Context: an optimization exercise on an open-source flow, tuned for small area. The choices shown serve that exercise and are no tape-out recipe. Function was checked by simulation only, so behaviour that the tests miss may differ from the original. Some runs may be left out. An edit can pass the tests and still lose a function that they never use.

File: design.v
module minN #(parameter N = 3) (input [8*N-1:0] v, output reg [7:0] m);
	reg [N-1:0] alive;
	integer i, k;
	always @(*) begin
		alive = {N{1'b1}};
		for (k = 7; k >= 0; k = k - 1) begin
			m[k] = 1'b1;
			for (i = 0; i < N; i = i + 1) m[k] = m[k] & (~alive[i] | v[8*i+k]);
			for (i = 0; i < N; i = i + 1) alive[i] = alive[i] & (~v[8*i+k] | m[k]);
		end
	end
endmodule
module maxN #(parameter N = 3, parameter W = 11) (input [W*N-1:0] v, output reg [W-1:0] m);
	reg [N-1:0] alive;
	integer i, k;
	always @(*) begin
		alive = {N{1'b1}};
		for (k = W-1; k >= 0; k = k - 1) begin
			m[k] = 1'b0;
			for (i = 0; i < N; i = i + 1) m[k] = m[k] | (alive[i] & v[W*i+k]);
			for (i = 0; i < N; i = i + 1) alive[i] = alive[i] & (v[W*i+k] | ~m[k]);
		end
	end
endmodule
module subW #(parameter W = 8) (input [W-1:0] x, input [W-1:0] y, output reg [W-1:0] d, output reg b);
	integer i;
	reg c;
	always @(*) begin
		c = 1'b1;
		for (i = 0; i < W; i = i + 1) begin
			d[i] = x[i] ^ ~y[i] ^ c;
			c = (x[i] & ~y[i]) | (x[i] & c) | (~y[i] & c);
		end
		b = ~c;
	end
endmodule
module ltW #(parameter W = 8) (input [W-1:0] x, input [W-1:0] y, output reg lt);
	integer i;
	always @(*) begin
		lt = 1'b0;
		for (i = 0; i < W; i = i + 1)
			lt = (~x[i] & y[i]) | (~x[i] & lt) | (y[i] & lt);
	end
endmodule
module edge1 (input [7:0] x, input [7:0] y, output e);
	wire [7:0] d;
	wire b;
	subW #(8) s (x, y, d, b);
	assign e = b ? (d < 8'd206) : (d > 8'd50);
endmodule
module ed_ch (input [71:0] v, output e);
	wire e1, e2, e3, e4;
	edge1 u1 (v[71:64], v[7:0], e1);
	edge1 u2 (v[63:56], v[15:8], e2);
	edge1 u3 (v[55:48], v[23:16], e3);
	edge1 u4 (v[47:40], v[31:24], e4);
	assign e = e1 | e2 | e3 | e4;
endmodule
module alpha (input [6:0] dd, input [6:0] th, output [6:0] al);
	wire [7:0] t6 = {dd, 1'b0};
	wire [7:0] r6, r5, r4, r3, r2, r1;
	wire b6, b5, b4, b3, b2, b1, b0;
	subW #(8) u_q6 (t6, {1'b0, th}, r6, b6);
	wire [7:0] t5 = {(b6 ? t6[6:0] : r6[6:0]), 1'b0};
	subW #(8) u_q5 (t5, {1'b0, th}, r5, b5);
	wire [7:0] t4 = {(b5 ? t5[6:0] : r5[6:0]), 1'b0};
	subW #(8) u_q4 (t4, {1'b0, th}, r4, b4);
	wire [7:0] t3 = {(b4 ? t4[6:0] : r4[6:0]), 1'b0};
	subW #(8) u_q3 (t3, {1'b0, th}, r3, b3);
	wire [7:0] t2 = {(b3 ? t3[6:0] : r3[6:0]), 1'b0};
	subW #(8) u_q2 (t2, {1'b0, th}, r2, b2);
	wire [7:0] t1 = {(b2 ? t2[6:0] : r2[6:0]), 1'b0};
	subW #(8) u_q1 (t1, {1'b0, th}, r1, b1);
	wire [7:0] t0 = {(b1 ? t1[6:0] : r1[6:0]), 1'b0};
	ltW #(8) u_q0 ({1'b0, th}, t0, b0);
	assign al = {~b6, ~b5, ~b4, ~b3, ~b2, ~b1, b0};
endmodule
module tx_chan (input [7:0] wv, input [7:0] a, output [10:0] q);
	reg [11:0] l;
	always @(*)
		case (wv)
		8'd2: l = 12'd2048;
		8'd3: l = 12'd1365;
		8'd4: l = 12'd1024;
		8'd5: l = 12'd819;
		8'd6: l = 12'd682;
		8'd7: l = 12'd585;
		8'd8: l = 12'd512;
		8'd9: l = 12'd455;
		8'd10: l = 12'd409;
		8'd11: l = 12'd372;
		8'd12: l = 12'd341;
		8'd13: l = 12'd315;
		8'd14: l = 12'd292;
		8'd15: l = 12'd273;
		8'd16: l = 12'd256;
		8'd17: l = 12'd240;
		8'd18: l = 12'd227;
		8'd19: l = 12'd215;
		8'd20: l = 12'd204;
		8'd21: l = 12'd195;
		8'd22: l = 12'd186;
		8'd23: l = 12'd178;
		8'd24: l = 12'd170;
		8'd25: l = 12'd163;
		8'd26: l = 12'd157;
		8'd27: l = 12'd151;
		8'd28: l = 12'd146;
		8'd29: l = 12'd141;
		8'd30: l = 12'd136;
		8'd31: l = 12'd132;
		8'd32: l = 12'd128;
		8'd33: l = 12'd124;
		8'd34: l = 12'd120;
		8'd35: l = 12'd117;
		8'd36: l = 12'd113;
		8'd37: l = 12'd110;
		8'd38: l = 12'd107;
		8'd39: l = 12'd105;
		8'd40: l = 12'd102;
		8'd41: l = 12'd99;
		8'd42: l = 12'd97;
		8'd43: l = 12'd95;
		8'd44: l = 12'd93;
		8'd45: l = 12'd91;
		8'd46: l = 12'd89;
		8'd47: l = 12'd87;
		8'd48: l = 12'd85;
		8'd49: l = 12'd83;
		8'd50: l = 12'd81;
		8'd51: l = 12'd80;
		8'd52: l = 12'd78;
		8'd53: l = 12'd77;
		8'd54: l = 12'd75;
		8'd55: l = 12'd74;
		8'd56: l = 12'd73;
		8'd57: l = 12'd71;
		8'd58: l = 12'd70;
		8'd59: l = 12'd69;
		8'd60: l = 12'd68;
		8'd61: l = 12'd67;
		8'd62: l = 12'd66;
		8'd63: l = 12'd65;
		8'd64: l = 12'd64;
		8'd65: l = 12'd63;
		8'd66: l = 12'd62;
		8'd67: l = 12'd61;
		8'd68: l = 12'd60;
		8'd69: l = 12'd59;
		8'd70: l = 12'd58;
		8'd71: l = 12'd57;
		8'd72: l = 12'd56;
		8'd73: l = 12'd56;
		8'd74: l = 12'd55;
		8'd75: l = 12'd54;
		8'd76: l = 12'd53;
		8'd77: l = 12'd53;
		8'd78: l = 12'd52;
		8'd79: l = 12'd51;
		8'd80: l = 12'd51;
		8'd81: l = 12'd50;
		8'd82: l = 12'd49;
		8'd83: l = 12'd49;
		8'd84: l = 12'd48;
		8'd85: l = 12'd48;
		8'd86: l = 12'd47;
		8'd87: l = 12'd47;
		8'd88: l = 12'd46;
		8'd89: l = 12'd46;
		8'd90: l = 12'd45;
		8'd91: l = 12'd45;
		8'd92: l = 12'd44;
		8'd93: l = 12'd44;
		8'd94: l = 12'd43;
		8'd95: l = 12'd43;
		8'd96: l = 12'd42;
		8'd97: l = 12'd42;
		8'd98: l = 12'd41;
		8'd99: l = 12'd41;
		8'd100: l = 12'd40;
		8'd101: l = 12'd40;
		8'd102: l = 12'd40;
		8'd103: l = 12'd39;
		8'd104: l = 12'd39;
		8'd105: l = 12'd39;
		8'd106: l = 12'd38;
		8'd107: l = 12'd38;
		8'd108: l = 12'd37;
		8'd109: l = 12'd37;
		8'd110: l = 12'd37;
		8'd111: l = 12'd36;
		8'd112: l = 12'd36;
		8'd113: l = 12'd36;
		8'd114: l = 12'd35;
		8'd115: l = 12'd35;
		8'd116: l = 12'd35;
		8'd117: l = 12'd35;
		8'd118: l = 12'd34;
		8'd119: l = 12'd34;
		8'd120: l = 12'd34;
		8'd121: l = 12'd33;
		8'd122: l = 12'd33;
		8'd123: l = 12'd33;
		8'd124: l = 12'd33;
		8'd125: l = 12'd32;
		8'd126: l = 12'd32;
		8'd127: l = 12'd32;
		8'd128: l = 12'd32;
		8'd129: l = 12'd31;
		8'd130: l = 12'd31;
		8'd131: l = 12'd31;
		8'd132: l = 12'd31;
		8'd133: l = 12'd30;
		8'd134: l = 12'd30;
		8'd135: l = 12'd30;
		8'd136: l = 12'd30;
		8'd137: l = 12'd29;
		8'd138: l = 12'd29;
		8'd139: l = 12'd29;
		8'd140: l = 12'd29;
		8'd141: l = 12'd29;
		8'd142: l = 12'd28;
		8'd143: l = 12'd28;
		8'd144: l = 12'd28;
		8'd145: l = 12'd28;
		8'd146: l = 12'd28;
		8'd147: l = 12'd27;
		8'd148: l = 12'd27;
		8'd149: l = 12'd27;
		8'd150: l = 12'd27;
		8'd151: l = 12'd27;
		8'd152: l = 12'd26;
		8'd153: l = 12'd26;
		8'd154: l = 12'd26;
		8'd155: l = 12'd26;
		8'd156: l = 12'd26;
		8'd157: l = 12'd26;
		8'd158: l = 12'd25;
		8'd159: l = 12'd25;
		8'd160: l = 12'd25;
		8'd161: l = 12'd25;
		8'd162: l = 12'd25;
		8'd163: l = 12'd25;
		8'd164: l = 12'd24;
		8'd165: l = 12'd24;
		8'd166: l = 12'd24;
		8'd167: l = 12'd24;
		8'd168: l = 12'd24;
		8'd169: l = 12'd24;
		8'd170: l = 12'd24;
		8'd171: l = 12'd23;
		8'd172: l = 12'd23;
		8'd173: l = 12'd23;
		8'd174: l = 12'd23;
		8'd175: l = 12'd23;
		8'd176: l = 12'd23;
		8'd177: l = 12'd23;
		8'd178: l = 12'd23;
		8'd179: l = 12'd22;
		8'd180: l = 12'd22;
		8'd181: l = 12'd22;
		8'd182: l = 12'd22;
		8'd183: l = 12'd22;
		8'd184: l = 12'd22;
		8'd185: l = 12'd22;
		8'd186: l = 12'd22;
		8'd187: l = 12'd21;
		8'd188: l = 12'd21;
		8'd189: l = 12'd21;
		8'd190: l = 12'd21;
		8'd191: l = 12'd21;
		8'd192: l = 12'd21;
		8'd193: l = 12'd21;
		8'd194: l = 12'd21;
		8'd195: l = 12'd21;
		8'd196: l = 12'd20;
		8'd197: l = 12'd20;
		8'd198: l = 12'd20;
		8'd199: l = 12'd20;
		8'd200: l = 12'd20;
		8'd201: l = 12'd20;
		8'd202: l = 12'd20;
		8'd203: l = 12'd20;
		8'd204: l = 12'd20;
		8'd205: l = 12'd19;
		8'd206: l = 12'd19;
		8'd207: l = 12'd19;
		8'd208: l = 12'd19;
		8'd209: l = 12'd19;
		8'd210: l = 12'd19;
		8'd211: l = 12'd19;
		8'd212: l = 12'd19;
		8'd213: l = 12'd19;
		8'd214: l = 12'd19;
		8'd215: l = 12'd19;
		8'd216: l = 12'd18;
		8'd217: l = 12'd18;
		8'd218: l = 12'd18;
		8'd219: l = 12'd18;
		8'd220: l = 12'd18;
		8'd221: l = 12'd18;
		8'd222: l = 12'd18;
		8'd223: l = 12'd18;
		8'd224: l = 12'd18;
		8'd225: l = 12'd18;
		8'd226: l = 12'd18;
		8'd227: l = 12'd18;
		8'd228: l = 12'd17;
		8'd229: l = 12'd17;
		8'd230: l = 12'd17;
		8'd231: l = 12'd17;
		8'd232: l = 12'd17;
		8'd233: l = 12'd17;
		8'd234: l = 12'd17;
		8'd235: l = 12'd17;
		8'd236: l = 12'd17;
		8'd237: l = 12'd17;
		8'd238: l = 12'd17;
		8'd239: l = 12'd17;
		8'd240: l = 12'd17;
		8'd241: l = 12'd16;
		8'd242: l = 12'd16;
		8'd243: l = 12'd16;
		8'd244: l = 12'd16;
		8'd245: l = 12'd16;
		8'd246: l = 12'd16;
		8'd247: l = 12'd16;
		8'd248: l = 12'd16;
		8'd249: l = 12'd16;
		8'd250: l = 12'd16;
		8'd251: l = 12'd16;
		8'd252: l = 12'd16;
		8'd253: l = 12'd16;
		8'd254: l = 12'd16;
		default: l = 12'd4095;
		endcase
	wire t_1 = (l[0] & a[6]) ^ (l[1] & a[5]);
	wire t_2 = (l[0] & a[6]) & (l[1] & a[5]);
	wire t_3 = (l[0] & a[7]) ^ (l[1] & a[6]) ^ (l[2] & a[5]);
	wire t_4 = ((l[0] & a[7]) & (l[1] & a[6])) | ((l[0] & a[7]) & (l[2] & a[5])) | ((l[1] & a[6]) & (l[2] & a[5]));
	wire t_5 = (l[3] & a[4]) ^ (l[4] & a[3]);
	wire t_6 = (l[3] & a[4]) & (l[4] & a[3]);
	wire t_7 = (l[1] & a[7]) ^ (l[2] & a[6]) ^ (l[3] & a[5]);
	wire t_8 = ((l[1] & a[7]) & (l[2] & a[6])) | ((l[1] & a[7]) & (l[3] & a[5])) | ((l[2] & a[6]) & (l[3] & a[5]));
	wire t_9 = (l[4] & a[4]) ^ (l[5] & a[3]) ^ (l[6] & a[2]);
	wire t_10 = ((l[4] & a[4]) & (l[5] & a[3])) | ((l[4] & a[4]) & (l[6] & a[2])) | ((l[5] & a[3]) & (l[6] & a[2]));
	wire t_11 = (l[2] & a[7]) ^ (l[3] & a[6]) ^ (l[4] & a[5]);
	wire t_12 = ((l[2] & a[7]) & (l[3] & a[6])) | ((l[2] & a[7]) & (l[4] & a[5])) | ((l[3] & a[6]) & (l[4] & a[5]));
	wire t_13 = (l[5] & a[4]) ^ (l[6] & a[3]) ^ (l[7] & a[2]);
	wire t_14 = ((l[5] & a[4]) & (l[6] & a[3])) | ((l[5] & a[4]) & (l[7] & a[2])) | ((l[6] & a[3]) & (l[7] & a[2]));
	wire t_15 = (l[3] & a[7]) ^ (l[4] & a[6]) ^ (l[5] & a[5]);
	wire t_16 = ((l[3] & a[7]) & (l[4] & a[6])) | ((l[3] & a[7]) & (l[5] & a[5])) | ((l[4] & a[6]) & (l[5] & a[5]));
	wire t_17 = (l[6] & a[4]) ^ (l[7] & a[3]) ^ (l[8] & a[2]);
	wire t_18 = ((l[6] & a[4]) & (l[7] & a[3])) | ((l[6] & a[4]) & (l[8] & a[2])) | ((l[7] & a[3]) & (l[8] & a[2]));
	wire t_19 = (l[4] & a[7]) ^ (l[5] & a[6]) ^ (l[6] & a[5]);
	wire t_20 = ((l[4] & a[7]) & (l[5] & a[6])) | ((l[4] & a[7]) & (l[6] & a[5])) | ((l[5] & a[6]) & (l[6] & a[5]));
	wire t_21 = (l[7] & a[4]) ^ (l[8] & a[3]) ^ (l[9] & a[2]);
	wire t_22 = ((l[7] & a[4]) & (l[8] & a[3])) | ((l[7] & a[4]) & (l[9] & a[2])) | ((l[8] & a[3]) & (l[9] & a[2]));
	wire t_23 = (l[5] & a[7]) ^ (l[6] & a[6]) ^ (l[7] & a[5]);
	wire t_24 = ((l[5] & a[7]) & (l[6] & a[6])) | ((l[5] & a[7]) & (l[7] & a[5])) | ((l[6] & a[6]) & (l[7] & a[5]));
	wire t_25 = (l[8] & a[4]) ^ (l[9] & a[3]);
	wire t_26 = (l[8] & a[4]) & (l[9] & a[3]);
	wire t_27 = (l[6] & a[7]) ^ (l[7] & a[6]) ^ (l[8] & a[5]);
	wire t_28 = ((l[6] & a[7]) & (l[7] & a[6])) | ((l[6] & a[7]) & (l[8] & a[5])) | ((l[7] & a[6]) & (l[8] & a[5]));
	wire t_29 = (l[0] & a[4]) ^ (l[1] & a[3]);
	wire t_30 = (l[0] & a[4]) & (l[1] & a[3]);
	wire t_31 = (l[0] & a[5]) ^ (l[1] & a[4]) ^ (l[2] & a[3]);
	wire t_32 = ((l[0] & a[5]) & (l[1] & a[4])) | ((l[0] & a[5]) & (l[2] & a[3])) | ((l[1] & a[4]) & (l[2] & a[3]));
	wire t_33 = (l[3] & a[2]) ^ (l[4] & a[1]);
	wire t_34 = (l[3] & a[2]) & (l[4] & a[1]);
	wire t_35 = (l[2] & a[4]) ^ (l[3] & a[3]) ^ (l[4] & a[2]);
	wire t_36 = ((l[2] & a[4]) & (l[3] & a[3])) | ((l[2] & a[4]) & (l[4] & a[2])) | ((l[3] & a[3]) & (l[4] & a[2]));
	wire t_37 = (l[5] & a[1]) ^ (l[6] & a[0]) ^ t_1;
	wire t_38 = ((l[5] & a[1]) & (l[6] & a[0])) | ((l[5] & a[1]) & t_1) | ((l[6] & a[0]) & t_1);
	wire t_39 = (l[5] & a[2]) ^ (l[6] & a[1]) ^ (l[7] & a[0]);
	wire t_40 = ((l[5] & a[2]) & (l[6] & a[1])) | ((l[5] & a[2]) & (l[7] & a[0])) | ((l[6] & a[1]) & (l[7] & a[0]));
	wire t_41 = t_2 ^ t_3 ^ t_5;
	wire t_42 = (t_2 & t_3) | (t_2 & t_5) | (t_3 & t_5);
	wire t_43 = (l[7] & a[1]) ^ (l[8] & a[0]) ^ t_4;
	wire t_44 = ((l[7] & a[1]) & (l[8] & a[0])) | ((l[7] & a[1]) & t_4) | ((l[8] & a[0]) & t_4);
	wire t_45 = t_6 ^ t_7 ^ t_9;
	wire t_46 = (t_6 & t_7) | (t_6 & t_9) | (t_7 & t_9);
	wire t_47 = (l[8] & a[1]) ^ (l[9] & a[0]) ^ t_8;
	wire t_48 = ((l[8] & a[1]) & (l[9] & a[0])) | ((l[8] & a[1]) & t_8) | ((l[9] & a[0]) & t_8);
	wire t_49 = t_10 ^ t_11 ^ t_13;
	wire t_50 = (t_10 & t_11) | (t_10 & t_13) | (t_11 & t_13);
	wire t_51 = (l[9] & a[1]) ^ (l[10] & a[0]) ^ t_12;
	wire t_52 = ((l[9] & a[1]) & (l[10] & a[0])) | ((l[9] & a[1]) & t_12) | ((l[10] & a[0]) & t_12);
	wire t_53 = t_14 ^ t_15 ^ t_17;
	wire t_54 = (t_14 & t_15) | (t_14 & t_17) | (t_15 & t_17);
	wire t_55 = (l[10] & a[1]) ^ (l[11] & a[0]) ^ t_16;
	wire t_56 = ((l[10] & a[1]) & (l[11] & a[0])) | ((l[10] & a[1]) & t_16) | ((l[11] & a[0]) & t_16);
	wire t_57 = t_18 ^ t_19 ^ t_21;
	wire t_58 = (t_18 & t_19) | (t_18 & t_21) | (t_19 & t_21);
	wire t_59 = (l[10] & a[2]) ^ (l[11] & a[1]) ^ t_20;
	wire t_60 = ((l[10] & a[2]) & (l[11] & a[1])) | ((l[10] & a[2]) & t_20) | ((l[11] & a[1]) & t_20);
	wire t_61 = t_22 ^ t_23 ^ t_25;
	wire t_62 = (t_22 & t_23) | (t_22 & t_25) | (t_23 & t_25);
	wire t_63 = (l[9] & a[4]) ^ (l[10] & a[3]) ^ (l[11] & a[2]);
	wire t_64 = ((l[9] & a[4]) & (l[10] & a[3])) | ((l[9] & a[4]) & (l[11] & a[2])) | ((l[10] & a[3]) & (l[11] & a[2]));
	wire t_65 = t_24 ^ t_26 ^ t_27;
	wire t_66 = (t_24 & t_26) | (t_24 & t_27) | (t_26 & t_27);
	wire t_67 = (l[7] & a[7]) ^ (l[8] & a[6]) ^ (l[9] & a[5]);
	wire t_68 = ((l[7] & a[7]) & (l[8] & a[6])) | ((l[7] & a[7]) & (l[9] & a[5])) | ((l[8] & a[6]) & (l[9] & a[5]));
	wire t_69 = (l[10] & a[4]) ^ (l[11] & a[3]) ^ t_28;
	wire t_70 = ((l[10] & a[4]) & (l[11] & a[3])) | ((l[10] & a[4]) & t_28) | ((l[11] & a[3]) & t_28);
	wire t_71 = (l[8] & a[7]) ^ (l[9] & a[6]) ^ (l[10] & a[5]);
	wire t_72 = ((l[8] & a[7]) & (l[9] & a[6])) | ((l[8] & a[7]) & (l[10] & a[5])) | ((l[9] & a[6]) & (l[10] & a[5]));
	wire t_73 = (l[0] & a[3]) ^ (l[1] & a[2]);
	wire t_74 = (l[0] & a[3]) & (l[1] & a[2]);
	wire t_75 = (l[2] & a[2]) ^ (l[3] & a[1]) ^ (l[4] & a[0]);
	wire t_76 = ((l[2] & a[2]) & (l[3] & a[1])) | ((l[2] & a[2]) & (l[4] & a[0])) | ((l[3] & a[1]) & (l[4] & a[0]));
	wire t_77 = (l[5] & a[0]) ^ t_30 ^ t_31;
	wire t_78 = ((l[5] & a[0]) & t_30) | ((l[5] & a[0]) & t_31) | (t_30 & t_31);
	wire t_79 = t_32 ^ t_34 ^ t_35;
	wire t_80 = (t_32 & t_34) | (t_32 & t_35) | (t_34 & t_35);
	wire t_81 = t_36 ^ t_38 ^ t_39;
	wire t_82 = (t_36 & t_38) | (t_36 & t_39) | (t_38 & t_39);
	wire t_83 = t_40 ^ t_42 ^ t_43;
	wire t_84 = (t_40 & t_42) | (t_40 & t_43) | (t_42 & t_43);
	wire t_85 = t_44 ^ t_46 ^ t_47;
	wire t_86 = (t_44 & t_46) | (t_44 & t_47) | (t_46 & t_47);
	wire t_87 = t_48 ^ t_50 ^ t_51;
	wire t_88 = (t_48 & t_50) | (t_48 & t_51) | (t_50 & t_51);
	wire t_89 = t_52 ^ t_54 ^ t_55;
	wire t_90 = (t_52 & t_54) | (t_52 & t_55) | (t_54 & t_55);
	wire t_91 = t_56 ^ t_58 ^ t_59;
	wire t_92 = (t_56 & t_58) | (t_56 & t_59) | (t_58 & t_59);
	wire t_93 = t_60 ^ t_62 ^ t_63;
	wire t_94 = (t_60 & t_62) | (t_60 & t_63) | (t_62 & t_63);
	wire t_95 = t_64 ^ t_66 ^ t_67;
	wire t_96 = (t_64 & t_66) | (t_64 & t_67) | (t_66 & t_67);
	wire t_97 = (l[11] & a[4]) ^ t_68 ^ t_70;
	wire t_98 = ((l[11] & a[4]) & t_68) | ((l[11] & a[4]) & t_70) | (t_68 & t_70);
	wire t_99 = (l[9] & a[7]) ^ (l[10] & a[6]) ^ (l[11] & a[5]);
	wire t_100 = ((l[9] & a[7]) & (l[10] & a[6])) | ((l[9] & a[7]) & (l[11] & a[5])) | ((l[10] & a[6]) & (l[11] & a[5]));
	wire t_101 = (l[0] & a[2]) ^ (l[1] & a[1]);
	wire t_102 = (l[0] & a[2]) & (l[1] & a[1]);
	wire t_103 = (l[2] & a[1]) ^ (l[3] & a[0]) ^ t_73;
	wire t_104 = ((l[2] & a[1]) & (l[3] & a[0])) | ((l[2] & a[1]) & t_73) | ((l[3] & a[0]) & t_73);
	wire t_105 = t_29 ^ t_74 ^ t_75;
	wire t_106 = (t_29 & t_74) | (t_29 & t_75) | (t_74 & t_75);
	wire t_107 = t_33 ^ t_76 ^ t_77;
	wire t_108 = (t_33 & t_76) | (t_33 & t_77) | (t_76 & t_77);
	wire t_109 = t_37 ^ t_78 ^ t_79;
	wire t_110 = (t_37 & t_78) | (t_37 & t_79) | (t_78 & t_79);
	wire t_111 = t_41 ^ t_80 ^ t_81;
	wire t_112 = (t_41 & t_80) | (t_41 & t_81) | (t_80 & t_81);
	wire t_113 = t_45 ^ t_82 ^ t_83;
	wire t_114 = (t_45 & t_82) | (t_45 & t_83) | (t_82 & t_83);
	wire t_115 = t_49 ^ t_84 ^ t_85;
	wire t_116 = (t_49 & t_84) | (t_49 & t_85) | (t_84 & t_85);
	wire t_117 = t_53 ^ t_86 ^ t_87;
	wire t_118 = (t_53 & t_86) | (t_53 & t_87) | (t_86 & t_87);
	wire t_119 = t_57 ^ t_88 ^ t_89;
	wire t_120 = (t_57 & t_88) | (t_57 & t_89) | (t_88 & t_89);
	wire t_121 = t_61 ^ t_90 ^ t_91;
	wire t_122 = (t_61 & t_90) | (t_61 & t_91) | (t_90 & t_91);
	wire t_123 = t_65 ^ t_92 ^ t_93;
	wire t_124 = (t_65 & t_92) | (t_65 & t_93) | (t_92 & t_93);
	wire t_125 = t_69 ^ t_94 ^ t_95;
	wire t_126 = (t_69 & t_94) | (t_69 & t_95) | (t_94 & t_95);
	wire t_127 = t_71 ^ t_96 ^ t_97;
	wire t_128 = (t_71 & t_96) | (t_71 & t_97) | (t_96 & t_97);
	wire t_129 = t_72 ^ t_98 ^ t_99;
	wire t_130 = (t_72 & t_98) | (t_72 & t_99) | (t_98 & t_99);
	wire t_131 = (l[10] & a[7]) ^ (l[11] & a[6]) ^ t_100;
	wire t_132 = ((l[10] & a[7]) & (l[11] & a[6])) | ((l[10] & a[7]) & t_100) | ((l[11] & a[6]) & t_100);
	wire t_133 = (l[0] & a[1]) ^ (l[1] & a[0]);
	wire t_134 = (l[0] & a[1]) & (l[1] & a[0]);
	wire t_135 = (l[2] & a[0]) ^ t_101 ^ t_134;
	wire t_136 = ((l[2] & a[0]) & t_101) | ((l[2] & a[0]) & t_134) | (t_101 & t_134);
	wire t_137 = t_102 ^ t_103 ^ t_136;
	wire t_138 = (t_102 & t_103) | (t_102 & t_136) | (t_103 & t_136);
	wire t_139 = t_104 ^ t_105 ^ t_138;
	wire t_140 = (t_104 & t_105) | (t_104 & t_138) | (t_105 & t_138);
	wire t_141 = t_106 ^ t_107 ^ t_140;
	wire t_142 = (t_106 & t_107) | (t_106 & t_140) | (t_107 & t_140);
	wire t_143 = t_108 ^ t_109 ^ t_142;
	wire t_144 = (t_108 & t_109) | (t_108 & t_142) | (t_109 & t_142);
	wire t_145 = t_110 ^ t_111 ^ t_144;
	wire t_146 = (t_110 & t_111) | (t_110 & t_144) | (t_111 & t_144);
	wire t_147 = t_112 ^ t_113 ^ t_146;
	wire t_148 = (t_112 & t_113) | (t_112 & t_146) | (t_113 & t_146);
	wire t_149 = t_114 ^ t_115 ^ t_148;
	wire t_150 = (t_114 & t_115) | (t_114 & t_148) | (t_115 & t_148);
	wire t_151 = t_116 ^ t_117 ^ t_150;
	wire t_152 = (t_116 & t_117) | (t_116 & t_150) | (t_117 & t_150);
	wire t_153 = t_118 ^ t_119 ^ t_152;
	wire t_154 = (t_118 & t_119) | (t_118 & t_152) | (t_119 & t_152);
	wire t_155 = t_120 ^ t_121 ^ t_154;
	wire t_156 = (t_120 & t_121) | (t_120 & t_154) | (t_121 & t_154);
	wire t_157 = t_122 ^ t_123 ^ t_156;
	wire t_158 = (t_122 & t_123) | (t_122 & t_156) | (t_123 & t_156);
	wire t_159 = t_124 ^ t_125 ^ t_158;
	wire t_160 = (t_124 & t_125) | (t_124 & t_158) | (t_125 & t_158);
	wire t_161 = t_126 ^ t_127 ^ t_160;
	wire t_162 = (t_126 & t_127) | (t_126 & t_160) | (t_127 & t_160);
	wire t_163 = t_128 ^ t_129 ^ t_162;
	wire t_164 = (t_128 & t_129) | (t_128 & t_162) | (t_129 & t_162);
	wire t_165 = t_130 ^ t_131 ^ t_164;
	wire t_166 = (t_130 & t_131) | (t_130 & t_164) | (t_131 & t_164);
	wire t_167 = (l[11] & a[7]) ^ t_132 ^ t_166;
	wire t_168 = ((l[11] & a[7]) & t_132) | ((l[11] & a[7]) & t_166) | (t_132 & t_166);
	assign q = {t_168, t_167, t_165, t_163, t_161, t_159, t_157, t_155, t_153, t_151, t_149};
endmodule
module restore_chan (input [7:0] a, input [7:0] ws, input [10:0] t, output [7:0] o);
	wire r_1 = ~(ws[0] & t[8]) ^ ~(ws[1] & t[7]);
	wire r_2 = ~(ws[0] & t[8]) & ~(ws[1] & t[7]);
	wire r_3 = ~(ws[0] & t[9]) ^ ~(ws[1] & t[8]);
	wire r_4 = ~(ws[0] & t[9]) & ~(ws[1] & t[8]);
	wire r_5 = ~(ws[0] & t[10]) ^ ~(ws[1] & t[9]);
	wire r_6 = ~(ws[0] & t[10]) & ~(ws[1] & t[9]);
	wire r_7 = ~(ws[0] & t[5]) ^ ~(ws[1] & t[4]);
	wire r_8 = ~(ws[0] & t[5]) & ~(ws[1] & t[4]);
	wire r_9 = ~(ws[0] & t[6]) ^ ~(ws[1] & t[5]) ^ ~(ws[2] & t[4]);
	wire r_10 = (~(ws[0] & t[6]) & ~(ws[1] & t[5])) | (~(ws[0] & t[6]) & ~(ws[2] & t[4])) | (~(ws[1] & t[5]) & ~(ws[2] & t[4]));
	wire r_11 = ~(ws[3] & t[3]) ^ ~(ws[4] & t[2]);
	wire r_12 = ~(ws[3] & t[3]) & ~(ws[4] & t[2]);
	wire r_13 = ~(ws[0] & t[7]) ^ ~(ws[1] & t[6]) ^ ~(ws[2] & t[5]);
	wire r_14 = (~(ws[0] & t[7]) & ~(ws[1] & t[6])) | (~(ws[0] & t[7]) & ~(ws[2] & t[5])) | (~(ws[1] & t[6]) & ~(ws[2] & t[5]));
	wire r_15 = ~(ws[3] & t[4]) ^ ~(ws[4] & t[3]) ^ ~(ws[5] & t[2]);
	wire r_16 = (~(ws[3] & t[4]) & ~(ws[4] & t[3])) | (~(ws[3] & t[4]) & ~(ws[5] & t[2])) | (~(ws[4] & t[3]) & ~(ws[5] & t[2]));
	wire r_17 = ~(ws[6] & t[1]) ^ ~(ws[7] & t[0]);
	wire r_18 = ~(ws[6] & t[1]) & ~(ws[7] & t[0]);
	wire r_19 = ~(ws[2] & t[6]) ^ ~(ws[3] & t[5]) ^ ~(ws[4] & t[4]);
	wire r_20 = (~(ws[2] & t[6]) & ~(ws[3] & t[5])) | (~(ws[2] & t[6]) & ~(ws[4] & t[4])) | (~(ws[3] & t[5]) & ~(ws[4] & t[4]));
	wire r_21 = ~(ws[5] & t[3]) ^ ~(ws[6] & t[2]) ^ ~(ws[7] & t[1]);
	wire r_22 = (~(ws[5] & t[3]) & ~(ws[6] & t[2])) | (~(ws[5] & t[3]) & ~(ws[7] & t[1])) | (~(ws[6] & t[2]) & ~(ws[7] & t[1]));
	wire r_23 = a[5] ^ 1'b1 ^ r_1;
	wire r_24 = (a[5] & 1'b1) | (a[5] & r_1) | (1'b1 & r_1);
	wire r_25 = ~(ws[2] & t[7]) ^ ~(ws[3] & t[6]) ^ ~(ws[4] & t[5]);
	wire r_26 = (~(ws[2] & t[7]) & ~(ws[3] & t[6])) | (~(ws[2] & t[7]) & ~(ws[4] & t[5])) | (~(ws[3] & t[6]) & ~(ws[4] & t[5]));
	wire r_27 = ~(ws[5] & t[4]) ^ ~(ws[6] & t[3]) ^ ~(ws[7] & t[2]);
	wire r_28 = (~(ws[5] & t[4]) & ~(ws[6] & t[3])) | (~(ws[5] & t[4]) & ~(ws[7] & t[2])) | (~(ws[6] & t[3]) & ~(ws[7] & t[2]));
	wire r_29 = a[6] ^ r_2 ^ r_3;
	wire r_30 = (a[6] & r_2) | (a[6] & r_3) | (r_2 & r_3);
	wire r_31 = ~(ws[2] & t[8]) ^ ~(ws[3] & t[7]) ^ ~(ws[4] & t[6]);
	wire r_32 = (~(ws[2] & t[8]) & ~(ws[3] & t[7])) | (~(ws[2] & t[8]) & ~(ws[4] & t[6])) | (~(ws[3] & t[7]) & ~(ws[4] & t[6]));
	wire r_33 = ~(ws[5] & t[5]) ^ ~(ws[6] & t[4]) ^ ~(ws[7] & t[3]);
	wire r_34 = (~(ws[5] & t[5]) & ~(ws[6] & t[4])) | (~(ws[5] & t[5]) & ~(ws[7] & t[3])) | (~(ws[6] & t[4]) & ~(ws[7] & t[3]));
	wire r_35 = a[7] ^ r_4 ^ r_5;
	wire r_36 = (a[7] & r_4) | (a[7] & r_5) | (r_4 & r_5);
	wire r_37 = ~(ws[0] & t[3]) ^ ~(ws[1] & t[2]);
	wire r_38 = ~(ws[0] & t[3]) & ~(ws[1] & t[2]);
	wire r_39 = ~(ws[0] & t[4]) ^ ~(ws[1] & t[3]) ^ ~(ws[2] & t[2]);
	wire r_40 = (~(ws[0] & t[4]) & ~(ws[1] & t[3])) | (~(ws[0] & t[4]) & ~(ws[2] & t[2])) | (~(ws[1] & t[3]) & ~(ws[2] & t[2]));
	wire r_41 = ~(ws[3] & t[1]) ^ ~(ws[4] & t[0]);
	wire r_42 = ~(ws[3] & t[1]) & ~(ws[4] & t[0]);
	wire r_43 = ~(ws[2] & t[3]) ^ ~(ws[3] & t[2]) ^ ~(ws[4] & t[1]);
	wire r_44 = (~(ws[2] & t[3]) & ~(ws[3] & t[2])) | (~(ws[2] & t[3]) & ~(ws[4] & t[1])) | (~(ws[3] & t[2]) & ~(ws[4] & t[1]));
	wire r_45 = ~(ws[5] & t[0]) ^ a[2] ^ r_7;
	wire r_46 = (~(ws[5] & t[0]) & a[2]) | (~(ws[5] & t[0]) & r_7) | (a[2] & r_7);
	wire r_47 = ~(ws[5] & t[1]) ^ ~(ws[6] & t[0]) ^ a[3];
	wire r_48 = (~(ws[5] & t[1]) & ~(ws[6] & t[0])) | (~(ws[5] & t[1]) & a[3]) | (~(ws[6] & t[0]) & a[3]);
	wire r_49 = r_8 ^ r_9 ^ r_11;
	wire r_50 = (r_8 & r_9) | (r_8 & r_11) | (r_9 & r_11);
	wire r_51 = a[4] ^ r_10 ^ r_12;
	wire r_52 = (a[4] & r_10) | (a[4] & r_12) | (r_10 & r_12);
	wire r_53 = r_13 ^ r_15 ^ r_17;
	wire r_54 = (r_13 & r_15) | (r_13 & r_17) | (r_15 & r_17);
	wire r_55 = r_14 ^ r_16 ^ r_18;
	wire r_56 = (r_14 & r_16) | (r_14 & r_18) | (r_16 & r_18);
	wire r_57 = r_19 ^ r_21 ^ r_23;
	wire r_58 = (r_19 & r_21) | (r_19 & r_23) | (r_21 & r_23);
	wire r_59 = r_20 ^ r_22 ^ r_24;
	wire r_60 = (r_20 & r_22) | (r_20 & r_24) | (r_22 & r_24);
	wire r_61 = r_25 ^ r_27 ^ r_29;
	wire r_62 = (r_25 & r_27) | (r_25 & r_29) | (r_27 & r_29);
	wire r_63 = r_26 ^ r_28 ^ r_30;
	wire r_64 = (r_26 & r_28) | (r_26 & r_30) | (r_28 & r_30);
	wire r_65 = r_31 ^ r_33 ^ r_35;
	wire r_66 = (r_31 & r_33) | (r_31 & r_35) | (r_33 & r_35);
	wire r_67 = ~(ws[0] & t[2]) ^ ~(ws[1] & t[1]);
	wire r_68 = ~(ws[0] & t[2]) & ~(ws[1] & t[1]);
	wire r_69 = ~(ws[2] & t[1]) ^ ~(ws[3] & t[0]) ^ a[0];
	wire r_70 = (~(ws[2] & t[1]) & ~(ws[3] & t[0])) | (~(ws[2] & t[1]) & a[0]) | (~(ws[3] & t[0]) & a[0]);
	wire r_71 = a[1] ^ r_38 ^ r_39;
	wire r_72 = (a[1] & r_38) | (a[1] & r_39) | (r_38 & r_39);
	wire r_73 = r_40 ^ r_42 ^ r_43;
	wire r_74 = (r_40 & r_42) | (r_40 & r_43) | (r_42 & r_43);
	wire r_75 = r_44 ^ r_46 ^ r_47;
	wire r_76 = (r_44 & r_46) | (r_44 & r_47) | (r_46 & r_47);
	wire r_77 = r_48 ^ r_50 ^ r_51;
	wire r_78 = (r_48 & r_50) | (r_48 & r_51) | (r_50 & r_51);
	wire r_79 = r_52 ^ r_54 ^ r_55;
	wire r_80 = (r_52 & r_54) | (r_52 & r_55) | (r_54 & r_55);
	wire r_81 = r_56 ^ r_58 ^ r_59;
	wire r_82 = (r_56 & r_58) | (r_56 & r_59) | (r_58 & r_59);
	wire r_83 = r_60 ^ r_62 ^ r_63;
	wire r_84 = (r_60 & r_62) | (r_60 & r_63) | (r_62 & r_63);
	wire r_85 = ~(ws[0] & t[1]) ^ ~(ws[1] & t[0]);
	wire r_86 = ~(ws[0] & t[1]) & ~(ws[1] & t[0]);
	wire r_87 = ~(ws[2] & t[0]) ^ 1'b1 ^ r_67;
	wire r_88 = (~(ws[2] & t[0]) & 1'b1) | (~(ws[2] & t[0]) & r_67) | (1'b1 & r_67);
	wire r_89 = r_37 ^ r_68 ^ r_69;
	wire r_90 = (r_37 & r_68) | (r_37 & r_69) | (r_68 & r_69);
	wire r_91 = r_41 ^ r_70 ^ r_71;
	wire r_92 = (r_41 & r_70) | (r_41 & r_71) | (r_70 & r_71);
	wire r_93 = r_45 ^ r_72 ^ r_73;
	wire r_94 = (r_45 & r_72) | (r_45 & r_73) | (r_72 & r_73);
	wire r_95 = r_49 ^ r_74 ^ r_75;
	wire r_96 = (r_49 & r_74) | (r_49 & r_75) | (r_74 & r_75);
	wire r_97 = r_53 ^ r_76 ^ r_77;
	wire r_98 = (r_53 & r_76) | (r_53 & r_77) | (r_76 & r_77);
	wire r_99 = r_57 ^ r_78 ^ r_79;
	wire r_100 = (r_57 & r_78) | (r_57 & r_79) | (r_78 & r_79);
	wire r_101 = r_61 ^ r_80 ^ r_81;
	wire r_102 = (r_61 & r_80) | (r_61 & r_81) | (r_80 & r_81);
	wire r_103 = r_65 ^ r_82 ^ r_83;
	wire r_104 = (r_65 & r_82) | (r_65 & r_83) | (r_82 & r_83);
	wire r_105 = 1'b1 ^ r_85;
	wire r_106 = 1'b1 & r_85;
	wire r_107 = r_86 ^ r_87 ^ r_106;
	wire r_108 = (r_86 & r_87) | (r_86 & r_106) | (r_87 & r_106);
	wire r_109 = r_88 ^ r_89 ^ r_108;
	wire r_110 = (r_88 & r_89) | (r_88 & r_108) | (r_89 & r_108);
	wire r_111 = r_90 ^ r_91 ^ r_110;
	wire r_112 = (r_90 & r_91) | (r_90 & r_110) | (r_91 & r_110);
	wire r_113 = r_92 ^ r_93 ^ r_112;
	wire r_114 = (r_92 & r_93) | (r_92 & r_112) | (r_93 & r_112);
	wire r_115 = r_94 ^ r_95 ^ r_114;
	wire r_116 = (r_94 & r_95) | (r_94 & r_114) | (r_95 & r_114);
	wire r_117 = r_96 ^ r_97 ^ r_116;
	wire r_118 = (r_96 & r_97) | (r_96 & r_116) | (r_97 & r_116);
	wire r_119 = r_98 ^ r_99 ^ r_118;
	wire r_120 = (r_98 & r_99) | (r_98 & r_118) | (r_99 & r_118);
	wire r_121 = r_100 ^ r_101 ^ r_120;
	wire r_122 = (r_100 & r_101) | (r_100 & r_120) | (r_101 & r_120);
	wire r_123 = r_102 ^ r_103 ^ r_122;
	wire r_124 = (r_102 & r_103) | (r_102 & r_122) | (r_103 & r_122);
	assign o = {r_123, r_121, r_119, r_117, r_115, r_113, r_111, r_109};
endmodule
module local_chan (input [7:0] x, input [6:0] al, input sg, input sa, output [7:0] o);
	wire [4:0] c = x[7:4] + {3'd0, x[3:0] != 4'd0};
	wire [7:0] xd;
	wire bb;
	subW #(8) s (x, {3'd0, c}, xd, bb);
	wire b_1 = (al[0] & c[4]) ^ (al[1] & c[3]);
	wire b_2 = (al[0] & c[4]) & (al[1] & c[3]);
	wire b_3 = (al[1] & c[4]) ^ (al[2] & c[3]) ^ (al[3] & c[2]);
	wire b_4 = ((al[1] & c[4]) & (al[2] & c[3])) | ((al[1] & c[4]) & (al[3] & c[2])) | ((al[2] & c[3]) & (al[3] & c[2]));
	wire b_5 = (al[2] & c[4]) ^ (al[3] & c[3]) ^ (al[4] & c[2]);
	wire b_6 = ((al[2] & c[4]) & (al[3] & c[3])) | ((al[2] & c[4]) & (al[4] & c[2])) | ((al[3] & c[3]) & (al[4] & c[2]));
	wire b_7 = (al[3] & c[4]) ^ (al[4] & c[3]) ^ (al[5] & c[2]);
	wire b_8 = ((al[3] & c[4]) & (al[4] & c[3])) | ((al[3] & c[4]) & (al[5] & c[2])) | ((al[4] & c[3]) & (al[5] & c[2]));
	wire b_9 = (al[4] & c[4]) ^ (al[5] & c[3]);
	wire b_10 = (al[4] & c[4]) & (al[5] & c[3]);
	wire b_11 = (al[0] & c[3]) ^ (al[1] & c[2]);
	wire b_12 = (al[0] & c[3]) & (al[1] & c[2]);
	wire b_13 = (al[2] & c[2]) ^ (al[3] & c[1]) ^ (al[4] & c[0]);
	wire b_14 = ((al[2] & c[2]) & (al[3] & c[1])) | ((al[2] & c[2]) & (al[4] & c[0])) | ((al[3] & c[1]) & (al[4] & c[0]));
	wire b_15 = (al[4] & c[1]) ^ (al[5] & c[0]) ^ b_2;
	wire b_16 = ((al[4] & c[1]) & (al[5] & c[0])) | ((al[4] & c[1]) & b_2) | ((al[5] & c[0]) & b_2);
	wire b_17 = (al[5] & c[1]) ^ (al[6] & c[0]) ^ b_4;
	wire b_18 = ((al[5] & c[1]) & (al[6] & c[0])) | ((al[5] & c[1]) & b_4) | ((al[6] & c[0]) & b_4);
	wire b_19 = (al[6] & c[1]) ^ xd[0] ^ b_6;
	wire b_20 = ((al[6] & c[1]) & xd[0]) | ((al[6] & c[1]) & b_6) | (xd[0] & b_6);
	wire b_21 = (al[6] & c[2]) ^ xd[1] ^ b_8;
	wire b_22 = ((al[6] & c[2]) & xd[1]) | ((al[6] & c[2]) & b_8) | (xd[1] & b_8);
	wire b_23 = (al[5] & c[4]) ^ (al[6] & c[3]) ^ xd[2];
	wire b_24 = ((al[5] & c[4]) & (al[6] & c[3])) | ((al[5] & c[4]) & xd[2]) | ((al[6] & c[3]) & xd[2]);
	wire b_25 = (al[0] & c[2]) ^ (al[1] & c[1]);
	wire b_26 = (al[0] & c[2]) & (al[1] & c[1]);
	wire b_27 = (al[2] & c[1]) ^ (al[3] & c[0]) ^ b_11;
	wire b_28 = ((al[2] & c[1]) & (al[3] & c[0])) | ((al[2] & c[1]) & b_11) | ((al[3] & c[0]) & b_11);
	wire b_29 = b_1 ^ b_12 ^ b_13;
	wire b_30 = (b_1 & b_12) | (b_1 & b_13) | (b_12 & b_13);
	wire b_31 = b_3 ^ b_14 ^ b_15;
	wire b_32 = (b_3 & b_14) | (b_3 & b_15) | (b_14 & b_15);
	wire b_33 = b_5 ^ b_16 ^ b_17;
	wire b_34 = (b_5 & b_16) | (b_5 & b_17) | (b_16 & b_17);
	wire b_35 = b_7 ^ b_18 ^ b_19;
	wire b_36 = (b_7 & b_18) | (b_7 & b_19) | (b_18 & b_19);
	wire b_37 = b_9 ^ b_20 ^ b_21;
	wire b_38 = (b_9 & b_20) | (b_9 & b_21) | (b_20 & b_21);
	wire b_39 = b_10 ^ b_22 ^ b_23;
	wire b_40 = (b_10 & b_22) | (b_10 & b_23) | (b_22 & b_23);
	wire b_41 = (al[6] & c[4]) ^ xd[3] ^ b_24;
	wire b_42 = ((al[6] & c[4]) & xd[3]) | ((al[6] & c[4]) & b_24) | (xd[3] & b_24);
	wire b_43 = (al[0] & c[1]) ^ (al[1] & c[0]);
	wire b_44 = (al[0] & c[1]) & (al[1] & c[0]);
	wire b_45 = (al[2] & c[0]) ^ b_25 ^ b_44;
	wire b_46 = ((al[2] & c[0]) & b_25) | ((al[2] & c[0]) & b_44) | (b_25 & b_44);
	wire b_47 = b_26 ^ b_27 ^ b_46;
	wire b_48 = (b_26 & b_27) | (b_26 & b_46) | (b_27 & b_46);
	wire b_49 = b_28 ^ b_29 ^ b_48;
	wire b_50 = (b_28 & b_29) | (b_28 & b_48) | (b_29 & b_48);
	wire b_51 = b_30 ^ b_31 ^ b_50;
	wire b_52 = (b_30 & b_31) | (b_30 & b_50) | (b_31 & b_50);
	wire b_53 = b_32 ^ b_33 ^ b_52;
	wire b_54 = (b_32 & b_33) | (b_32 & b_52) | (b_33 & b_52);
	wire b_55 = b_34 ^ b_35 ^ b_54;
	wire b_56 = (b_34 & b_35) | (b_34 & b_54) | (b_35 & b_54);
	wire b_57 = b_36 ^ b_37 ^ b_56;
	wire b_58 = (b_36 & b_37) | (b_36 & b_56) | (b_37 & b_56);
	wire b_59 = b_38 ^ b_39 ^ b_58;
	wire b_60 = (b_38 & b_39) | (b_38 & b_58) | (b_39 & b_58);
	wire b_61 = b_40 ^ b_41 ^ b_60;
	wire b_62 = (b_40 & b_41) | (b_40 & b_60) | (b_41 & b_60);
	wire b_63 = xd[4] ^ b_42 ^ b_62;
	wire b_64 = (xd[4] & b_42) | (xd[4] & b_62) | (b_42 & b_62);
	wire b_65 = xd[5] ^ b_64;
	wire b_66 = xd[5] & b_64;
	wire b_67 = xd[6] ^ b_66;
	wire b_68 = xd[6] & b_66;
	wire b_69 = xd[7] ^ b_68;
	wire b_70 = xd[7] & b_68;
	wire [7:0] xa = {b_69, b_67, b_65, b_63, b_61, b_59, b_57, b_55};
	assign o = sg ? x : sa ? xa : xd;
endmodule
module ixw (input [7:0] x, input [4:0] w, output [7:0] s);
	wire i_1 = (x[0] & w[4]) ^ (x[1] & w[3]);
	wire i_2 = (x[0] & w[4]) & (x[1] & w[3]);
	wire i_3 = (x[1] & w[4]) ^ (x[2] & w[3]) ^ (x[3] & w[2]);
	wire i_4 = ((x[1] & w[4]) & (x[2] & w[3])) | ((x[1] & w[4]) & (x[3] & w[2])) | ((x[2] & w[3]) & (x[3] & w[2]));
	wire i_5 = (x[2] & w[4]) ^ (x[3] & w[3]) ^ (x[4] & w[2]);
	wire i_6 = ((x[2] & w[4]) & (x[3] & w[3])) | ((x[2] & w[4]) & (x[4] & w[2])) | ((x[3] & w[3]) & (x[4] & w[2]));
	wire i_7 = (x[3] & w[4]) ^ (x[4] & w[3]) ^ (x[5] & w[2]);
	wire i_8 = ((x[3] & w[4]) & (x[4] & w[3])) | ((x[3] & w[4]) & (x[5] & w[2])) | ((x[4] & w[3]) & (x[5] & w[2]));
	wire i_9 = (x[4] & w[4]) ^ (x[5] & w[3]);
	wire i_10 = (x[4] & w[4]) & (x[5] & w[3]);
	wire i_11 = (x[0] & w[3]) ^ (x[1] & w[2]);
	wire i_12 = (x[0] & w[3]) & (x[1] & w[2]);
	wire i_13 = (x[2] & w[2]) ^ (x[3] & w[1]) ^ (x[4] & w[0]);
	wire i_14 = ((x[2] & w[2]) & (x[3] & w[1])) | ((x[2] & w[2]) & (x[4] & w[0])) | ((x[3] & w[1]) & (x[4] & w[0]));
	wire i_15 = (x[4] & w[1]) ^ (x[5] & w[0]) ^ i_2;
	wire i_16 = ((x[4] & w[1]) & (x[5] & w[0])) | ((x[4] & w[1]) & i_2) | ((x[5] & w[0]) & i_2);
	wire i_17 = (x[5] & w[1]) ^ (x[6] & w[0]) ^ i_4;
	wire i_18 = ((x[5] & w[1]) & (x[6] & w[0])) | ((x[5] & w[1]) & i_4) | ((x[6] & w[0]) & i_4);
	wire i_19 = (x[6] & w[1]) ^ (x[7] & w[0]) ^ i_6;
	wire i_20 = ((x[6] & w[1]) & (x[7] & w[0])) | ((x[6] & w[1]) & i_6) | ((x[7] & w[0]) & i_6);
	wire i_21 = (x[6] & w[2]) ^ (x[7] & w[1]) ^ i_8;
	wire i_22 = ((x[6] & w[2]) & (x[7] & w[1])) | ((x[6] & w[2]) & i_8) | ((x[7] & w[1]) & i_8);
	wire i_23 = (x[5] & w[4]) ^ (x[6] & w[3]) ^ (x[7] & w[2]);
	wire i_24 = ((x[5] & w[4]) & (x[6] & w[3])) | ((x[5] & w[4]) & (x[7] & w[2])) | ((x[6] & w[3]) & (x[7] & w[2]));
	wire i_25 = (x[0] & w[2]) ^ (x[1] & w[1]);
	wire i_26 = (x[0] & w[2]) & (x[1] & w[1]);
	wire i_27 = (x[2] & w[1]) ^ (x[3] & w[0]) ^ i_11;
	wire i_28 = ((x[2] & w[1]) & (x[3] & w[0])) | ((x[2] & w[1]) & i_11) | ((x[3] & w[0]) & i_11);
	wire i_29 = i_1 ^ i_12 ^ i_13;
	wire i_30 = (i_1 & i_12) | (i_1 & i_13) | (i_12 & i_13);
	wire i_31 = i_3 ^ i_14 ^ i_15;
	wire i_32 = (i_3 & i_14) | (i_3 & i_15) | (i_14 & i_15);
	wire i_33 = i_5 ^ i_16 ^ i_17;
	wire i_34 = (i_5 & i_16) | (i_5 & i_17) | (i_16 & i_17);
	wire i_35 = i_7 ^ i_18 ^ i_19;
	wire i_36 = (i_7 & i_18) | (i_7 & i_19) | (i_18 & i_19);
	wire i_37 = i_9 ^ i_20 ^ i_21;
	wire i_38 = (i_9 & i_20) | (i_9 & i_21) | (i_20 & i_21);
	wire i_39 = i_10 ^ i_22 ^ i_23;
	wire i_40 = (i_10 & i_22) | (i_10 & i_23) | (i_22 & i_23);
	wire i_41 = (x[6] & w[4]) ^ (x[7] & w[3]) ^ i_24;
	wire i_42 = ((x[6] & w[4]) & (x[7] & w[3])) | ((x[6] & w[4]) & i_24) | ((x[7] & w[3]) & i_24);
	wire i_43 = (x[0] & w[1]) ^ (x[1] & w[0]);
	wire i_44 = (x[0] & w[1]) & (x[1] & w[0]);
	wire i_45 = (x[2] & w[0]) ^ i_25 ^ i_44;
	wire i_46 = ((x[2] & w[0]) & i_25) | ((x[2] & w[0]) & i_44) | (i_25 & i_44);
	wire i_47 = i_26 ^ i_27 ^ i_46;
	wire i_48 = (i_26 & i_27) | (i_26 & i_46) | (i_27 & i_46);
	wire i_49 = i_28 ^ i_29 ^ i_48;
	wire i_50 = (i_28 & i_29) | (i_28 & i_48) | (i_29 & i_48);
	wire i_51 = i_30 ^ i_31 ^ i_50;
	wire i_52 = (i_30 & i_31) | (i_30 & i_50) | (i_31 & i_50);
	wire i_53 = i_32 ^ i_33 ^ i_52;
	wire i_54 = (i_32 & i_33) | (i_32 & i_52) | (i_33 & i_52);
	wire i_55 = i_34 ^ i_35 ^ i_54;
	wire i_56 = (i_34 & i_35) | (i_34 & i_54) | (i_35 & i_54);
	wire i_57 = i_36 ^ i_37 ^ i_56;
	wire i_58 = (i_36 & i_37) | (i_36 & i_56) | (i_37 & i_56);
	wire i_59 = i_38 ^ i_39 ^ i_58;
	wire i_60 = (i_38 & i_39) | (i_38 & i_58) | (i_39 & i_58);
	wire i_61 = i_40 ^ i_41 ^ i_60;
	wire i_62 = (i_40 & i_41) | (i_40 & i_60) | (i_41 & i_60);
	wire i_63 = (x[7] & w[4]) ^ i_42 ^ i_62;
	wire i_64 = ((x[7] & w[4]) & i_42) | ((x[7] & w[4]) & i_62) | (i_42 & i_62);
	assign s = {i_64, i_63, i_61, i_59, i_57, i_55, i_53, i_51};
endmodule
module top(mode, clk, rst, load, RGB_window, w, Ar_global_prev, Ag_global_prev, Ab_global_prev,
           Ar_global, Ag_global, Ab_global, O_R, O_G, O_B, tx_invxhundred, ed_bit);
input clk, rst, load, mode;
input [215:0] RGB_window;
input [7:0] Ar_global_prev, Ag_global_prev, Ab_global_prev;
input [4:0] w;
output [7:0] Ar_global, Ag_global, Ab_global, O_R, O_G, O_B;
output [11:0] tx_invxhundred;
output ed_bit;
wire [71:0] ch0, ch1, ch2;
genvar n;
generate
	for (n = 0; n < 9; n = n + 1) begin : g_px
		assign ch2[71-8*n -: 8] = RGB_window[215 - 24*n -: 8];
		assign ch1[71-8*n -: 8] = RGB_window[207 - 24*n -: 8];
		assign ch0[71-8*n -: 8] = RGB_window[199 - 24*n -: 8];
	end
endgenerate
wire [7:0] mn0, mn1, mn2;
minN #(9) u_mn0 (ch0, mn0);
minN #(9) u_mn1 (ch1, mn1);
minN #(9) u_mn2 (ch2, mn2);
wire ed0, ed1, ed2;
ed_ch u_ed0 (ch0, ed0);
ed_ch u_ed1 (ch1, ed1);
ed_ch u_ed2 (ch2, ed2);
reg [7:0] m0_1, m1_1, m2_1, m0_2, m1_2, m2_2;
reg [23:0] e_1, e_2, e_3, e_4, e_5, e_6;
reg ed_1, ed_2;
always @(posedge clk) begin
	if (load) begin
		m0_1 <= mn0;
		m1_1 <= mn1;
		m2_1 <= mn2;
		e_1 <= RGB_window[119:96];
		ed_1 <= ed0 | ed1 | ed2;
	end
	m0_2 <= m0_1; m1_2 <= m1_1; m2_2 <= m2_1;
	e_2 <= e_1; ed_2 <= ed_1;
	e_3 <= e_2; e_4 <= e_3; e_5 <= e_4; e_6 <= e_5;
end
assign ed_bit = ~mode & ed_2;
wire [7:0] I_dark_w;
minN #(3) u_idark (ed_bit ? e_2 : {m2_2, m1_2, m0_2}, I_dark_w);
reg [7:0] I_dark, I_dark_tc, Dr, Dg, Db;
always @(posedge clk) begin
	I_dark <= I_dark_w;
	I_dark_tc <= I_dark;
	Dr <= m0_2; Dg <= m1_2; Db <= m2_2;
end
wire [7:0] Dall;
minN #(3) u_dall ({Dr, Dg, Db}, Dall);
reg [7:0] maxt, Ar_g, Ag_h, Ab_h, Ag_g, Ab_g;
wire keep;
ltW #(8) u_keep (Dall, maxt, keep);
wire [7:0] Ar_c = keep ? Ar_g : Dr;
wire [7:0] Ag_c = keep ? Ag_h : Dg;
wire [7:0] Ab_c = keep ? Ab_h : Db;
always @(posedge clk) begin
	if (rst) maxt <= 8'd0;
	else if (!keep) maxt <= Dall;
	Ar_g <= Ar_c;
	Ag_h <= Ag_c;
	Ab_h <= Ab_c;
	if (!mode) begin
		Ag_g <= Ag_c;
		Ab_g <= Ab_c;
	end
end
assign Ar_global = Ar_g;
assign Ag_global = Ag_g;
assign Ab_global = Ab_g;
reg [7:0] Ar_go, Ag_go, Ab_go, Ar_go2, Ag_go2, Ab_go2;
always @(posedge clk)
	if (!mode) begin
		Ar_go <= Ar_global_prev; Ag_go <= Ag_global_prev; Ab_go <= Ab_global_prev;
		Ar_go2 <= Ar_go; Ag_go2 <= Ag_go; Ab_go2 <= Ab_go;
	end
wire [7:0] wmin_n;
minN #(3) u_wmin (mode ? {Ar_go, Ag_go, Ab_go} : {Ar_global_prev, Ag_global_prev, Ab_global_prev}, wmin_n);
wire [6:0] th_n = wmin_n[7:1];
wire [7:0] th2_n = {th_n, 1'b0};
wire [7:0] dd_n;
wire i_lt_th_n, i_gt_th2_n, th2_gt_i_n;
subW #(8) u_dd (I_dark_w, {1'b0, th_n}, dd_n, i_lt_th_n);
ltW #(8) u_c1 (th2_n, I_dark_w, i_gt_th2_n);
ltW #(8) u_c2 (I_dark_w, th2_n, th2_gt_i_n);
wire [6:0] al_n;
alpha u_alpha (dd_n[6:0], th_n, al_n);
reg [6:0] al;
reg sel_go, sel_al;
always @(posedge clk) begin
	al <= al_n;
	sel_go <= i_gt_th2_n;
	sel_al <= th2_gt_i_n & ~i_lt_th_n;
end
wire [7:0] Ar_ll, Ag_ll, Ab_ll;
local_chan u_lr (Ar_go2, al, sel_go, sel_al, Ar_ll);
local_chan u_lg (Ag_go2, al, sel_go, sel_al, Ag_ll);
local_chan u_lb (Ab_go2, al, sel_go, sel_al, Ab_ll);
wire [7:0] Ar_local = mode ? Ar_global_prev : Ar_ll;
wire [7:0] Ag_m = mode ? Ar_local : Ag_ll;
wire [7:0] Ab_m = mode ? Ar_local : Ab_ll;
wire [7:0] s;
ixw u_ixw (I_dark_tc, w, s);
wire [7:0] wr, wg, wb;
wire xr, xg, xb;
subW #(8) u_wr (Ar_local, s, wr, xr);
subW #(8) u_wg (Ag_m, s, wg, xg);
subW #(8) u_wb (Ab_m, s, wb, xb);
reg [7:0] Aglo, Ablo;
wire [7:0] Ag_n = mode ? Aglo : Ag_ll;
wire [7:0] Ab_n = mode ? Ablo : Ab_ll;
always @(posedge clk)
	if (!mode) begin
		Aglo <= Ag_ll;
		Ablo <= Ab_ll;
	end
wire [10:0] Qr_n, Qg_n, Qb_n;
tx_chan u_tr (wr, Ar_local, Qr_n);
tx_chan u_tg (wg, Ag_n, Qg_n);
tx_chan u_tb (wb, Ab_n, Qb_n);
wire [10:0] Qmax_n;
maxN #(3, 11) u_qmax ({Qr_n, Qg_n, Qb_n}, Qmax_n);
reg [10:0] Qr, Qmax;
always @(posedge clk) begin
	Qr <= Qr_n;
	Qmax <= Qmax_n;
end
wire [10:0] tx = mode ? Qr : Qmax;
assign tx_invxhundred = {1'b0, tx};
wire [7:0] sr, sg, sb;
wire yr, yg, yb;
subW #(8) u_sr (Ar_local, e_6[23:16], sr, yr);
subW #(8) u_sg (Ag_m, e_6[15:8], sg, yg);
subW #(8) u_sb (Ab_m, e_6[7:0], sb, yb);
reg [7:0] wsro, wsgo, wsbo;
always @(posedge clk) begin
	wsro <= sr;
	wsgo <= sg;
	wsbo <= sb;
end
restore_chan u_or (Ar_local, wsro, tx, O_R);
restore_chan u_og (Ag_m, wsgo, tx, O_G);
restore_chan u_ob (Ab_m, wsbo, tx, O_B);
endmodule
File: flow/abc.script
strash;&get,-n;&deepsyn,-T,300;&put;dch,-f;amap;topo
File: flow/fapol.py
# Chooses the polarity of each full-adder cell so that fewer inverters sit
# between full adders: fa(~a,~b,~c) = ~fa(a,b,c). Reads and writes Yosys JSON.
import json, sys
FA = ('sky130_fd_sc_hd__fa_1', 'sky130_fd_sc_hd__fa_2', 'sky130_fd_sc_hd__fa_4')
IN, OUT = ('A', 'B', 'CIN'), ('SUM', 'COUT')
d = json.load(open(sys.argv[1]))
top = [m for m in d['modules'].values() if m.get('attributes', {}).get('top')][0] \
    if any(m.get('attributes', {}).get('top') for m in d['modules'].values()) else d['modules'][sys.argv[3]]
cells = top['cells']
nxt = [max([b for n in top['netnames'].values() for b in n['bits'] if isinstance(b, int)] + [1]) + 1]
def newbit():
    nxt[0] += 1
    top['netnames']['$fapol_w%d' % nxt[0]] = {'hide_name': 1, 'bits': [nxt[0]], 'attributes': {}}
    return nxt[0]
LOGIC = lambda t: t.startswith('$_')
drv = {}
cons = {}
for name, c in cells.items():
    for p, bits in c['connections'].items():
        dirn = c.get('port_directions', {}).get(p)
        if dirn is None:
            dirn = 'output' if p in ('Y', 'X', 'Q', 'Q_N', 'SUM', 'COUT', 'HI', 'LO') else 'input'
        for b in bits:
            if not isinstance(b, int):
                continue
            if dirn == 'output':
                drv[b] = (name, p)
            else:
                cons.setdefault(b, []).append((name, p))
for pn, p in top['ports'].items():
    for b in p['bits']:
        if isinstance(b, int):
            if p['direction'] == 'input':
                drv[b] = ('$port', pn)
            else:
                cons.setdefault(b, []).append(('$port', pn))
# root of a bit through NOT gates: (root bit, inversion)
def root(b):
    q = 0
    while isinstance(b, int) and b in drv and cells.get(drv[b][0], {}).get('type') == '$_NOT_':
        b = cells[drv[b][0]]['connections']['A'][0]
        q ^= 1
    return b, q
fas = [n for n, c in cells.items() if c['type'] in FA]
f = {n: 0 for n in fas}
# for each fa input pin: (root, q)
pin = {}
users = {}  # root -> list of (fa, pin)
for n in fas:
    for p in IN:
        b = cells[n]['connections'][p][0]
        r, q = root(b)
        pin[(n, p)] = (r, q)
        users.setdefault(r, []).append((n, p))
# rigid consumers of a root (flops, ports, other black boxes) that read the root itself or via NOTs
def rigid_needs(r):
    # polarities needed by non-logic, non-fa consumers, following NOT chains
    need = set()
    stack = [(r, 0)]
    seen = set()
    while stack:
        b, q = stack.pop()
        if (b, q) in seen or not isinstance(b, int):
            continue
        seen.add((b, q))
        for (cn, p) in cons.get(b, []):
            if cn == '$port':
                need.add(q)
                continue
            t = cells[cn]['type']
            if t == '$_NOT_':
                stack.append((cells[cn]['connections']['Y'][0], q ^ 1))
            elif t in FA:
                pass
            elif LOGIC(t):
                pass
            else:
                need.add(q)
    return need
rig = {}
def produced(r):
    if isinstance(r, int) and r in drv:
        cn = drv[r][0]
        if cn != '$port':
            t = cells[cn]['type']
            if t in FA:
                return f[cn]
            if LOGIC(t):
                return None  # either
    return 0
def cost(r):
    if r not in rig:
        rig[r] = rigid_needs(r)
    needs = set(rig[r])
    for (n, p) in users.get(r, []):
        needs.add(pin[(n, p)][1] ^ f[n])
    pr = produced(r)
    if pr is None:
        return 1 if len(needs) == 2 else 0
    return 1 if (pr ^ 1) in needs else 0
def fa_roots(n):
    rs = set(pin[(n, p)][0] for p in IN)
    for p in OUT:
        rs.add(cells[n]['connections'][p][0])
    return rs
changed = True
it = 0
while changed and it < 50:
    changed = False
    it += 1
    for n in fas:
        rs = fa_roots(n)
        before = sum(cost(r) for r in rs)
        f[n] ^= 1
        after = sum(cost(r) for r in rs)
        if after < before:
            changed = True
        else:
            f[n] ^= 1
base = sum(1 for n in fas if f[n])
# rebuild: flipped fa outputs get new bits; old bits driven by NOT of the new ones
phys = {}  # root -> (bit carrying root ^ pol, pol)
k = [0]
def add_not(a):
    y = newbit()
    k[0] += 1
    cells['$fapol_not_%d' % k[0]] = {'hide_name': 1, 'type': '$_NOT_', 'parameters': {}, 'attributes': {},
                                     'port_directions': {'A': 'input', 'Y': 'output'},
                                     'connections': {'A': [a], 'Y': [y]}}
    return y
for n in fas:
    if f[n]:
        for p in OUT:
            old = cells[n]['connections'][p][0]
            nb = newbit()
            cells[n]['connections'][p] = [nb]
            k[0] += 1
            cells['$fapol_not_%d' % k[0]] = {'hide_name': 1, 'type': '$_NOT_', 'parameters': {}, 'attributes': {},
                                             'port_directions': {'A': 'input', 'Y': 'output'},
                                             'connections': {'A': [nb], 'Y': [old]}}
            phys[old] = (nb, 1)
inv_cache = {}
for n in fas:
    for p in IN:
        r, q = pin[(n, p)]
        want = q ^ f[n]
        if not isinstance(r, int):
            v = r if want == 0 else {'0': '1', '1': '0'}.get(r, r)
            cells[n]['connections'][p] = [v]
            continue
        b, pol = phys.get(r, (r, 0))
        if pol == want:
            cells[n]['connections'][p] = [b]
        else:
            if b not in inv_cache:
                inv_cache[b] = add_not(b)
            cells[n]['connections'][p] = [inv_cache[b]]
d['modules'] = {k: v for k, v in d['modules'].items() if v is top}
json.dump(d, open(sys.argv[2], 'w'))
print("fa cells %d, flipped %d, iterations %d" % (len(fas), base, it))
File: flow/mkmap.py
# Writes a Yosys techmap file that turns each combinational cell of the
# liberty file (except full adders and tie cells) back into logic.
import re, sys
lib = open(sys.argv[1]).read()
keep_fa = True
out = []

def block(s, i):
    d = 1
    while d:
        c = s[i]
        if c == '{': d += 1
        elif c == '}': d -= 1
        i += 1
    return i

def conv(f):
    f = f.replace('!', '~').replace('*', '&').replace('+', '|')
    f = re.sub(r'\)\s*\(', ')&(', f)
    f = re.sub(r'(\w|\))\s+(?=[\w~(])', r'\1&', f)
    return f

for m in re.finditer(r'\n\s*cell\s*\(\s*"?(\w+)"?\s*\)\s*\{', lib):
    name = m.group(1)
    body = lib[m.end():block(lib, m.end())]
    if re.search(r'\b(ff|latch|statetable)\s*\(', body):
        continue
    if re.search(r'__(fa|fah|fahcin|fahcon)_\d', name) or 'conb' in name:
        continue
    pins = []
    for pm in re.finditer(r'\n\s*pin\s*\(\s*"?(\w+)"?\s*\)\s*\{', body):
        pb = body[pm.end():block(body, pm.end())]
        dm = re.search(r'direction\s*:\s*"?(\w+)"?', pb)
        fm = re.search(r'function\s*:\s*"([^"]*)"', pb)
        pins.append((pm.group(1), dm.group(1) if dm else None, fm.group(1) if fm else None))
    ins = [p for p in pins if p[1] == 'input']
    outs = [p for p in pins if p[1] == 'output']
    if not outs or any(o[2] is None for o in outs):
        continue
    s = '(* techmap_celltype = "%s" *)\nmodule _tm_%s(%s);\n' % (name, name, ",".join(p[0] for p in ins + outs))
    for p in ins:
        s += "input %s;\n" % p[0]
    for p in outs:
        s += "output %s;\nassign %s = %s;\n" % (p[0], p[0], conv(p[2]))
    s += "endmodule\n"
    out.append(s)
open(sys.argv[2], 'w').write("\n".join(out))
File: config.mk
export PLATFORM = sky130hd
export DESIGN_NAME = top
export DESIGN_NICKNAME = top
export VERILOG_FILES = /design/flow/design.v
export SDC_FILE = /design/flow/constraint.sdc
export NUM_CORES = 4
export LEC_CHECK = 0
export CAP_MARGIN = 0
export CORE_MARGIN = 2
export CORE_UTILIZATION = 50
export CTS_BUF_LIST = sky130_fd_sc_hd__clkbuf_8
export CTS_CLUSTER_DIAMETER = 60
export CTS_CLUSTER_SIZE = 12
export SLEW_MARGIN = 0
File: standard.sh
#!/bin/bash
# synth_recipe.tcl (not shown) runs the flow's synth.tcl, then flattens the netlist and writes it again
# the make line also repeats each setting of config.mk as NAME=value (left out here)
make -C /OpenROAD-flow-scripts/flow DESIGN_CONFIG=/design/flow/config.mk WORK_HOME=/design/flow/orfs CLKGATE_MAP_FILE= SYNTH_SCRIPT=/design/flow/synth_recipe.tcl "${@:-finish}"
File: flow/run.sh
#!/bin/bash
# Own flow: the standard synthesis, then the combinational logic between
# the registers and full adders is re-mapped: full-adder polarities are chosen
# to drop inverters (fapol.py) and ABC maps the rest with an area script.
# Registers keep their cells and names. The rest is the standard layout.
set -euo pipefail
W=$(pwd)
F=$W/flow
R=$W/orfs/results/${FLOW_PLATFORM}/top/base
L=$W/orfs/logs/${FLOW_PLATFORM}/top/base
LIB=$FLOW_HOME/platforms/${FLOW_PLATFORM}/lib/sky130_fd_sc_hd__tt_025C_1v80.lib

bash standard.sh synth > $W/std_synth.log 2>&1

cp $R/1_2_yosys.v $W/std_1_2_yosys.v
python3 $F/mkmap.py $LIB $W/comb_map.v > $W/mkmap.log 2>&1
DU=$(grep -o -- '-dont_use [A-Za-z0-9_]*' $L/1_2_yosys.log | sort -u | tr '\n' ' ')
SCRIPT=$(cat $F/abc.script)
cat > $W/reopt_a.ys <<EOF
read_liberty -lib $LIB
read_verilog $W/std_1_2_yosys.v
hierarchy -top $FLOW_TOP
techmap -map $W/comb_map.v
techmap
opt -fast
write_json $W/reopt_a.json
EOF
yosys -s $W/reopt_a.ys > $W/reopt_a.log 2>&1
python3 $F/fapol.py $W/reopt_a.json $W/reopt_b.json $FLOW_TOP > $W/fapol.log 2>&1
cat > $W/reopt_b.ys <<EOF
read_liberty -lib $LIB
read_json $W/reopt_b.json
hierarchy -top $FLOW_TOP
opt_clean
abc -liberty $LIB $DU -script "+$SCRIPT"
opt_clean -purge
hilomap -singleton -hicell sky130_fd_sc_hd__conb_1 HI -locell sky130_fd_sc_hd__conb_1 LO
insbuf -buf sky130_fd_sc_hd__buf_1 A X
stat -liberty $LIB
check -assert
write_verilog -noattr -nohex -nodec $W/reopt_1_2_yosys.v
EOF
yosys -s $W/reopt_b.ys > $W/reopt_b.log 2>&1
cp $W/reopt_1_2_yosys.v $R/1_2_yosys.v
rm -f $R/1_synth.odb $R/1_synth.sdc
touch $R/1_2_yosys.v
# every port still gets a buffer, of the smallest buffer cell
export BUFFER_PORTS_ARGS="-buffer_cell sky130_fd_sc_hd__buf_1"
export CTS_ARGS="-sink_clustering_enable -repair_clock_nets -dont_use_dummy_load -buf_list {sky130_fd_sc_hd__clkbuf_8} -sink_clustering_size 12 -sink_clustering_max_diameter 60"
bash standard.sh > $W/std_layout.log 2>&1
File: constraint.sdc
create_clock -name core_clock -period 36.0 [get_ports {clk}]
set_input_delay 7.2000 -clock core_clock [delete_from_list [all_inputs] [get_ports {clk}]]
set_output_delay 7.2000 -clock core_clock [all_outputs]
set_load 0.01 [all_outputs]
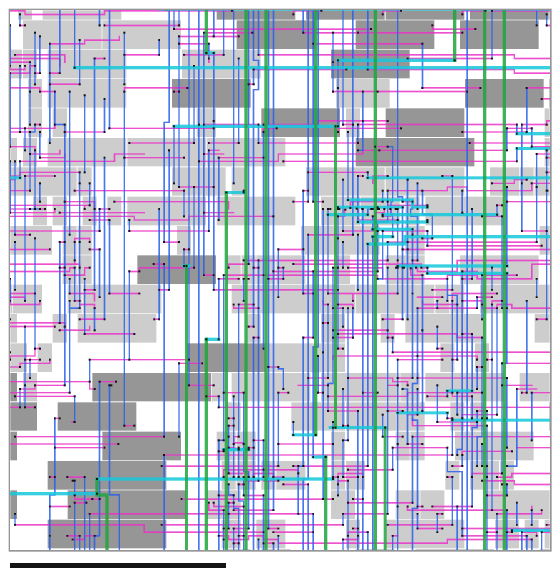
run_1/zoom.png
Scale bar: 20 µm. Window x 112 to 162, y 57 to 107 µm. Cells in gray, sequential cells in the stronger gray; small squares are vias.
[magenta] met1
[blue] met2
[cyan] met3
[green] met4
most frequent: fa_1 (31), nand2_1 (20), clkinv_1 (13)
cells with their middle in the window: 130
netlist names of flops here include: e_5 (4), e_6 (4), Ab_go2 (3)
sequential cells in the window: 17

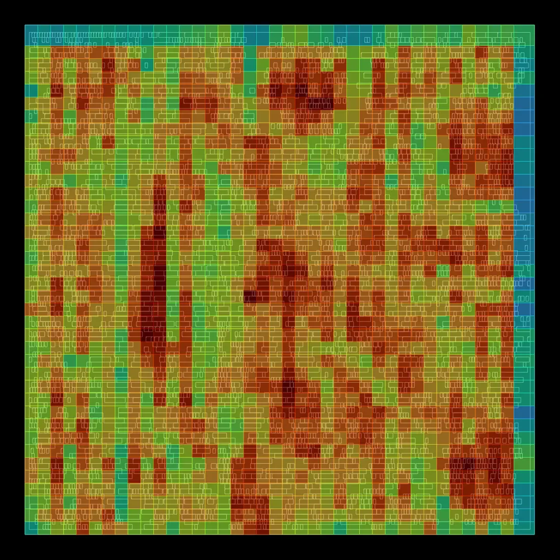
run_1/final_congestion.png
met1 Use GR: 0.421
total routing resource utilization after global routing: 0.326
wire length per cell: 22.4 µm
layer with the highest usage after global routing: met2

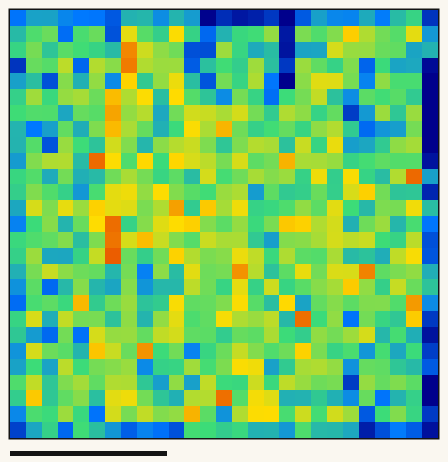
run_1/density.png
Scale bar: 100 µm. The die is cut into 27 by 27 equal tiles; dark blue is low, red is high, 0 to 100% covered.
mean over tiles: 51%
tiles over 75% full: 5.5%
fullest tile: 89%

==> impl_metrics.py, run 1 <==
metrics = {
    "setup_path": {
        "cp.arrival_ps": 34000,
        "setup.worst_path.class": "input port to register",
        "required_ps": 36540,
        "cp_slowest_stage_delay_ps": 820,
        "timing.critical_path.from_type": "input port",
        "crit_fanout": 55,
        "critical_path.slowest_cell": "clkinv_1",
        "endpoint_kind": "register",
        "critPathMostFrequentCell": "fa_1",
    },
    "clock_network": {
        "post_cts_resized": 0,
        "postCtsHoldBufs": 0,
        "ctsLongestPathBuffers": 3,
        "cts_setup_buffers": 0,
        "cts_tree": "done",
        "worst_skew_pair.late_latency_ps": 620,
        "htree_levels": 2,
        "sinks_on_the_clock_net": 401,
        "cts_root_buf": "clkbuf_8",
        "cts.reportedPaths.clkPinSlew_ps": 80,
        "num_cts_buffers": 41,
    },
    "floorplan": {
        "die_footprint_um2": 74700,
        "die_height_um": 273,
        "placementRows": 98,
        "io-pin-count": 310,
        "core_um2": 71600,
        "die_width_um": 273,
        "start_util": 0.506,
    },
    "yosys": {
        "netlist_area_before_placement_um2": 36200,
        "synthesis.instances": 4027,
        "yosys_warnings": 7,
        "synth.avg_cell_area_um2": 9.00,
    },
    "timing": {
        "setup_viol_count_final": 0,
        "clock.fmax_mhz": 29.9,
        "final.min_clock_period_ps": 33450,
        "grt_setup_unrepaired": "false",
        "fin_worst_skew_ps": 65.2,
        "post-route-worst-setup-slack_ps": 2550,
        "timing.final.hold_violations": 0,
        "period_share": 0.929,
        "finalMaxSlewViolations": 0,
        "fin_hold_ws_ps": 311,
        "worstMarginPinSlew_ps": 1150,
        "slew-limit-headroom": 0.231,
        "setup_total_negative_slack_ps": 0,
    },
    "detailed_routing": {
        "vias_per_cell": 5.99,
        "final_antenna_net_count": 0,
        "drt_wl_total_mm": 120,
        "dr_total_vias": 32049,
        "drt-initial-drc-count": 3392,
        "drc": 0,
        "first_pass_iters": 7,
    },
    "place": {
        "hpwl_mm": 97.9,
        "numPlacedInstances": 5306,
        "port-buffer-count": 308,
        "place_worst_setup_slack_ps": 2100,
        "gp_congestion": 0.986,
    },
    "global_route": {
        "grt_antenna_before_repair": 3,
        "pin_count_of_the_biggest_net_entering_global_routing": 56,
        "global_route.overflow_total": 0,
        "grt_pass1_vias": 31944,
        "first_pass_grt_wire_length_mm": 186,
    },
    "layout": {
        "area.growth.synth_to_final_pct": 8.88,
        "layout.cells.non_filler": 5351,
        "share_of_post_route_cells_with_drive_strength_above_1": 0.0230,
        "layout.filler_cells": 6800,
        "finish.net_count": 5238,
        "utilization": 0.551,
    },
    "run": {
        "drv.max_cap_violation_count": 0,
    },
    "worst_hold_path": {
        "hold_path.class": "register to register",
    },
    "status": {
        "status": "complete, no violations",
    },
}
run 1: final timing paths:
path / depth (start not counted) / slack, ps / from / endpoint
worst min-delay path: 0 / 310 / e_4[0]$_DFF_P_ / e_5[0]$_DFF_P_
worst max register to register: 99 / 9760 / ed_2$_DFF_P_ / al[0]$_DFF_P_
worst min register to register: 0 / 310 / e_4[0]$_DFF_P_ / e_5[0]$_DFF_P_
worst max-delay path: 102 / 2550 / mode / al[0]$_DFF_P_
run 1: routing by layer:
| layer | global-route usage | wire length, µm | vias up |
|---|---|---|---|
| met4 | 0.142 | 6130 | 2 |
| met1 | 0.421 | 47000 | 15485 |
| met2 | 0.540 | 56900 | 1694 |
| li1 | - | - | 14526 |
| met3 | 0.0552 | 9920 | 342 |
| met5 | 0 | 13 | - |
run 1: flip-flops by register name, summed over array words and instances, names as in the netlist, 11 cells and up:
name  count
e_5      24
e_3      24
Qr       11
Qmax     11
e_6      24
e_4      24
e_1      24
e_2      24
run 1: stage by stage:
step / instance area (µm²)
floorplan: 36300
global placement: 38900
detailed placement: 38900
CTS: 39500
global route: 39500
finish: 39500
run 1: worst max-delay path, delay by kind of cell:
family | cells | cell delay [ps]
AO/OA/AOI/OAI | 35 | 7000
adder cells (fa/ha/maj) | 34 | 12260
buffers and inverters | 17 | 3870
AND/OR/NAND/NOR | 16 | 3590
run 1: area by class of cell:
class	count	area, µm²	area share
Timing Repair Buffer	363	1570	0.0398
Inverter	574	2160	0.0547
Antenna cell	4	10.0	0.000254
Multi-Input combinational cell	3018	24700	0.627
Tap cell	950	1190	0.0301
Clock buffer	41	564	0.0143
Sequential cell	401	9240	0.234
run 1: cells in the final DEF (no fill, tap or decap), drive strengths merged, types with 121 or more instances in the layout:
cell	instances
dfxtp	280
clkinv	573
o21ai	239
nand2	332
or2	153
o22ai	164
fa	590
a21oi	198
edfxtp	121
nor2	663
buf	361
--- run 2 (diff from run 1) ---
--- a/design.v
+++ b/design.v
@@ -633,3 +633,3 @@
 endmodule
-module local_chan (input [7:0] x, input [6:0] al, input sg, input sa, output [7:0] o);
+module local_chan (input [7:0] x, input [6:0] al, input sg, output [7:0] o);
 	wire [4:0] c = x[7:4] + {3'd0, x[3:0] != 4'd0};
@@ -709,3 +709,3 @@
 	wire [7:0] xa = {b_69, b_67, b_65, b_63, b_61, b_59, b_57, b_55};
-	assign o = sg ? x : sa ? xa : xd;
+	assign o = sg ? x : xa;
 endmodule
@@ -868,12 +868,11 @@
 reg [6:0] al;
-reg sel_go, sel_al;
+reg sel_go;
 always @(posedge clk) begin
-	al <= al_n;
+	al <= al_n & {7{th2_gt_i_n & ~i_lt_th_n}};
 	sel_go <= i_gt_th2_n;
-	sel_al <= th2_gt_i_n & ~i_lt_th_n;
 end
 wire [7:0] Ar_ll, Ag_ll, Ab_ll;
-local_chan u_lr (Ar_go2, al, sel_go, sel_al, Ar_ll);
-local_chan u_lg (Ag_go2, al, sel_go, sel_al, Ag_ll);
-local_chan u_lb (Ab_go2, al, sel_go, sel_al, Ab_ll);
+local_chan u_lr (Ar_go2, al, sel_go, Ar_ll);
+local_chan u_lg (Ag_go2, al, sel_go, Ag_ll);
+local_chan u_lb (Ab_go2, al, sel_go, Ab_ll);
 wire [7:0] Ar_local = mode ? Ar_global_prev : Ar_ll;
==> run 2 against run 1 <==
Effect of this change: clock skew up 42 ps; via count down 1.0%; flip-flop and latch count down 1; largest cell class unchanged.
==> impl_metrics.py, run 2 <==
metrics = {
    "timing": {
        "setup_total_negative_slack_ps": 0,
        "grt_setup_unrepaired": "false",
        "worstMarginPinSlew_ps": 1200,
        "slew-limit-headroom": 0.198,
        "fin_worst_skew_ps": 108,
        "timing.final.hold_violations": 0,
        "finalMaxSlewViolations": 0,
        "fin_hold_ws_ps": 320,
        "setup_viol_count_final": 0,
        "period_share": 0.878,
        "clock.fmax_mhz": 31.6,
    },
    "clock_network": {
        "cts_setup_buffers": 0,
        "postCtsHoldBufs": 0,
        "sinks_on_the_clock_net": 400,
        "cts_root_buf": "clkbuf_8",
        "worst_skew_pair.late_latency_ps": 640,
        "cts_tree": "done",
        "num_cts_buffers": 44,
        "htree_levels": 2,
        "cts.reportedPaths.clkPinSlew_ps": 80,
        "ctsLongestPathBuffers": 3,
        "post_cts_resized": 0,
    },
    "layout": {
        "layout.filler_cells": 6776,
        "total_area_of_multi_input_combinational_cells_um2": 24700,
        "layout_common_cells": "nor2_1, fa_1, clkinv_1",
        "finish.net_count": 5292,
        "seqCellArea_um2": 9220,
        "share_of_post_route_cells_with_drive_strength_above_1": 0.0229,
        "area.growth.synth_to_final_pct": 8.95,
        "final_common_cell": "nor2_1",
    },
    "global_route": {
        "grt_antenna_before_repair": 1,
        "grt_pass1_vias": 31583,
        "global_route.overflow_total": 0,
        "pin_count_of_the_biggest_net_entering_global_routing": 60,
        "first_pass_grt_wire_length_mm": 181,
    },
    "floorplan": {
        "die_width_um": 273,
        "placementRows": 98,
        "die_footprint_um2": 74600,
        "start_util": 0.506,
        "io-pin-count": 310,
        "die_height_um": 273,
        "core_um2": 71600,
    },
    "worst_hold_path": {
        "hold_path.class": "register to register",
    },
    "setup_path": {
        "timing.critical_path.from_type": "input port",
        "required_ps": 36480,
        "critical_path.slowest_cell": "clkinv_1",
        "crit_fanout": 36,
        "cp.arrival_ps": 32100,
        "cp_slowest_stage_delay_ps": 790,
        "setup.worst_path.class": "input port to register",
        "critPathMostFrequentCell": "fa_1",
        "endpoint_kind": "register",
    },
    "detailed_routing": {
        "vias_per_cell": 5.87,
        "dr_total_vias": 31718,
        "drt-initial-drc-count": 3158,
        "drc": 0,
        "final_antenna_net_count": 0,
        "first_pass_iters": 6,
        "drt_wl_total_mm": 117,
    },
    "place": {
        "gp_congestion": 0.984,
        "port-buffer-count": 308,
    },
    "status": {
        "status": "complete, no violations",
    },
    "yosys": {
        "netlist_area_before_placement_um2": 36200,
        "synthesis.instances": 4082,
        "yosys_warnings": 7,
        "synth.avg_cell_area_um2": 8.88,
    },
    "run": {
        "drv.max_cap_violation_count": 0,
    },
}
## run 2: critical path: cells and delay by family
family                   cells  cell delay, ps
AND/OR/NAND/NOR             18            3660
buffers and inverters       14            2990
AO/OA/AOI/OAI               21            4350
adder cells (fa/ha/maj)     35           13800
## run 2: area by class of cell
| cell class | instances | share of cell area |
|---|---|---|
| repair buffers | 357 | 0.0387 |
| diodes | 1 | 0.0000634 |
| inverters | 587 | 0.0559 |
| flip-flops and latches | 400 | 0.234 |
| clock buffers | 44 | 0.0153 |
| well taps | 950 | 0.0301 |
| multi-input cells | 3064 | 0.626 |
## run 2: path summary, 6_finish.rpt
check                                startpoint              end  slack [ps]  depth (start not counted)
worst max-delay path                       mode    al[0]$_DFF_P_        4380                         88
worst min-delay path            e_3[18]$_DFF_P_  e_4[18]$_DFF_P_         320                          0
worst max register to register     ed_2$_DFF_P_    al[0]$_DFF_P_       10970                         86
worst min register to register  e_3[18]$_DFF_P_  e_4[18]$_DFF_P_         320                          0
## run 2: layer usage
metal | GRT usage | up-vias | wire [µm]
met1 | 0.418 | 15457 | 47600
met2 | 0.535 | 1392 | 56800
met5 | 0 | - | 0
met3 | 0.0470 | 235 | 8530
li1 | - | 14634 | -
met4 | 0.100 | 0 | 4090
## run 2: stage by stage
stage               instance area [µm²]  cells  worst slack, ps  utilization
finish                            39500   5403             4380        0.551
floorplan                         36300   4086             1700            -
detailed placement                38900   5358             3780        0.543
global route                      39500   5403             2450        0.551
global placement                  38900   5358             4120        0.543
CTS                               39500   5402             4490        0.551
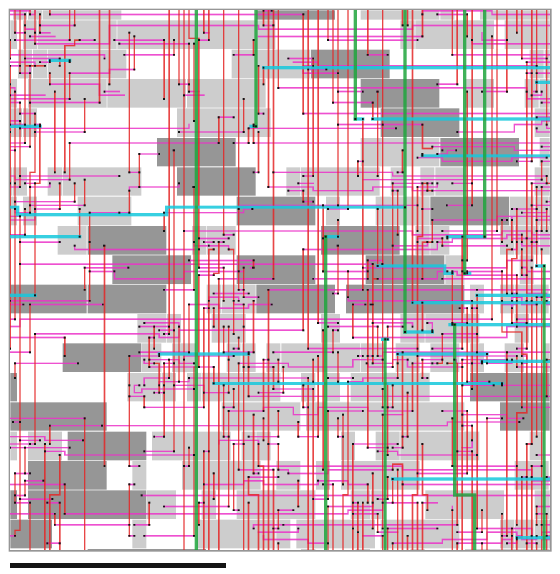
run_2/zoom.png
Scale bar: 20 µm. Window x 112 to 162, y 57 to 107 µm. Cells in gray, sequential cells in the stronger gray; small squares are vias.
[green] met4
[red] met2
[magenta] met1
[cyan] met3
sequential cells in the window: 23
most frequent: fa_1 (29), clkinv_1 (23), dfxtp_1 (19)
netlist names of flops here include: e_5 (5), e_6 (5), e_4 (4)
cells with their middle in the window: 136

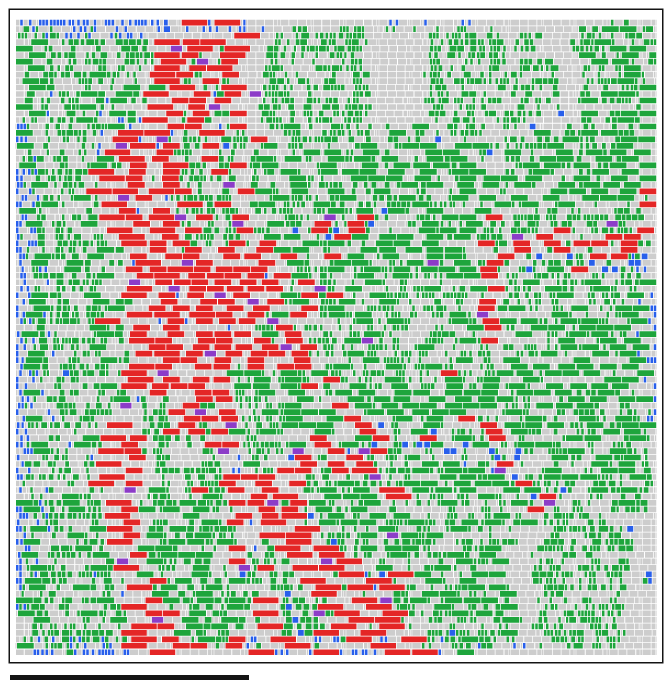
run_2/cell_classes.png
Scale bar: 100 µm. Fill, decap, tap and diode cells in gray.
[blue] other buffers and delay cells | cells: 357
[purple] cells driving clock nets | cells: 44
[green] all other logic | cells: 3651
[red] flip-flops | cells: 400

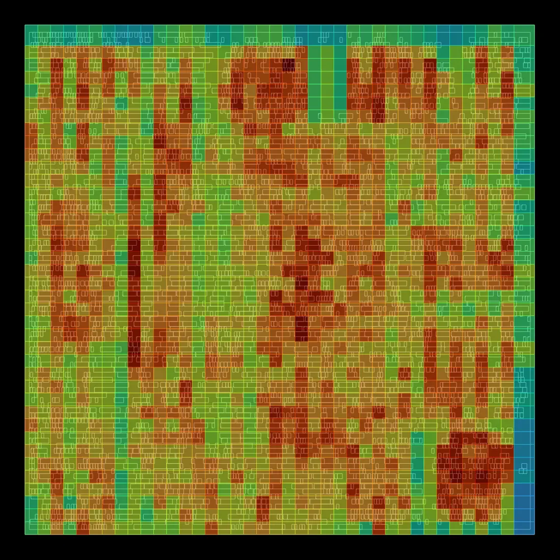
run_2/final_congestion.png
Final Core Density: 0.551
wire length per cell: 21.7 µm
total routing resource utilization after global routing: 0.316

--- run 3 (diff from run 2) ---
--- a/flow/run.sh
+++ b/flow/run.sh
@@ -37,3 +37,3 @@
 hilomap -singleton -hicell sky130_fd_sc_hd__conb_1 HI -locell sky130_fd_sc_hd__conb_1 LO
-insbuf -buf sky130_fd_sc_hd__buf_1 A X
+insbuf -buf sky130_fd_sc_hd__buf_4 A X
 stat -liberty $LIB
--- a/config.mk
+++ b/config.mk
@@ -7,3 +7,3 @@
 export LEC_CHECK = 0
-export CAP_MARGIN = 0
+export CAP_MARGIN = 20
 export CORE_MARGIN = 2
@@ -13,2 +13,2 @@
 export CTS_CLUSTER_SIZE = 12
-export SLEW_MARGIN = 0
+export SLEW_MARGIN = 20
==> run 3 against run 2 <==
Effect of this change: critical endpoint unchanged; utilization shrank 0.63 points; cell area grew 0.20%; fmax shrank 2.5%; count of clock-buffer cells in the layout shrank 1; die area grew 0.61%; first-iteration DRC count shrank 11%; synthesized area grew 0.62%; hold slack lost 17 ps.
==> impl_metrics.py, run 3 <==
metrics = {
    "detailed_routing": {
        "post_drt_wl_per_cell_um": 22.1,
        "drc": 0,
        "drt_wl_total_mm": 119,
        "first_pass_iters": 6,
        "final_antenna_net_count": 0,
        "vias_per_cell": 5.87,
        "dr_total_vias": 31734,
        "drt-initial-drc-count": 2798,
    },
    "global_route": {
        "grt_antenna_before_repair": 2,
        "grt_pass1_vias": 32159,
        "grt.total_usage": 0.321,
        "global_route.overflow_total": 0,
        "first_pass_grt_wire_length_mm": 185,
        "pin_count_of_the_biggest_net_entering_global_routing": 65,
    },
    "floorplan": {
        "start_util": 0.502,
        "die_footprint_um2": 75100,
        "placementRows": 99,
        "io-pin-count": 310,
        "core_um2": 72600,
        "die_height_um": 274,
        "die_width_um": 274,
    },
    "setup_path": {
        "required_ps": 36490,
        "setup.worst_path.class": "input port to register",
        "endpoint_kind": "register",
        "cp.arrival_ps": 32920,
        "crit_fanout": 42,
        "critPathMostFrequentCell": "fa_1",
        "critical_path.slowest_cell": "clkinv_1",
        "timing.critical_path.from_type": "input port",
        "cp_slowest_stage_delay_ps": 840,
    },
    "clock_network": {
        "cts_tree": "done",
        "htree_levels": 2,
        "postCtsHoldBufs": 0,
        "ctsLongestPathBuffers": 3,
        "num_cts_buffers": 43,
        "sinks_on_the_clock_net": 400,
        "post_cts_resized": 0,
        "cts.reportedPaths.clkPinSlew_ps": 80,
        "cts_setup_buffers": 0,
        "worst_skew_pair.late_latency_ps": 640,
        "cts_root_buf": "clkbuf_8",
    },
    "worst_hold_path": {
        "hold_path.class": "register to register",
    },
    "status": {
        "status": "complete, no violations",
    },
    "timing": {
        "finalMaxSlewViolations": 0,
        "timing.final.hold_violations": 0,
        "grt_setup_unrepaired": "false",
        "setup_total_negative_slack_ps": 0,
        "final.min_clock_period_ps": 32430,
        "slew-limit-headroom": 0.257,
        "setup_viol_count_final": 0,
        "fin_worst_skew_ps": 75.2,
        "worstMarginPinSlew_ps": 1110,
        "clock.fmax_mhz": 30.8,
        "period_share": 0.901,
    },
    "yosys": {
        "synthesis.instances": 4074,
        "yosys_warnings": 7,
        "netlist_area_before_placement_um2": 36500,
        "synth.avg_cell_area_um2": 8.95,
    },
    "layout": {
        "layout_common_cells": "nor2_1, clkinv_1, fa_1",
        "finish.net_count": 5281,
        "share_of_post_route_cells_with_drive_strength_above_1": 0.0221,
        "final_common_cell": "nor2_1",
        "area.growth.synth_to_final_pct": 8.50,
    },
    "place": {
        "gp_congestion": 0.989,
        "hpwl_mm": 98.9,
        "port-buffer-count": 308,
    },
    "run": {
        "drv.max_cap_violation_count": 0,
    },
}
==> run 3: worst paths after layout <==
check / from / to / slack, ps / cells past startpoint
max: mode / al[0]$_DFF_P_ / 3570 / 89
min: e_1[12]$_DFFE_PP_ / e_2[12]$_DFF_P_ / 300 / 0
max reg2reg: ed_2$_DFF_P_ / al[0]$_DFF_P_ / 10840 / 87
min reg2reg: e_1[12]$_DFFE_PP_ / e_2[12]$_DFF_P_ / 300 / 0
==> run 3: final cells by class <==
cell class | count | area [µm²]
Antenna cell | 2 | 5.00
Clock buffer | 43 | 592
Fill cell | 6846 | 33000
Inverter | 598 | 2250
Multi-Input combinational cell | 3045 | 24800
Sequential cell | 400 | 9220
Tap cell | 959 | 1200
Timing Repair Buffer | 355 | 1510
==> run 3: critical path, delay by kind of cell <==
kind / cells / cell delay (ps)
AO/OA/AOI/OAI: 20 / 3950
adder cells (fa/ha/maj): 35 / 14090
buffers and inverters: 14 / 3530
AND/OR/NAND/NOR: 20 / 4080
==> run 3: routing by layer <==
metal	global-route usage	routed length, µm	vias up
met5	0	16	-
met3	0.0486	8490	276
li1	-	-	14592
met2	0.544	57800	1393
met1	0.408	47200	15471
met4	0.140	5820	2
==> run 3: per-stage QoR <==
| step | cells | hold WS (ps) | setup WS, ps | utilization | instance area [µm²] |
|---|---|---|---|---|---|
| after floorplan | 4078 | 310 | 3080 | - | 36500 |
| after global placement | 5357 | 310 | 3390 | 0.537 | 39000 |
| after detailed placement | 5357 | 312 | 3100 | 0.537 | 39000 |
| after CTS | 5400 | 311 | 3790 | 0.545 | 39600 |
| after global routing | 5401 | 316 | 1980 | 0.545 | 39600 |
| final | 5402 | 303 | 3570 | 0.545 | 39600 |
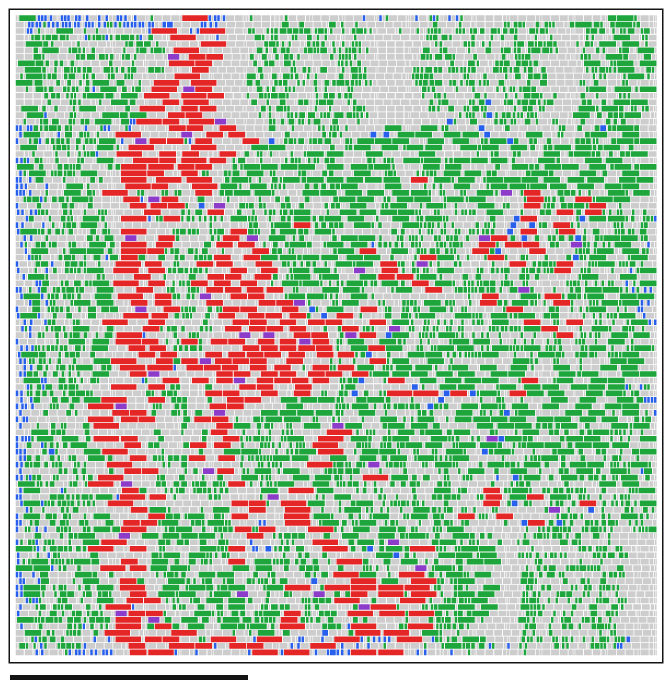
run_3/cell_classes.png
Scale bar: 100 µm. Fill, decap, tap and diode cells in gray.
[blue] other buffers and delay cells | cells: 355
[purple] cells driving clock nets | cells: 43
[green] all other logic | cells: 3643
[red] flip-flops | cells: 400

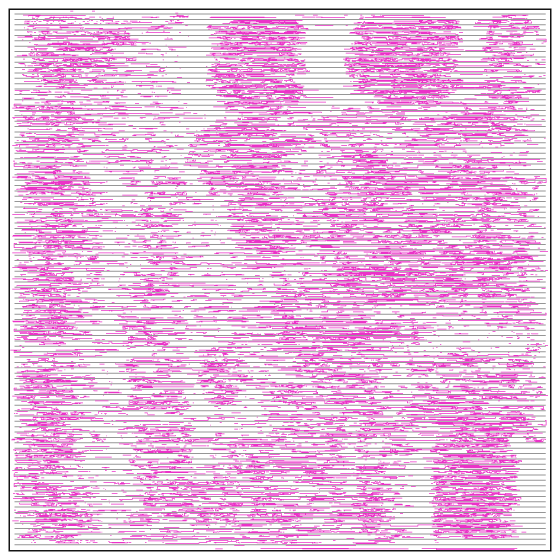
run_3/met1.png
Supply wires on this layer in gray.
wire length on this layer: 47.2 mm
main direction: horizontal
longest straight run: 71.8 µm
nets with wire on the layer: 4789

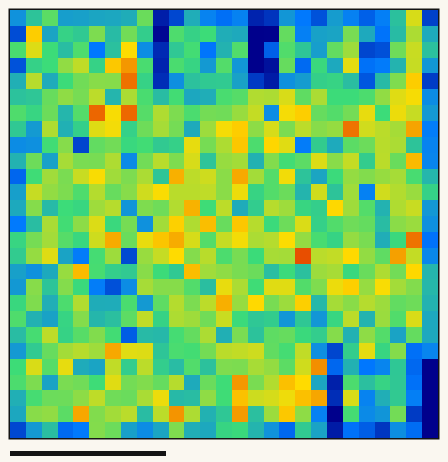
run_3/density.png
Scale bar: 100 µm. The die is cut into 27 by 27 equal tiles; dark blue is low, red is high, 0 to 100% covered.
mean over tiles: 51%
fullest tile: 91%
tiles over 75% full: 6.6%

--- run 4 (diff from run 3) ---
--- a/flow/run.sh
+++ b/flow/run.sh
@@ -48,3 +48,3 @@
 export BUFFER_PORTS_ARGS="-buffer_cell sky130_fd_sc_hd__buf_1"
-export CTS_ARGS="-sink_clustering_enable -repair_clock_nets -dont_use_dummy_load -buf_list {sky130_fd_sc_hd__clkbuf_8} -sink_clustering_size 12 -sink_clustering_max_diameter 60"
+export CTS_ARGS="-sink_clustering_enable -repair_clock_nets -dont_use_dummy_load -buf_list {sky130_fd_sc_hd__clkbuf_8} -sink_clustering_size 14 -sink_clustering_max_diameter 60"
 bash standard.sh > $W/std_layout.log 2>&1
==> flow/abc.script (replaced) <==
strash;&get,-n;&deepsyn,-T,150;&put;dch,-f;amap;strash;&get,-n;&deepsyn,-T,150;&put;dch,-f;amap;topo
--- a/config.mk
+++ b/config.mk
@@ -12,3 +12,3 @@
 export CTS_CLUSTER_DIAMETER = 60
-export CTS_CLUSTER_SIZE = 12
+export CTS_CLUSTER_SIZE = 14
 export SLEW_MARGIN = 20
==> run 4 against run 3 <==
Effect of this change: utilization is 0.52 points higher; cell area is 0.24% lower; fmax is 0.20% higher; register-to-register slack better by 450 ps; sequential share of layout area is 0.055 points higher; via count hardly changed; synthesized area is 0.21% lower; critical path depth stayed put.
==> impl_metrics.py, run 4 <==
metrics = {
    "worst_hold_path": {
        "hold_path.class": "register to register",
    },
    "layout": {
        "final_common_cell": "nor2_1",
        "finish.net_count": 5280,
        "area.growth.synth_to_final_pct": 8.47,
        "share_of_post_route_cells_with_drive_strength_above_1": 0.0223,
    },
    "setup_path": {
        "cpLargestDelayFamily": "adder cells",
        "critPathBufInv": 16,
        "crit_fanout": 52,
        "critPathMostFrequentCell": "fa_1",
        "endpoint_kind": "register",
        "setup.reg_to_reg.worst_slack_ps": 11290,
        "critical_path.slowest_cell": "o21ai_0",
        "cp_slowest_stage_delay_ps": 540,
        "setup.worst_path.class": "input port to register",
        "required_ps": 36540,
        "cp.arrival_ps": 32910,
        "timing.critical_path.from_type": "input port",
    },
    "yosys": {
        "synthesis.instances": 4072,
        "synth.avg_cell_area_um2": 8.94,
        "yosys_warnings": 7,
    },
    "floorplan": {
        "die_footprint_um2": 74900,
        "start_util": 0.507,
        "io-pin-count": 310,
        "placementRows": 98,
        "die_height_um": 274,
    },
    "detailed_routing": {
        "first_pass_iters": 9,
        "dr_total_vias": 31765,
        "drt_wl_total_mm": 118,
        "vias_per_cell": 5.89,
        "drt-initial-drc-count": 3295,
        "drc": 0,
        "final_antenna_net_count": 0,
    },
    "clock_network": {
        "post_cts_resized": 0,
        "htree_levels": 2,
        "num_cts_buffers": 41,
        "sinks_on_the_clock_net": 400,
        "cts_tree": "done",
        "cts_root_buf": "clkbuf_8",
        "cts.reportedPaths.clkPinSlew_ps": 90,
        "cts_setup_buffers": 0,
        "worst_skew_pair.late_latency_ps": 620,
    },
    "timing": {
        "setup_total_negative_slack_ps": 0,
        "finalMaxSlewViolations": 0,
        "grt_setup_unrepaired": "false",
        "fin_hold_ws_ps": 288,
        "fin_worst_skew_ps": 68.3,
        "clock.fmax_mhz": 30.9,
        "slew-limit-headroom": 0.286,
        "worstMarginPinSlew_ps": 1060,
        "setup_viol_count_final": 0,
    },
    "run": {
        "drv.max_cap_violation_count": 0,
    },
    "global_route": {
        "pin_count_of_the_biggest_net_entering_global_routing": 53,
        "first_pass_grt_wire_length_mm": 182,
        "global_route.overflow_total": 0,
        "grt_antenna_before_repair": 5,
    },
    "status": {
        "status": "complete, no violations",
    },
    "place": {
        "port-buffer-count": 308,
        "hpwl_mm": 96.6,
        "gp_congestion": 0.963,
    },
}
==> run 4: per-stage QoR <==
| stage | cells | worst slack, ps | instance area, µm² | utilization |
|---|---|---|---|---|
| after floorplan | 4076 | 3440 | 36400 | - |
| after global placement | 5348 | 3330 | 38900 | 0.542 |
| after detailed placement | 5348 | 2940 | 38900 | 0.542 |
| after CTS | 5389 | 3600 | 39500 | 0.550 |
| after global routing | 5392 | 1570 | 39500 | 0.550 |
| final | 5393 | 3640 | 39500 | 0.550 |
==> run 4: per-layer routing <==
metal / GRT usage / routed length (µm) / part of all wire
met1: 0.409 / 47000 / 0.40
met2: 0.532 / 56500 / 0.48
met3: 0.0492 / 8560 / 0.073
met4: 0.130 / 5510 / 0.047
met5: 0 / 40 / 0.00034
==> run 4: cell type report <==
cell class	count	area, µm²
Multi-Input combinational cell	3031	24700
Timing Repair Buffer	358	1530
Inverter	610	2290
Sequential cell	400	9220
Tap cell	950	1190
Antenna cell	3	7.51
Clock buffer	41	564
Fill cell	6879	32300
==> run 4: final timing paths <==
path | cells after the start | to | startpoint
min reg2reg | 0 | e_4[9]$_DFF_P_ | e_3[9]$_DFF_P_
max reg2reg | 85 | al[0]$_DFF_P_ | Ab_go[7]$_DFFE_PN_
min | 0 | e_4[9]$_DFF_P_ | e_3[9]$_DFF_P_
max | 89 | al[0]$_DFF_P_ | mode
==> run 4: worst reg2reg max path: cells and delay by family, from the launching register on <==
| kind | cells | cell delay, ps |
|---|---|---|
| AO/OA/AOI/OAI | 23 | 5240 |
| buffers and inverters | 12 | 3400 |
| adder cells (fa/ha/maj) | 33 | 13220 |
| AND/OR/NAND/NOR | 17 | 2360 |
| flip-flops | 1 | 420 |
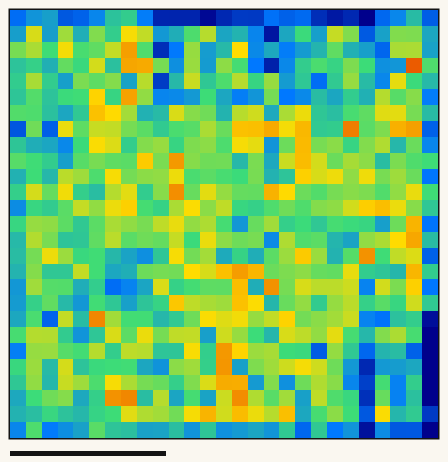
run_4/density.png
Scale bar: 100 µm. The die is cut into 27 by 27 equal tiles; dark blue is low, red is high, 0 to 100% covered.
nearly empty tiles: 1.1%
mean over tiles: 51%
fullest tile: 90%
tiles over 75% full: 7.3%

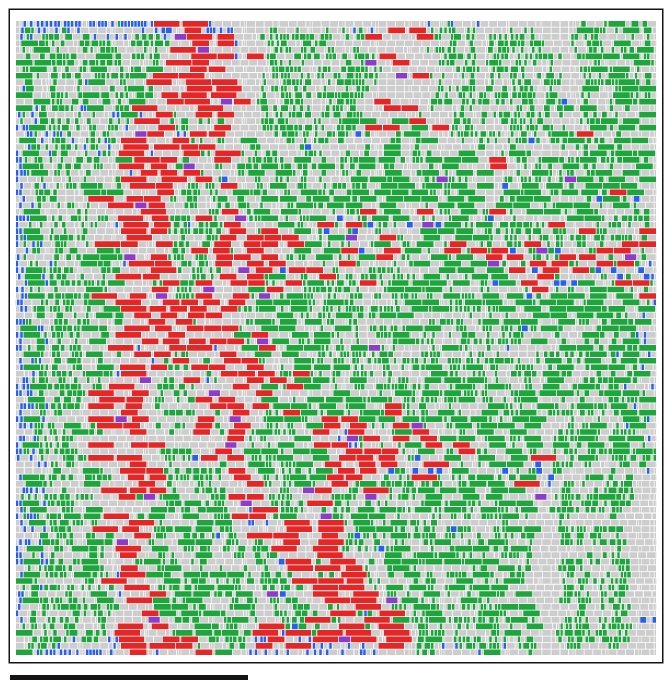
run_4/cell_classes.png
Scale bar: 100 µm. Fill, decap, tap and diode cells in gray.
[blue] other buffers and delay cells | cells: 358
[green] all other logic | cells: 3641
[red] flip-flops | cells: 400
[purple] cells driving clock nets | cells: 41

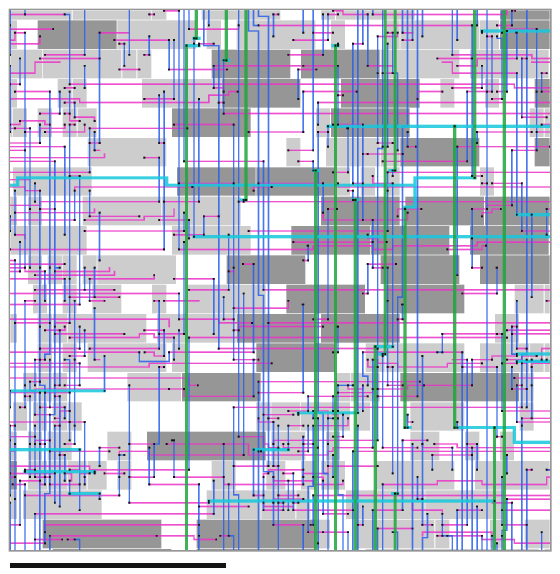
run_4/zoom.png
Scale bar: 20 µm. Window x 112 to 162, y 57 to 107 µm. Cells in gray, sequential cells in the stronger gray; small squares are vias.
[magenta] met1
[blue] met2
[green] met4
[cyan] met3
sequential cells in the window: 30
most frequent: clkinv_1 (26), dfxtp_1 (26), fa_1 (25)
cells with their middle in the window: 142
netlist names of flops here include: e_5 (8), e_6 (7), e_3 (5)

--- run 5 (diff from run 4) ---
--- a/flow/run.sh
+++ b/flow/run.sh
@@ -37,3 +37,3 @@
 hilomap -singleton -hicell sky130_fd_sc_hd__conb_1 HI -locell sky130_fd_sc_hd__conb_1 LO
-insbuf -buf sky130_fd_sc_hd__buf_4 A X
+insbuf -buf sky130_fd_sc_hd__buf_1 A X
 stat -liberty $LIB
--- a/config.mk
+++ b/config.mk
@@ -13,2 +13,3 @@
 export CTS_CLUSTER_SIZE = 14
+export GPL_TIMING_DRIVEN = 0
 export SLEW_MARGIN = 20
==> run 5 against run 4 <==
Effect of this change: fmax fell by 5.2%; final cell count barely moved; largest cell class unchanged; register-to-register slack got worse by 1400 ps; cell area rose by 0.27%; die area fell by 0.34%.
==> impl_metrics.py, run 5 <==
metrics = {
    "clock_network": {
        "cts_tree": "done",
        "num_cts_buffers": 42,
        "post_cts_resized": 0,
        "cts.reportedPaths.clkPinSlew_ps": 90,
        "ctsLongestPathBuffers": 3,
        "worst_skew_pair.late_latency_ps": 630,
        "cts_root_buf": "clkbuf_8",
        "postCtsHoldBufs": 0,
        "sinks_on_the_clock_net": 400,
        "htree_levels": 2,
        "cts_setup_buffers": 0,
    },
    "timing": {
        "finalMaxSlewViolations": 0,
        "timing.final.hold_violations": 0,
        "grt_setup_unrepaired": "false",
        "worstMarginPinSlew_ps": 1090,
        "final.min_clock_period_ps": 34150,
        "clock.fmax_mhz": 29.3,
        "setup_viol_count_final": 0,
        "slew-limit-headroom": 0.267,
        "period_share": 0.949,
        "fin_worst_skew_ps": 82.0,
    },
    "place": {
        "postPlaceCellArea_um2": 39000,
        "hpwl_mm": 95.4,
        "port-buffer-count": 308,
        "gp_congestion": 0.969,
    },
    "detailed_routing": {
        "met2RoutedLength_mm": 54.9,
        "first_pass_iters": 7,
        "dr_total_vias": 31637,
        "final_antenna_net_count": 0,
        "max_layer_used": "met4",
        "drt_wl_total_mm": 115,
        "vias_per_cell": 5.86,
        "post_drt_wl_per_cell_um": 21.3,
        "dr_wl_met3_mm": 8.63,
        "drc": 0,
        "drt-initial-drc-count": 2686,
        "wirelength_met1_mm": 46.5,
    },
    "setup_path": {
        "critical_path.slowest_cell": "nand2_1",
        "endpoint_kind": "register",
        "setup.worst_path.class": "input port to register",
        "required_ps": 36500,
        "crit_fanout": 67,
        "timing.critical_path.from_type": "input port",
        "critPathMostFrequentCell": "fa_1",
        "cp.arrival_ps": 34650,
        "cp_slowest_stage_delay_ps": 820,
    },
    "global_route": {
        "pin_count_of_the_biggest_net_entering_global_routing": 68,
        "global_route.overflow_total": 0,
        "grt_pass1_vias": 31785,
        "grt_antenna_before_repair": 2,
        "first_pass_grt_wire_length_mm": 180,
    },
    "layout": {
        "finish.net_count": 5286,
        "area.growth.synth_to_final_pct": 9.14,
        "final_common_cell": "nor2_1",
        "share_of_post_route_cells_with_drive_strength_above_1": 0.0196,
        "layout_common_cells": "nor2_1, clkinv_1, fa_1",
        "post-route-cell-area_um2": 39600,
        "utilization": 0.553,
    },
    "worst_hold_path": {
        "hold_path.class": "register to register",
    },
    "yosys": {
        "synth.avg_cell_area_um2": 8.90,
        "synthesis.instances": 4072,
        "netlist_area_before_placement_um2": 36300,
        "yosys_warnings": 7,
    },
    "floorplan": {
        "start_util": 0.506,
        "die_width_um": 273,
        "placementRows": 98,
        "core_um2": 71600,
        "io-pin-count": 310,
        "die_footprint_um2": 74700,
        "die_height_um": 273,
    },
    "status": {
        "status": "complete, no violations",
    },
    "run": {
        "drv.max_cap_violation_count": 0,
    },
}
-- run 5: path summary, 6_finish.rpt --
kind             startpoint             end  slack (ps)  depth (start not counted)
max                    mode   al[0]$_DFF_P_        1850                         91
max reg2reg    ed_2$_DFF_P_   al[0]$_DFF_P_        9880                         87
min reg2reg  e_5[8]$_DFF_P_  e_6[8]$_DFF_P_         300                          0
min          e_5[8]$_DFF_P_  e_6[8]$_DFF_P_         300                          0
-- run 5: worst max-delay path, delay by kind of cell --
kind / cells / cell delay, ps
compound gates: 23 / 5280
simple gates: 20 / 4400
fa+ha+maj: 33 / 13310
buf+inv: 15 / 4270
-- run 5: routing by layer --
layer / vias to the layer above / track usage
met3: 256 / 0.0501
met5: - / 0
li1: 14602 / -
met1: 15359 / 0.405
met4: 0 / 0.118
met2: 1420 / 0.524
-- run 5: through the flow --
step	setup WS, ps	TNS (ps)	instances	hold WS, ps
after global placement	-5750	-13890	5334	310
after CTS	1690	0	5396	300
final	1850	0	5398	300
after global routing	109	0	5398	300
after detailed placement	1150	0	5354	312
after floorplan	3440	0	4076	310
-- run 5: layout make-up --
| cell class | instances | area [µm²] |
|---|---|---|
| Antenna cell | 2 | 5.00 |
| Buffer | 35 | 131 |
| Clock buffer | 42 | 578 |
| Fill cell | 6724 | 32000 |
| Inverter | 610 | 2300 |
| Multi-Input combinational cell | 3031 | 24800 |
| Sequential cell | 400 | 9220 |
| Tap cell | 950 | 1190 |
| Timing Repair Buffer | 328 | 1390 |
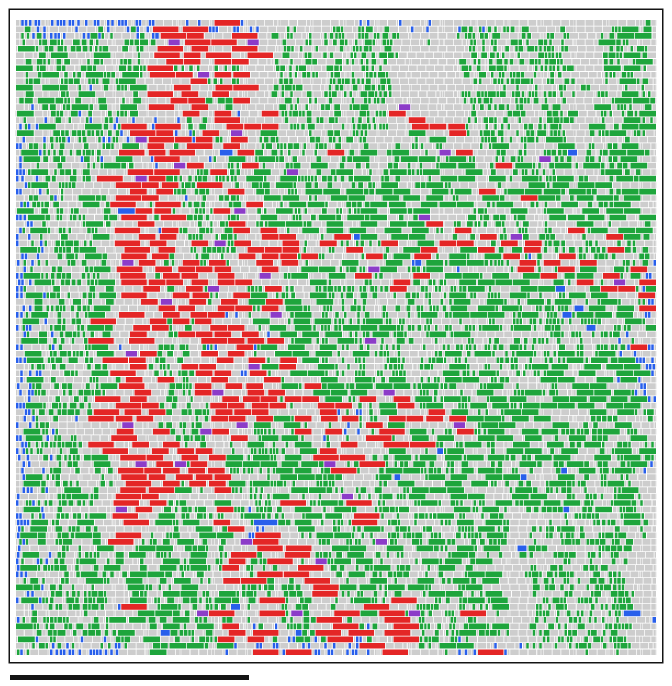
run_5/cell_classes.png
Scale bar: 100 µm. Fill, decap, tap and diode cells in gray.
[blue] other buffers and delay cells | cells: 363
[purple] cells driving clock nets | cells: 42
[green] all other logic | cells: 3641
[red] flip-flops | cells: 400

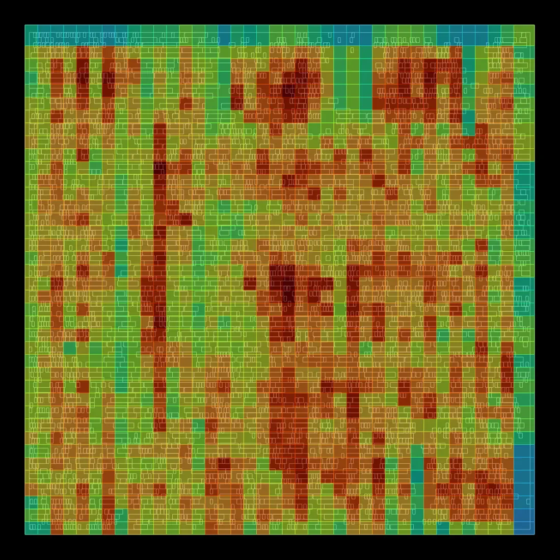
run_5/final_congestion.png
GR Util met2: 0.524
total routing resource utilization after global routing: 0.312
met3 track utilization from global routing: 0.0501

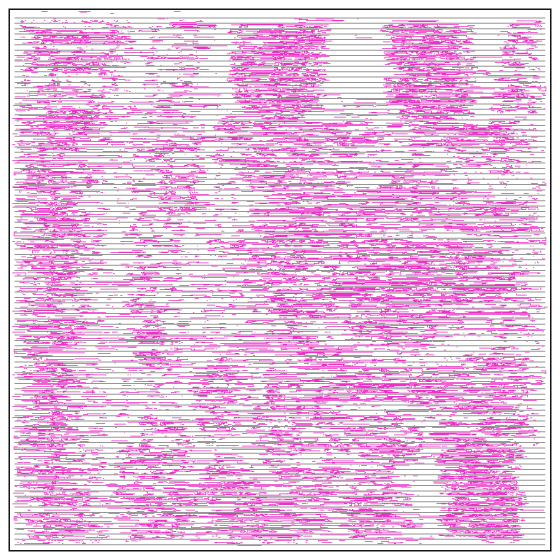
run_5/met1.png
Supply wires on this layer in gray.
nets with wire on the layer: 4824
wire length on this layer: 46.5 mm
share of all routed wire: 40%

==> afterwards: timing with drivers on the ports <==
The flow's constraints put no driver on any port. The routed layouts listed below were extracted and timed again, unchanged, in two steps. Step 1: set_driving_cell puts a clkbuf_16 on clk and a buf_2 on each other input, an assumption about the parent block. Step 2 also shifts input and output timing later by t, the mid clock arrival at the registers, as if the neighbouring blocks saw the same clock. Three values: ideal, step 1, step 2; two values: the first two.
run | t (ns) | slack for setup (ns) | hold WS [ns] | worst setup path after step 2 | pins driven straight from the clock port
run 1 | 0.643 | 2.546 / 2.540 / 1.897 | 0.311 / 0.311 / 0.311 | input to register | 1
run 2 | 0.645 | 4.379 / 4.415 / 3.770 | 0.320 / 0.320 / 0.320 | input to register | 1
run 3 | 0.657 | 3.571 / 3.599 / 2.942 | 0.303 / 0.303 / 0.303 | input to register | 1
run 4 | 0.642 | 3.636 / 3.674 / 3.032 | 0.288 / 0.288 / 0.288 | input to register | 1
run 5 | 0.650 | 1.850 / 1.888 / 1.238 | 0.300 / 0.300 / 0.300 | input to register | 1
After both steps every run listed still meets setup and hold. The setup slack of run 1, which loses most, moves by -0.006 ns with the drivers and by -0.649 ns with both steps.
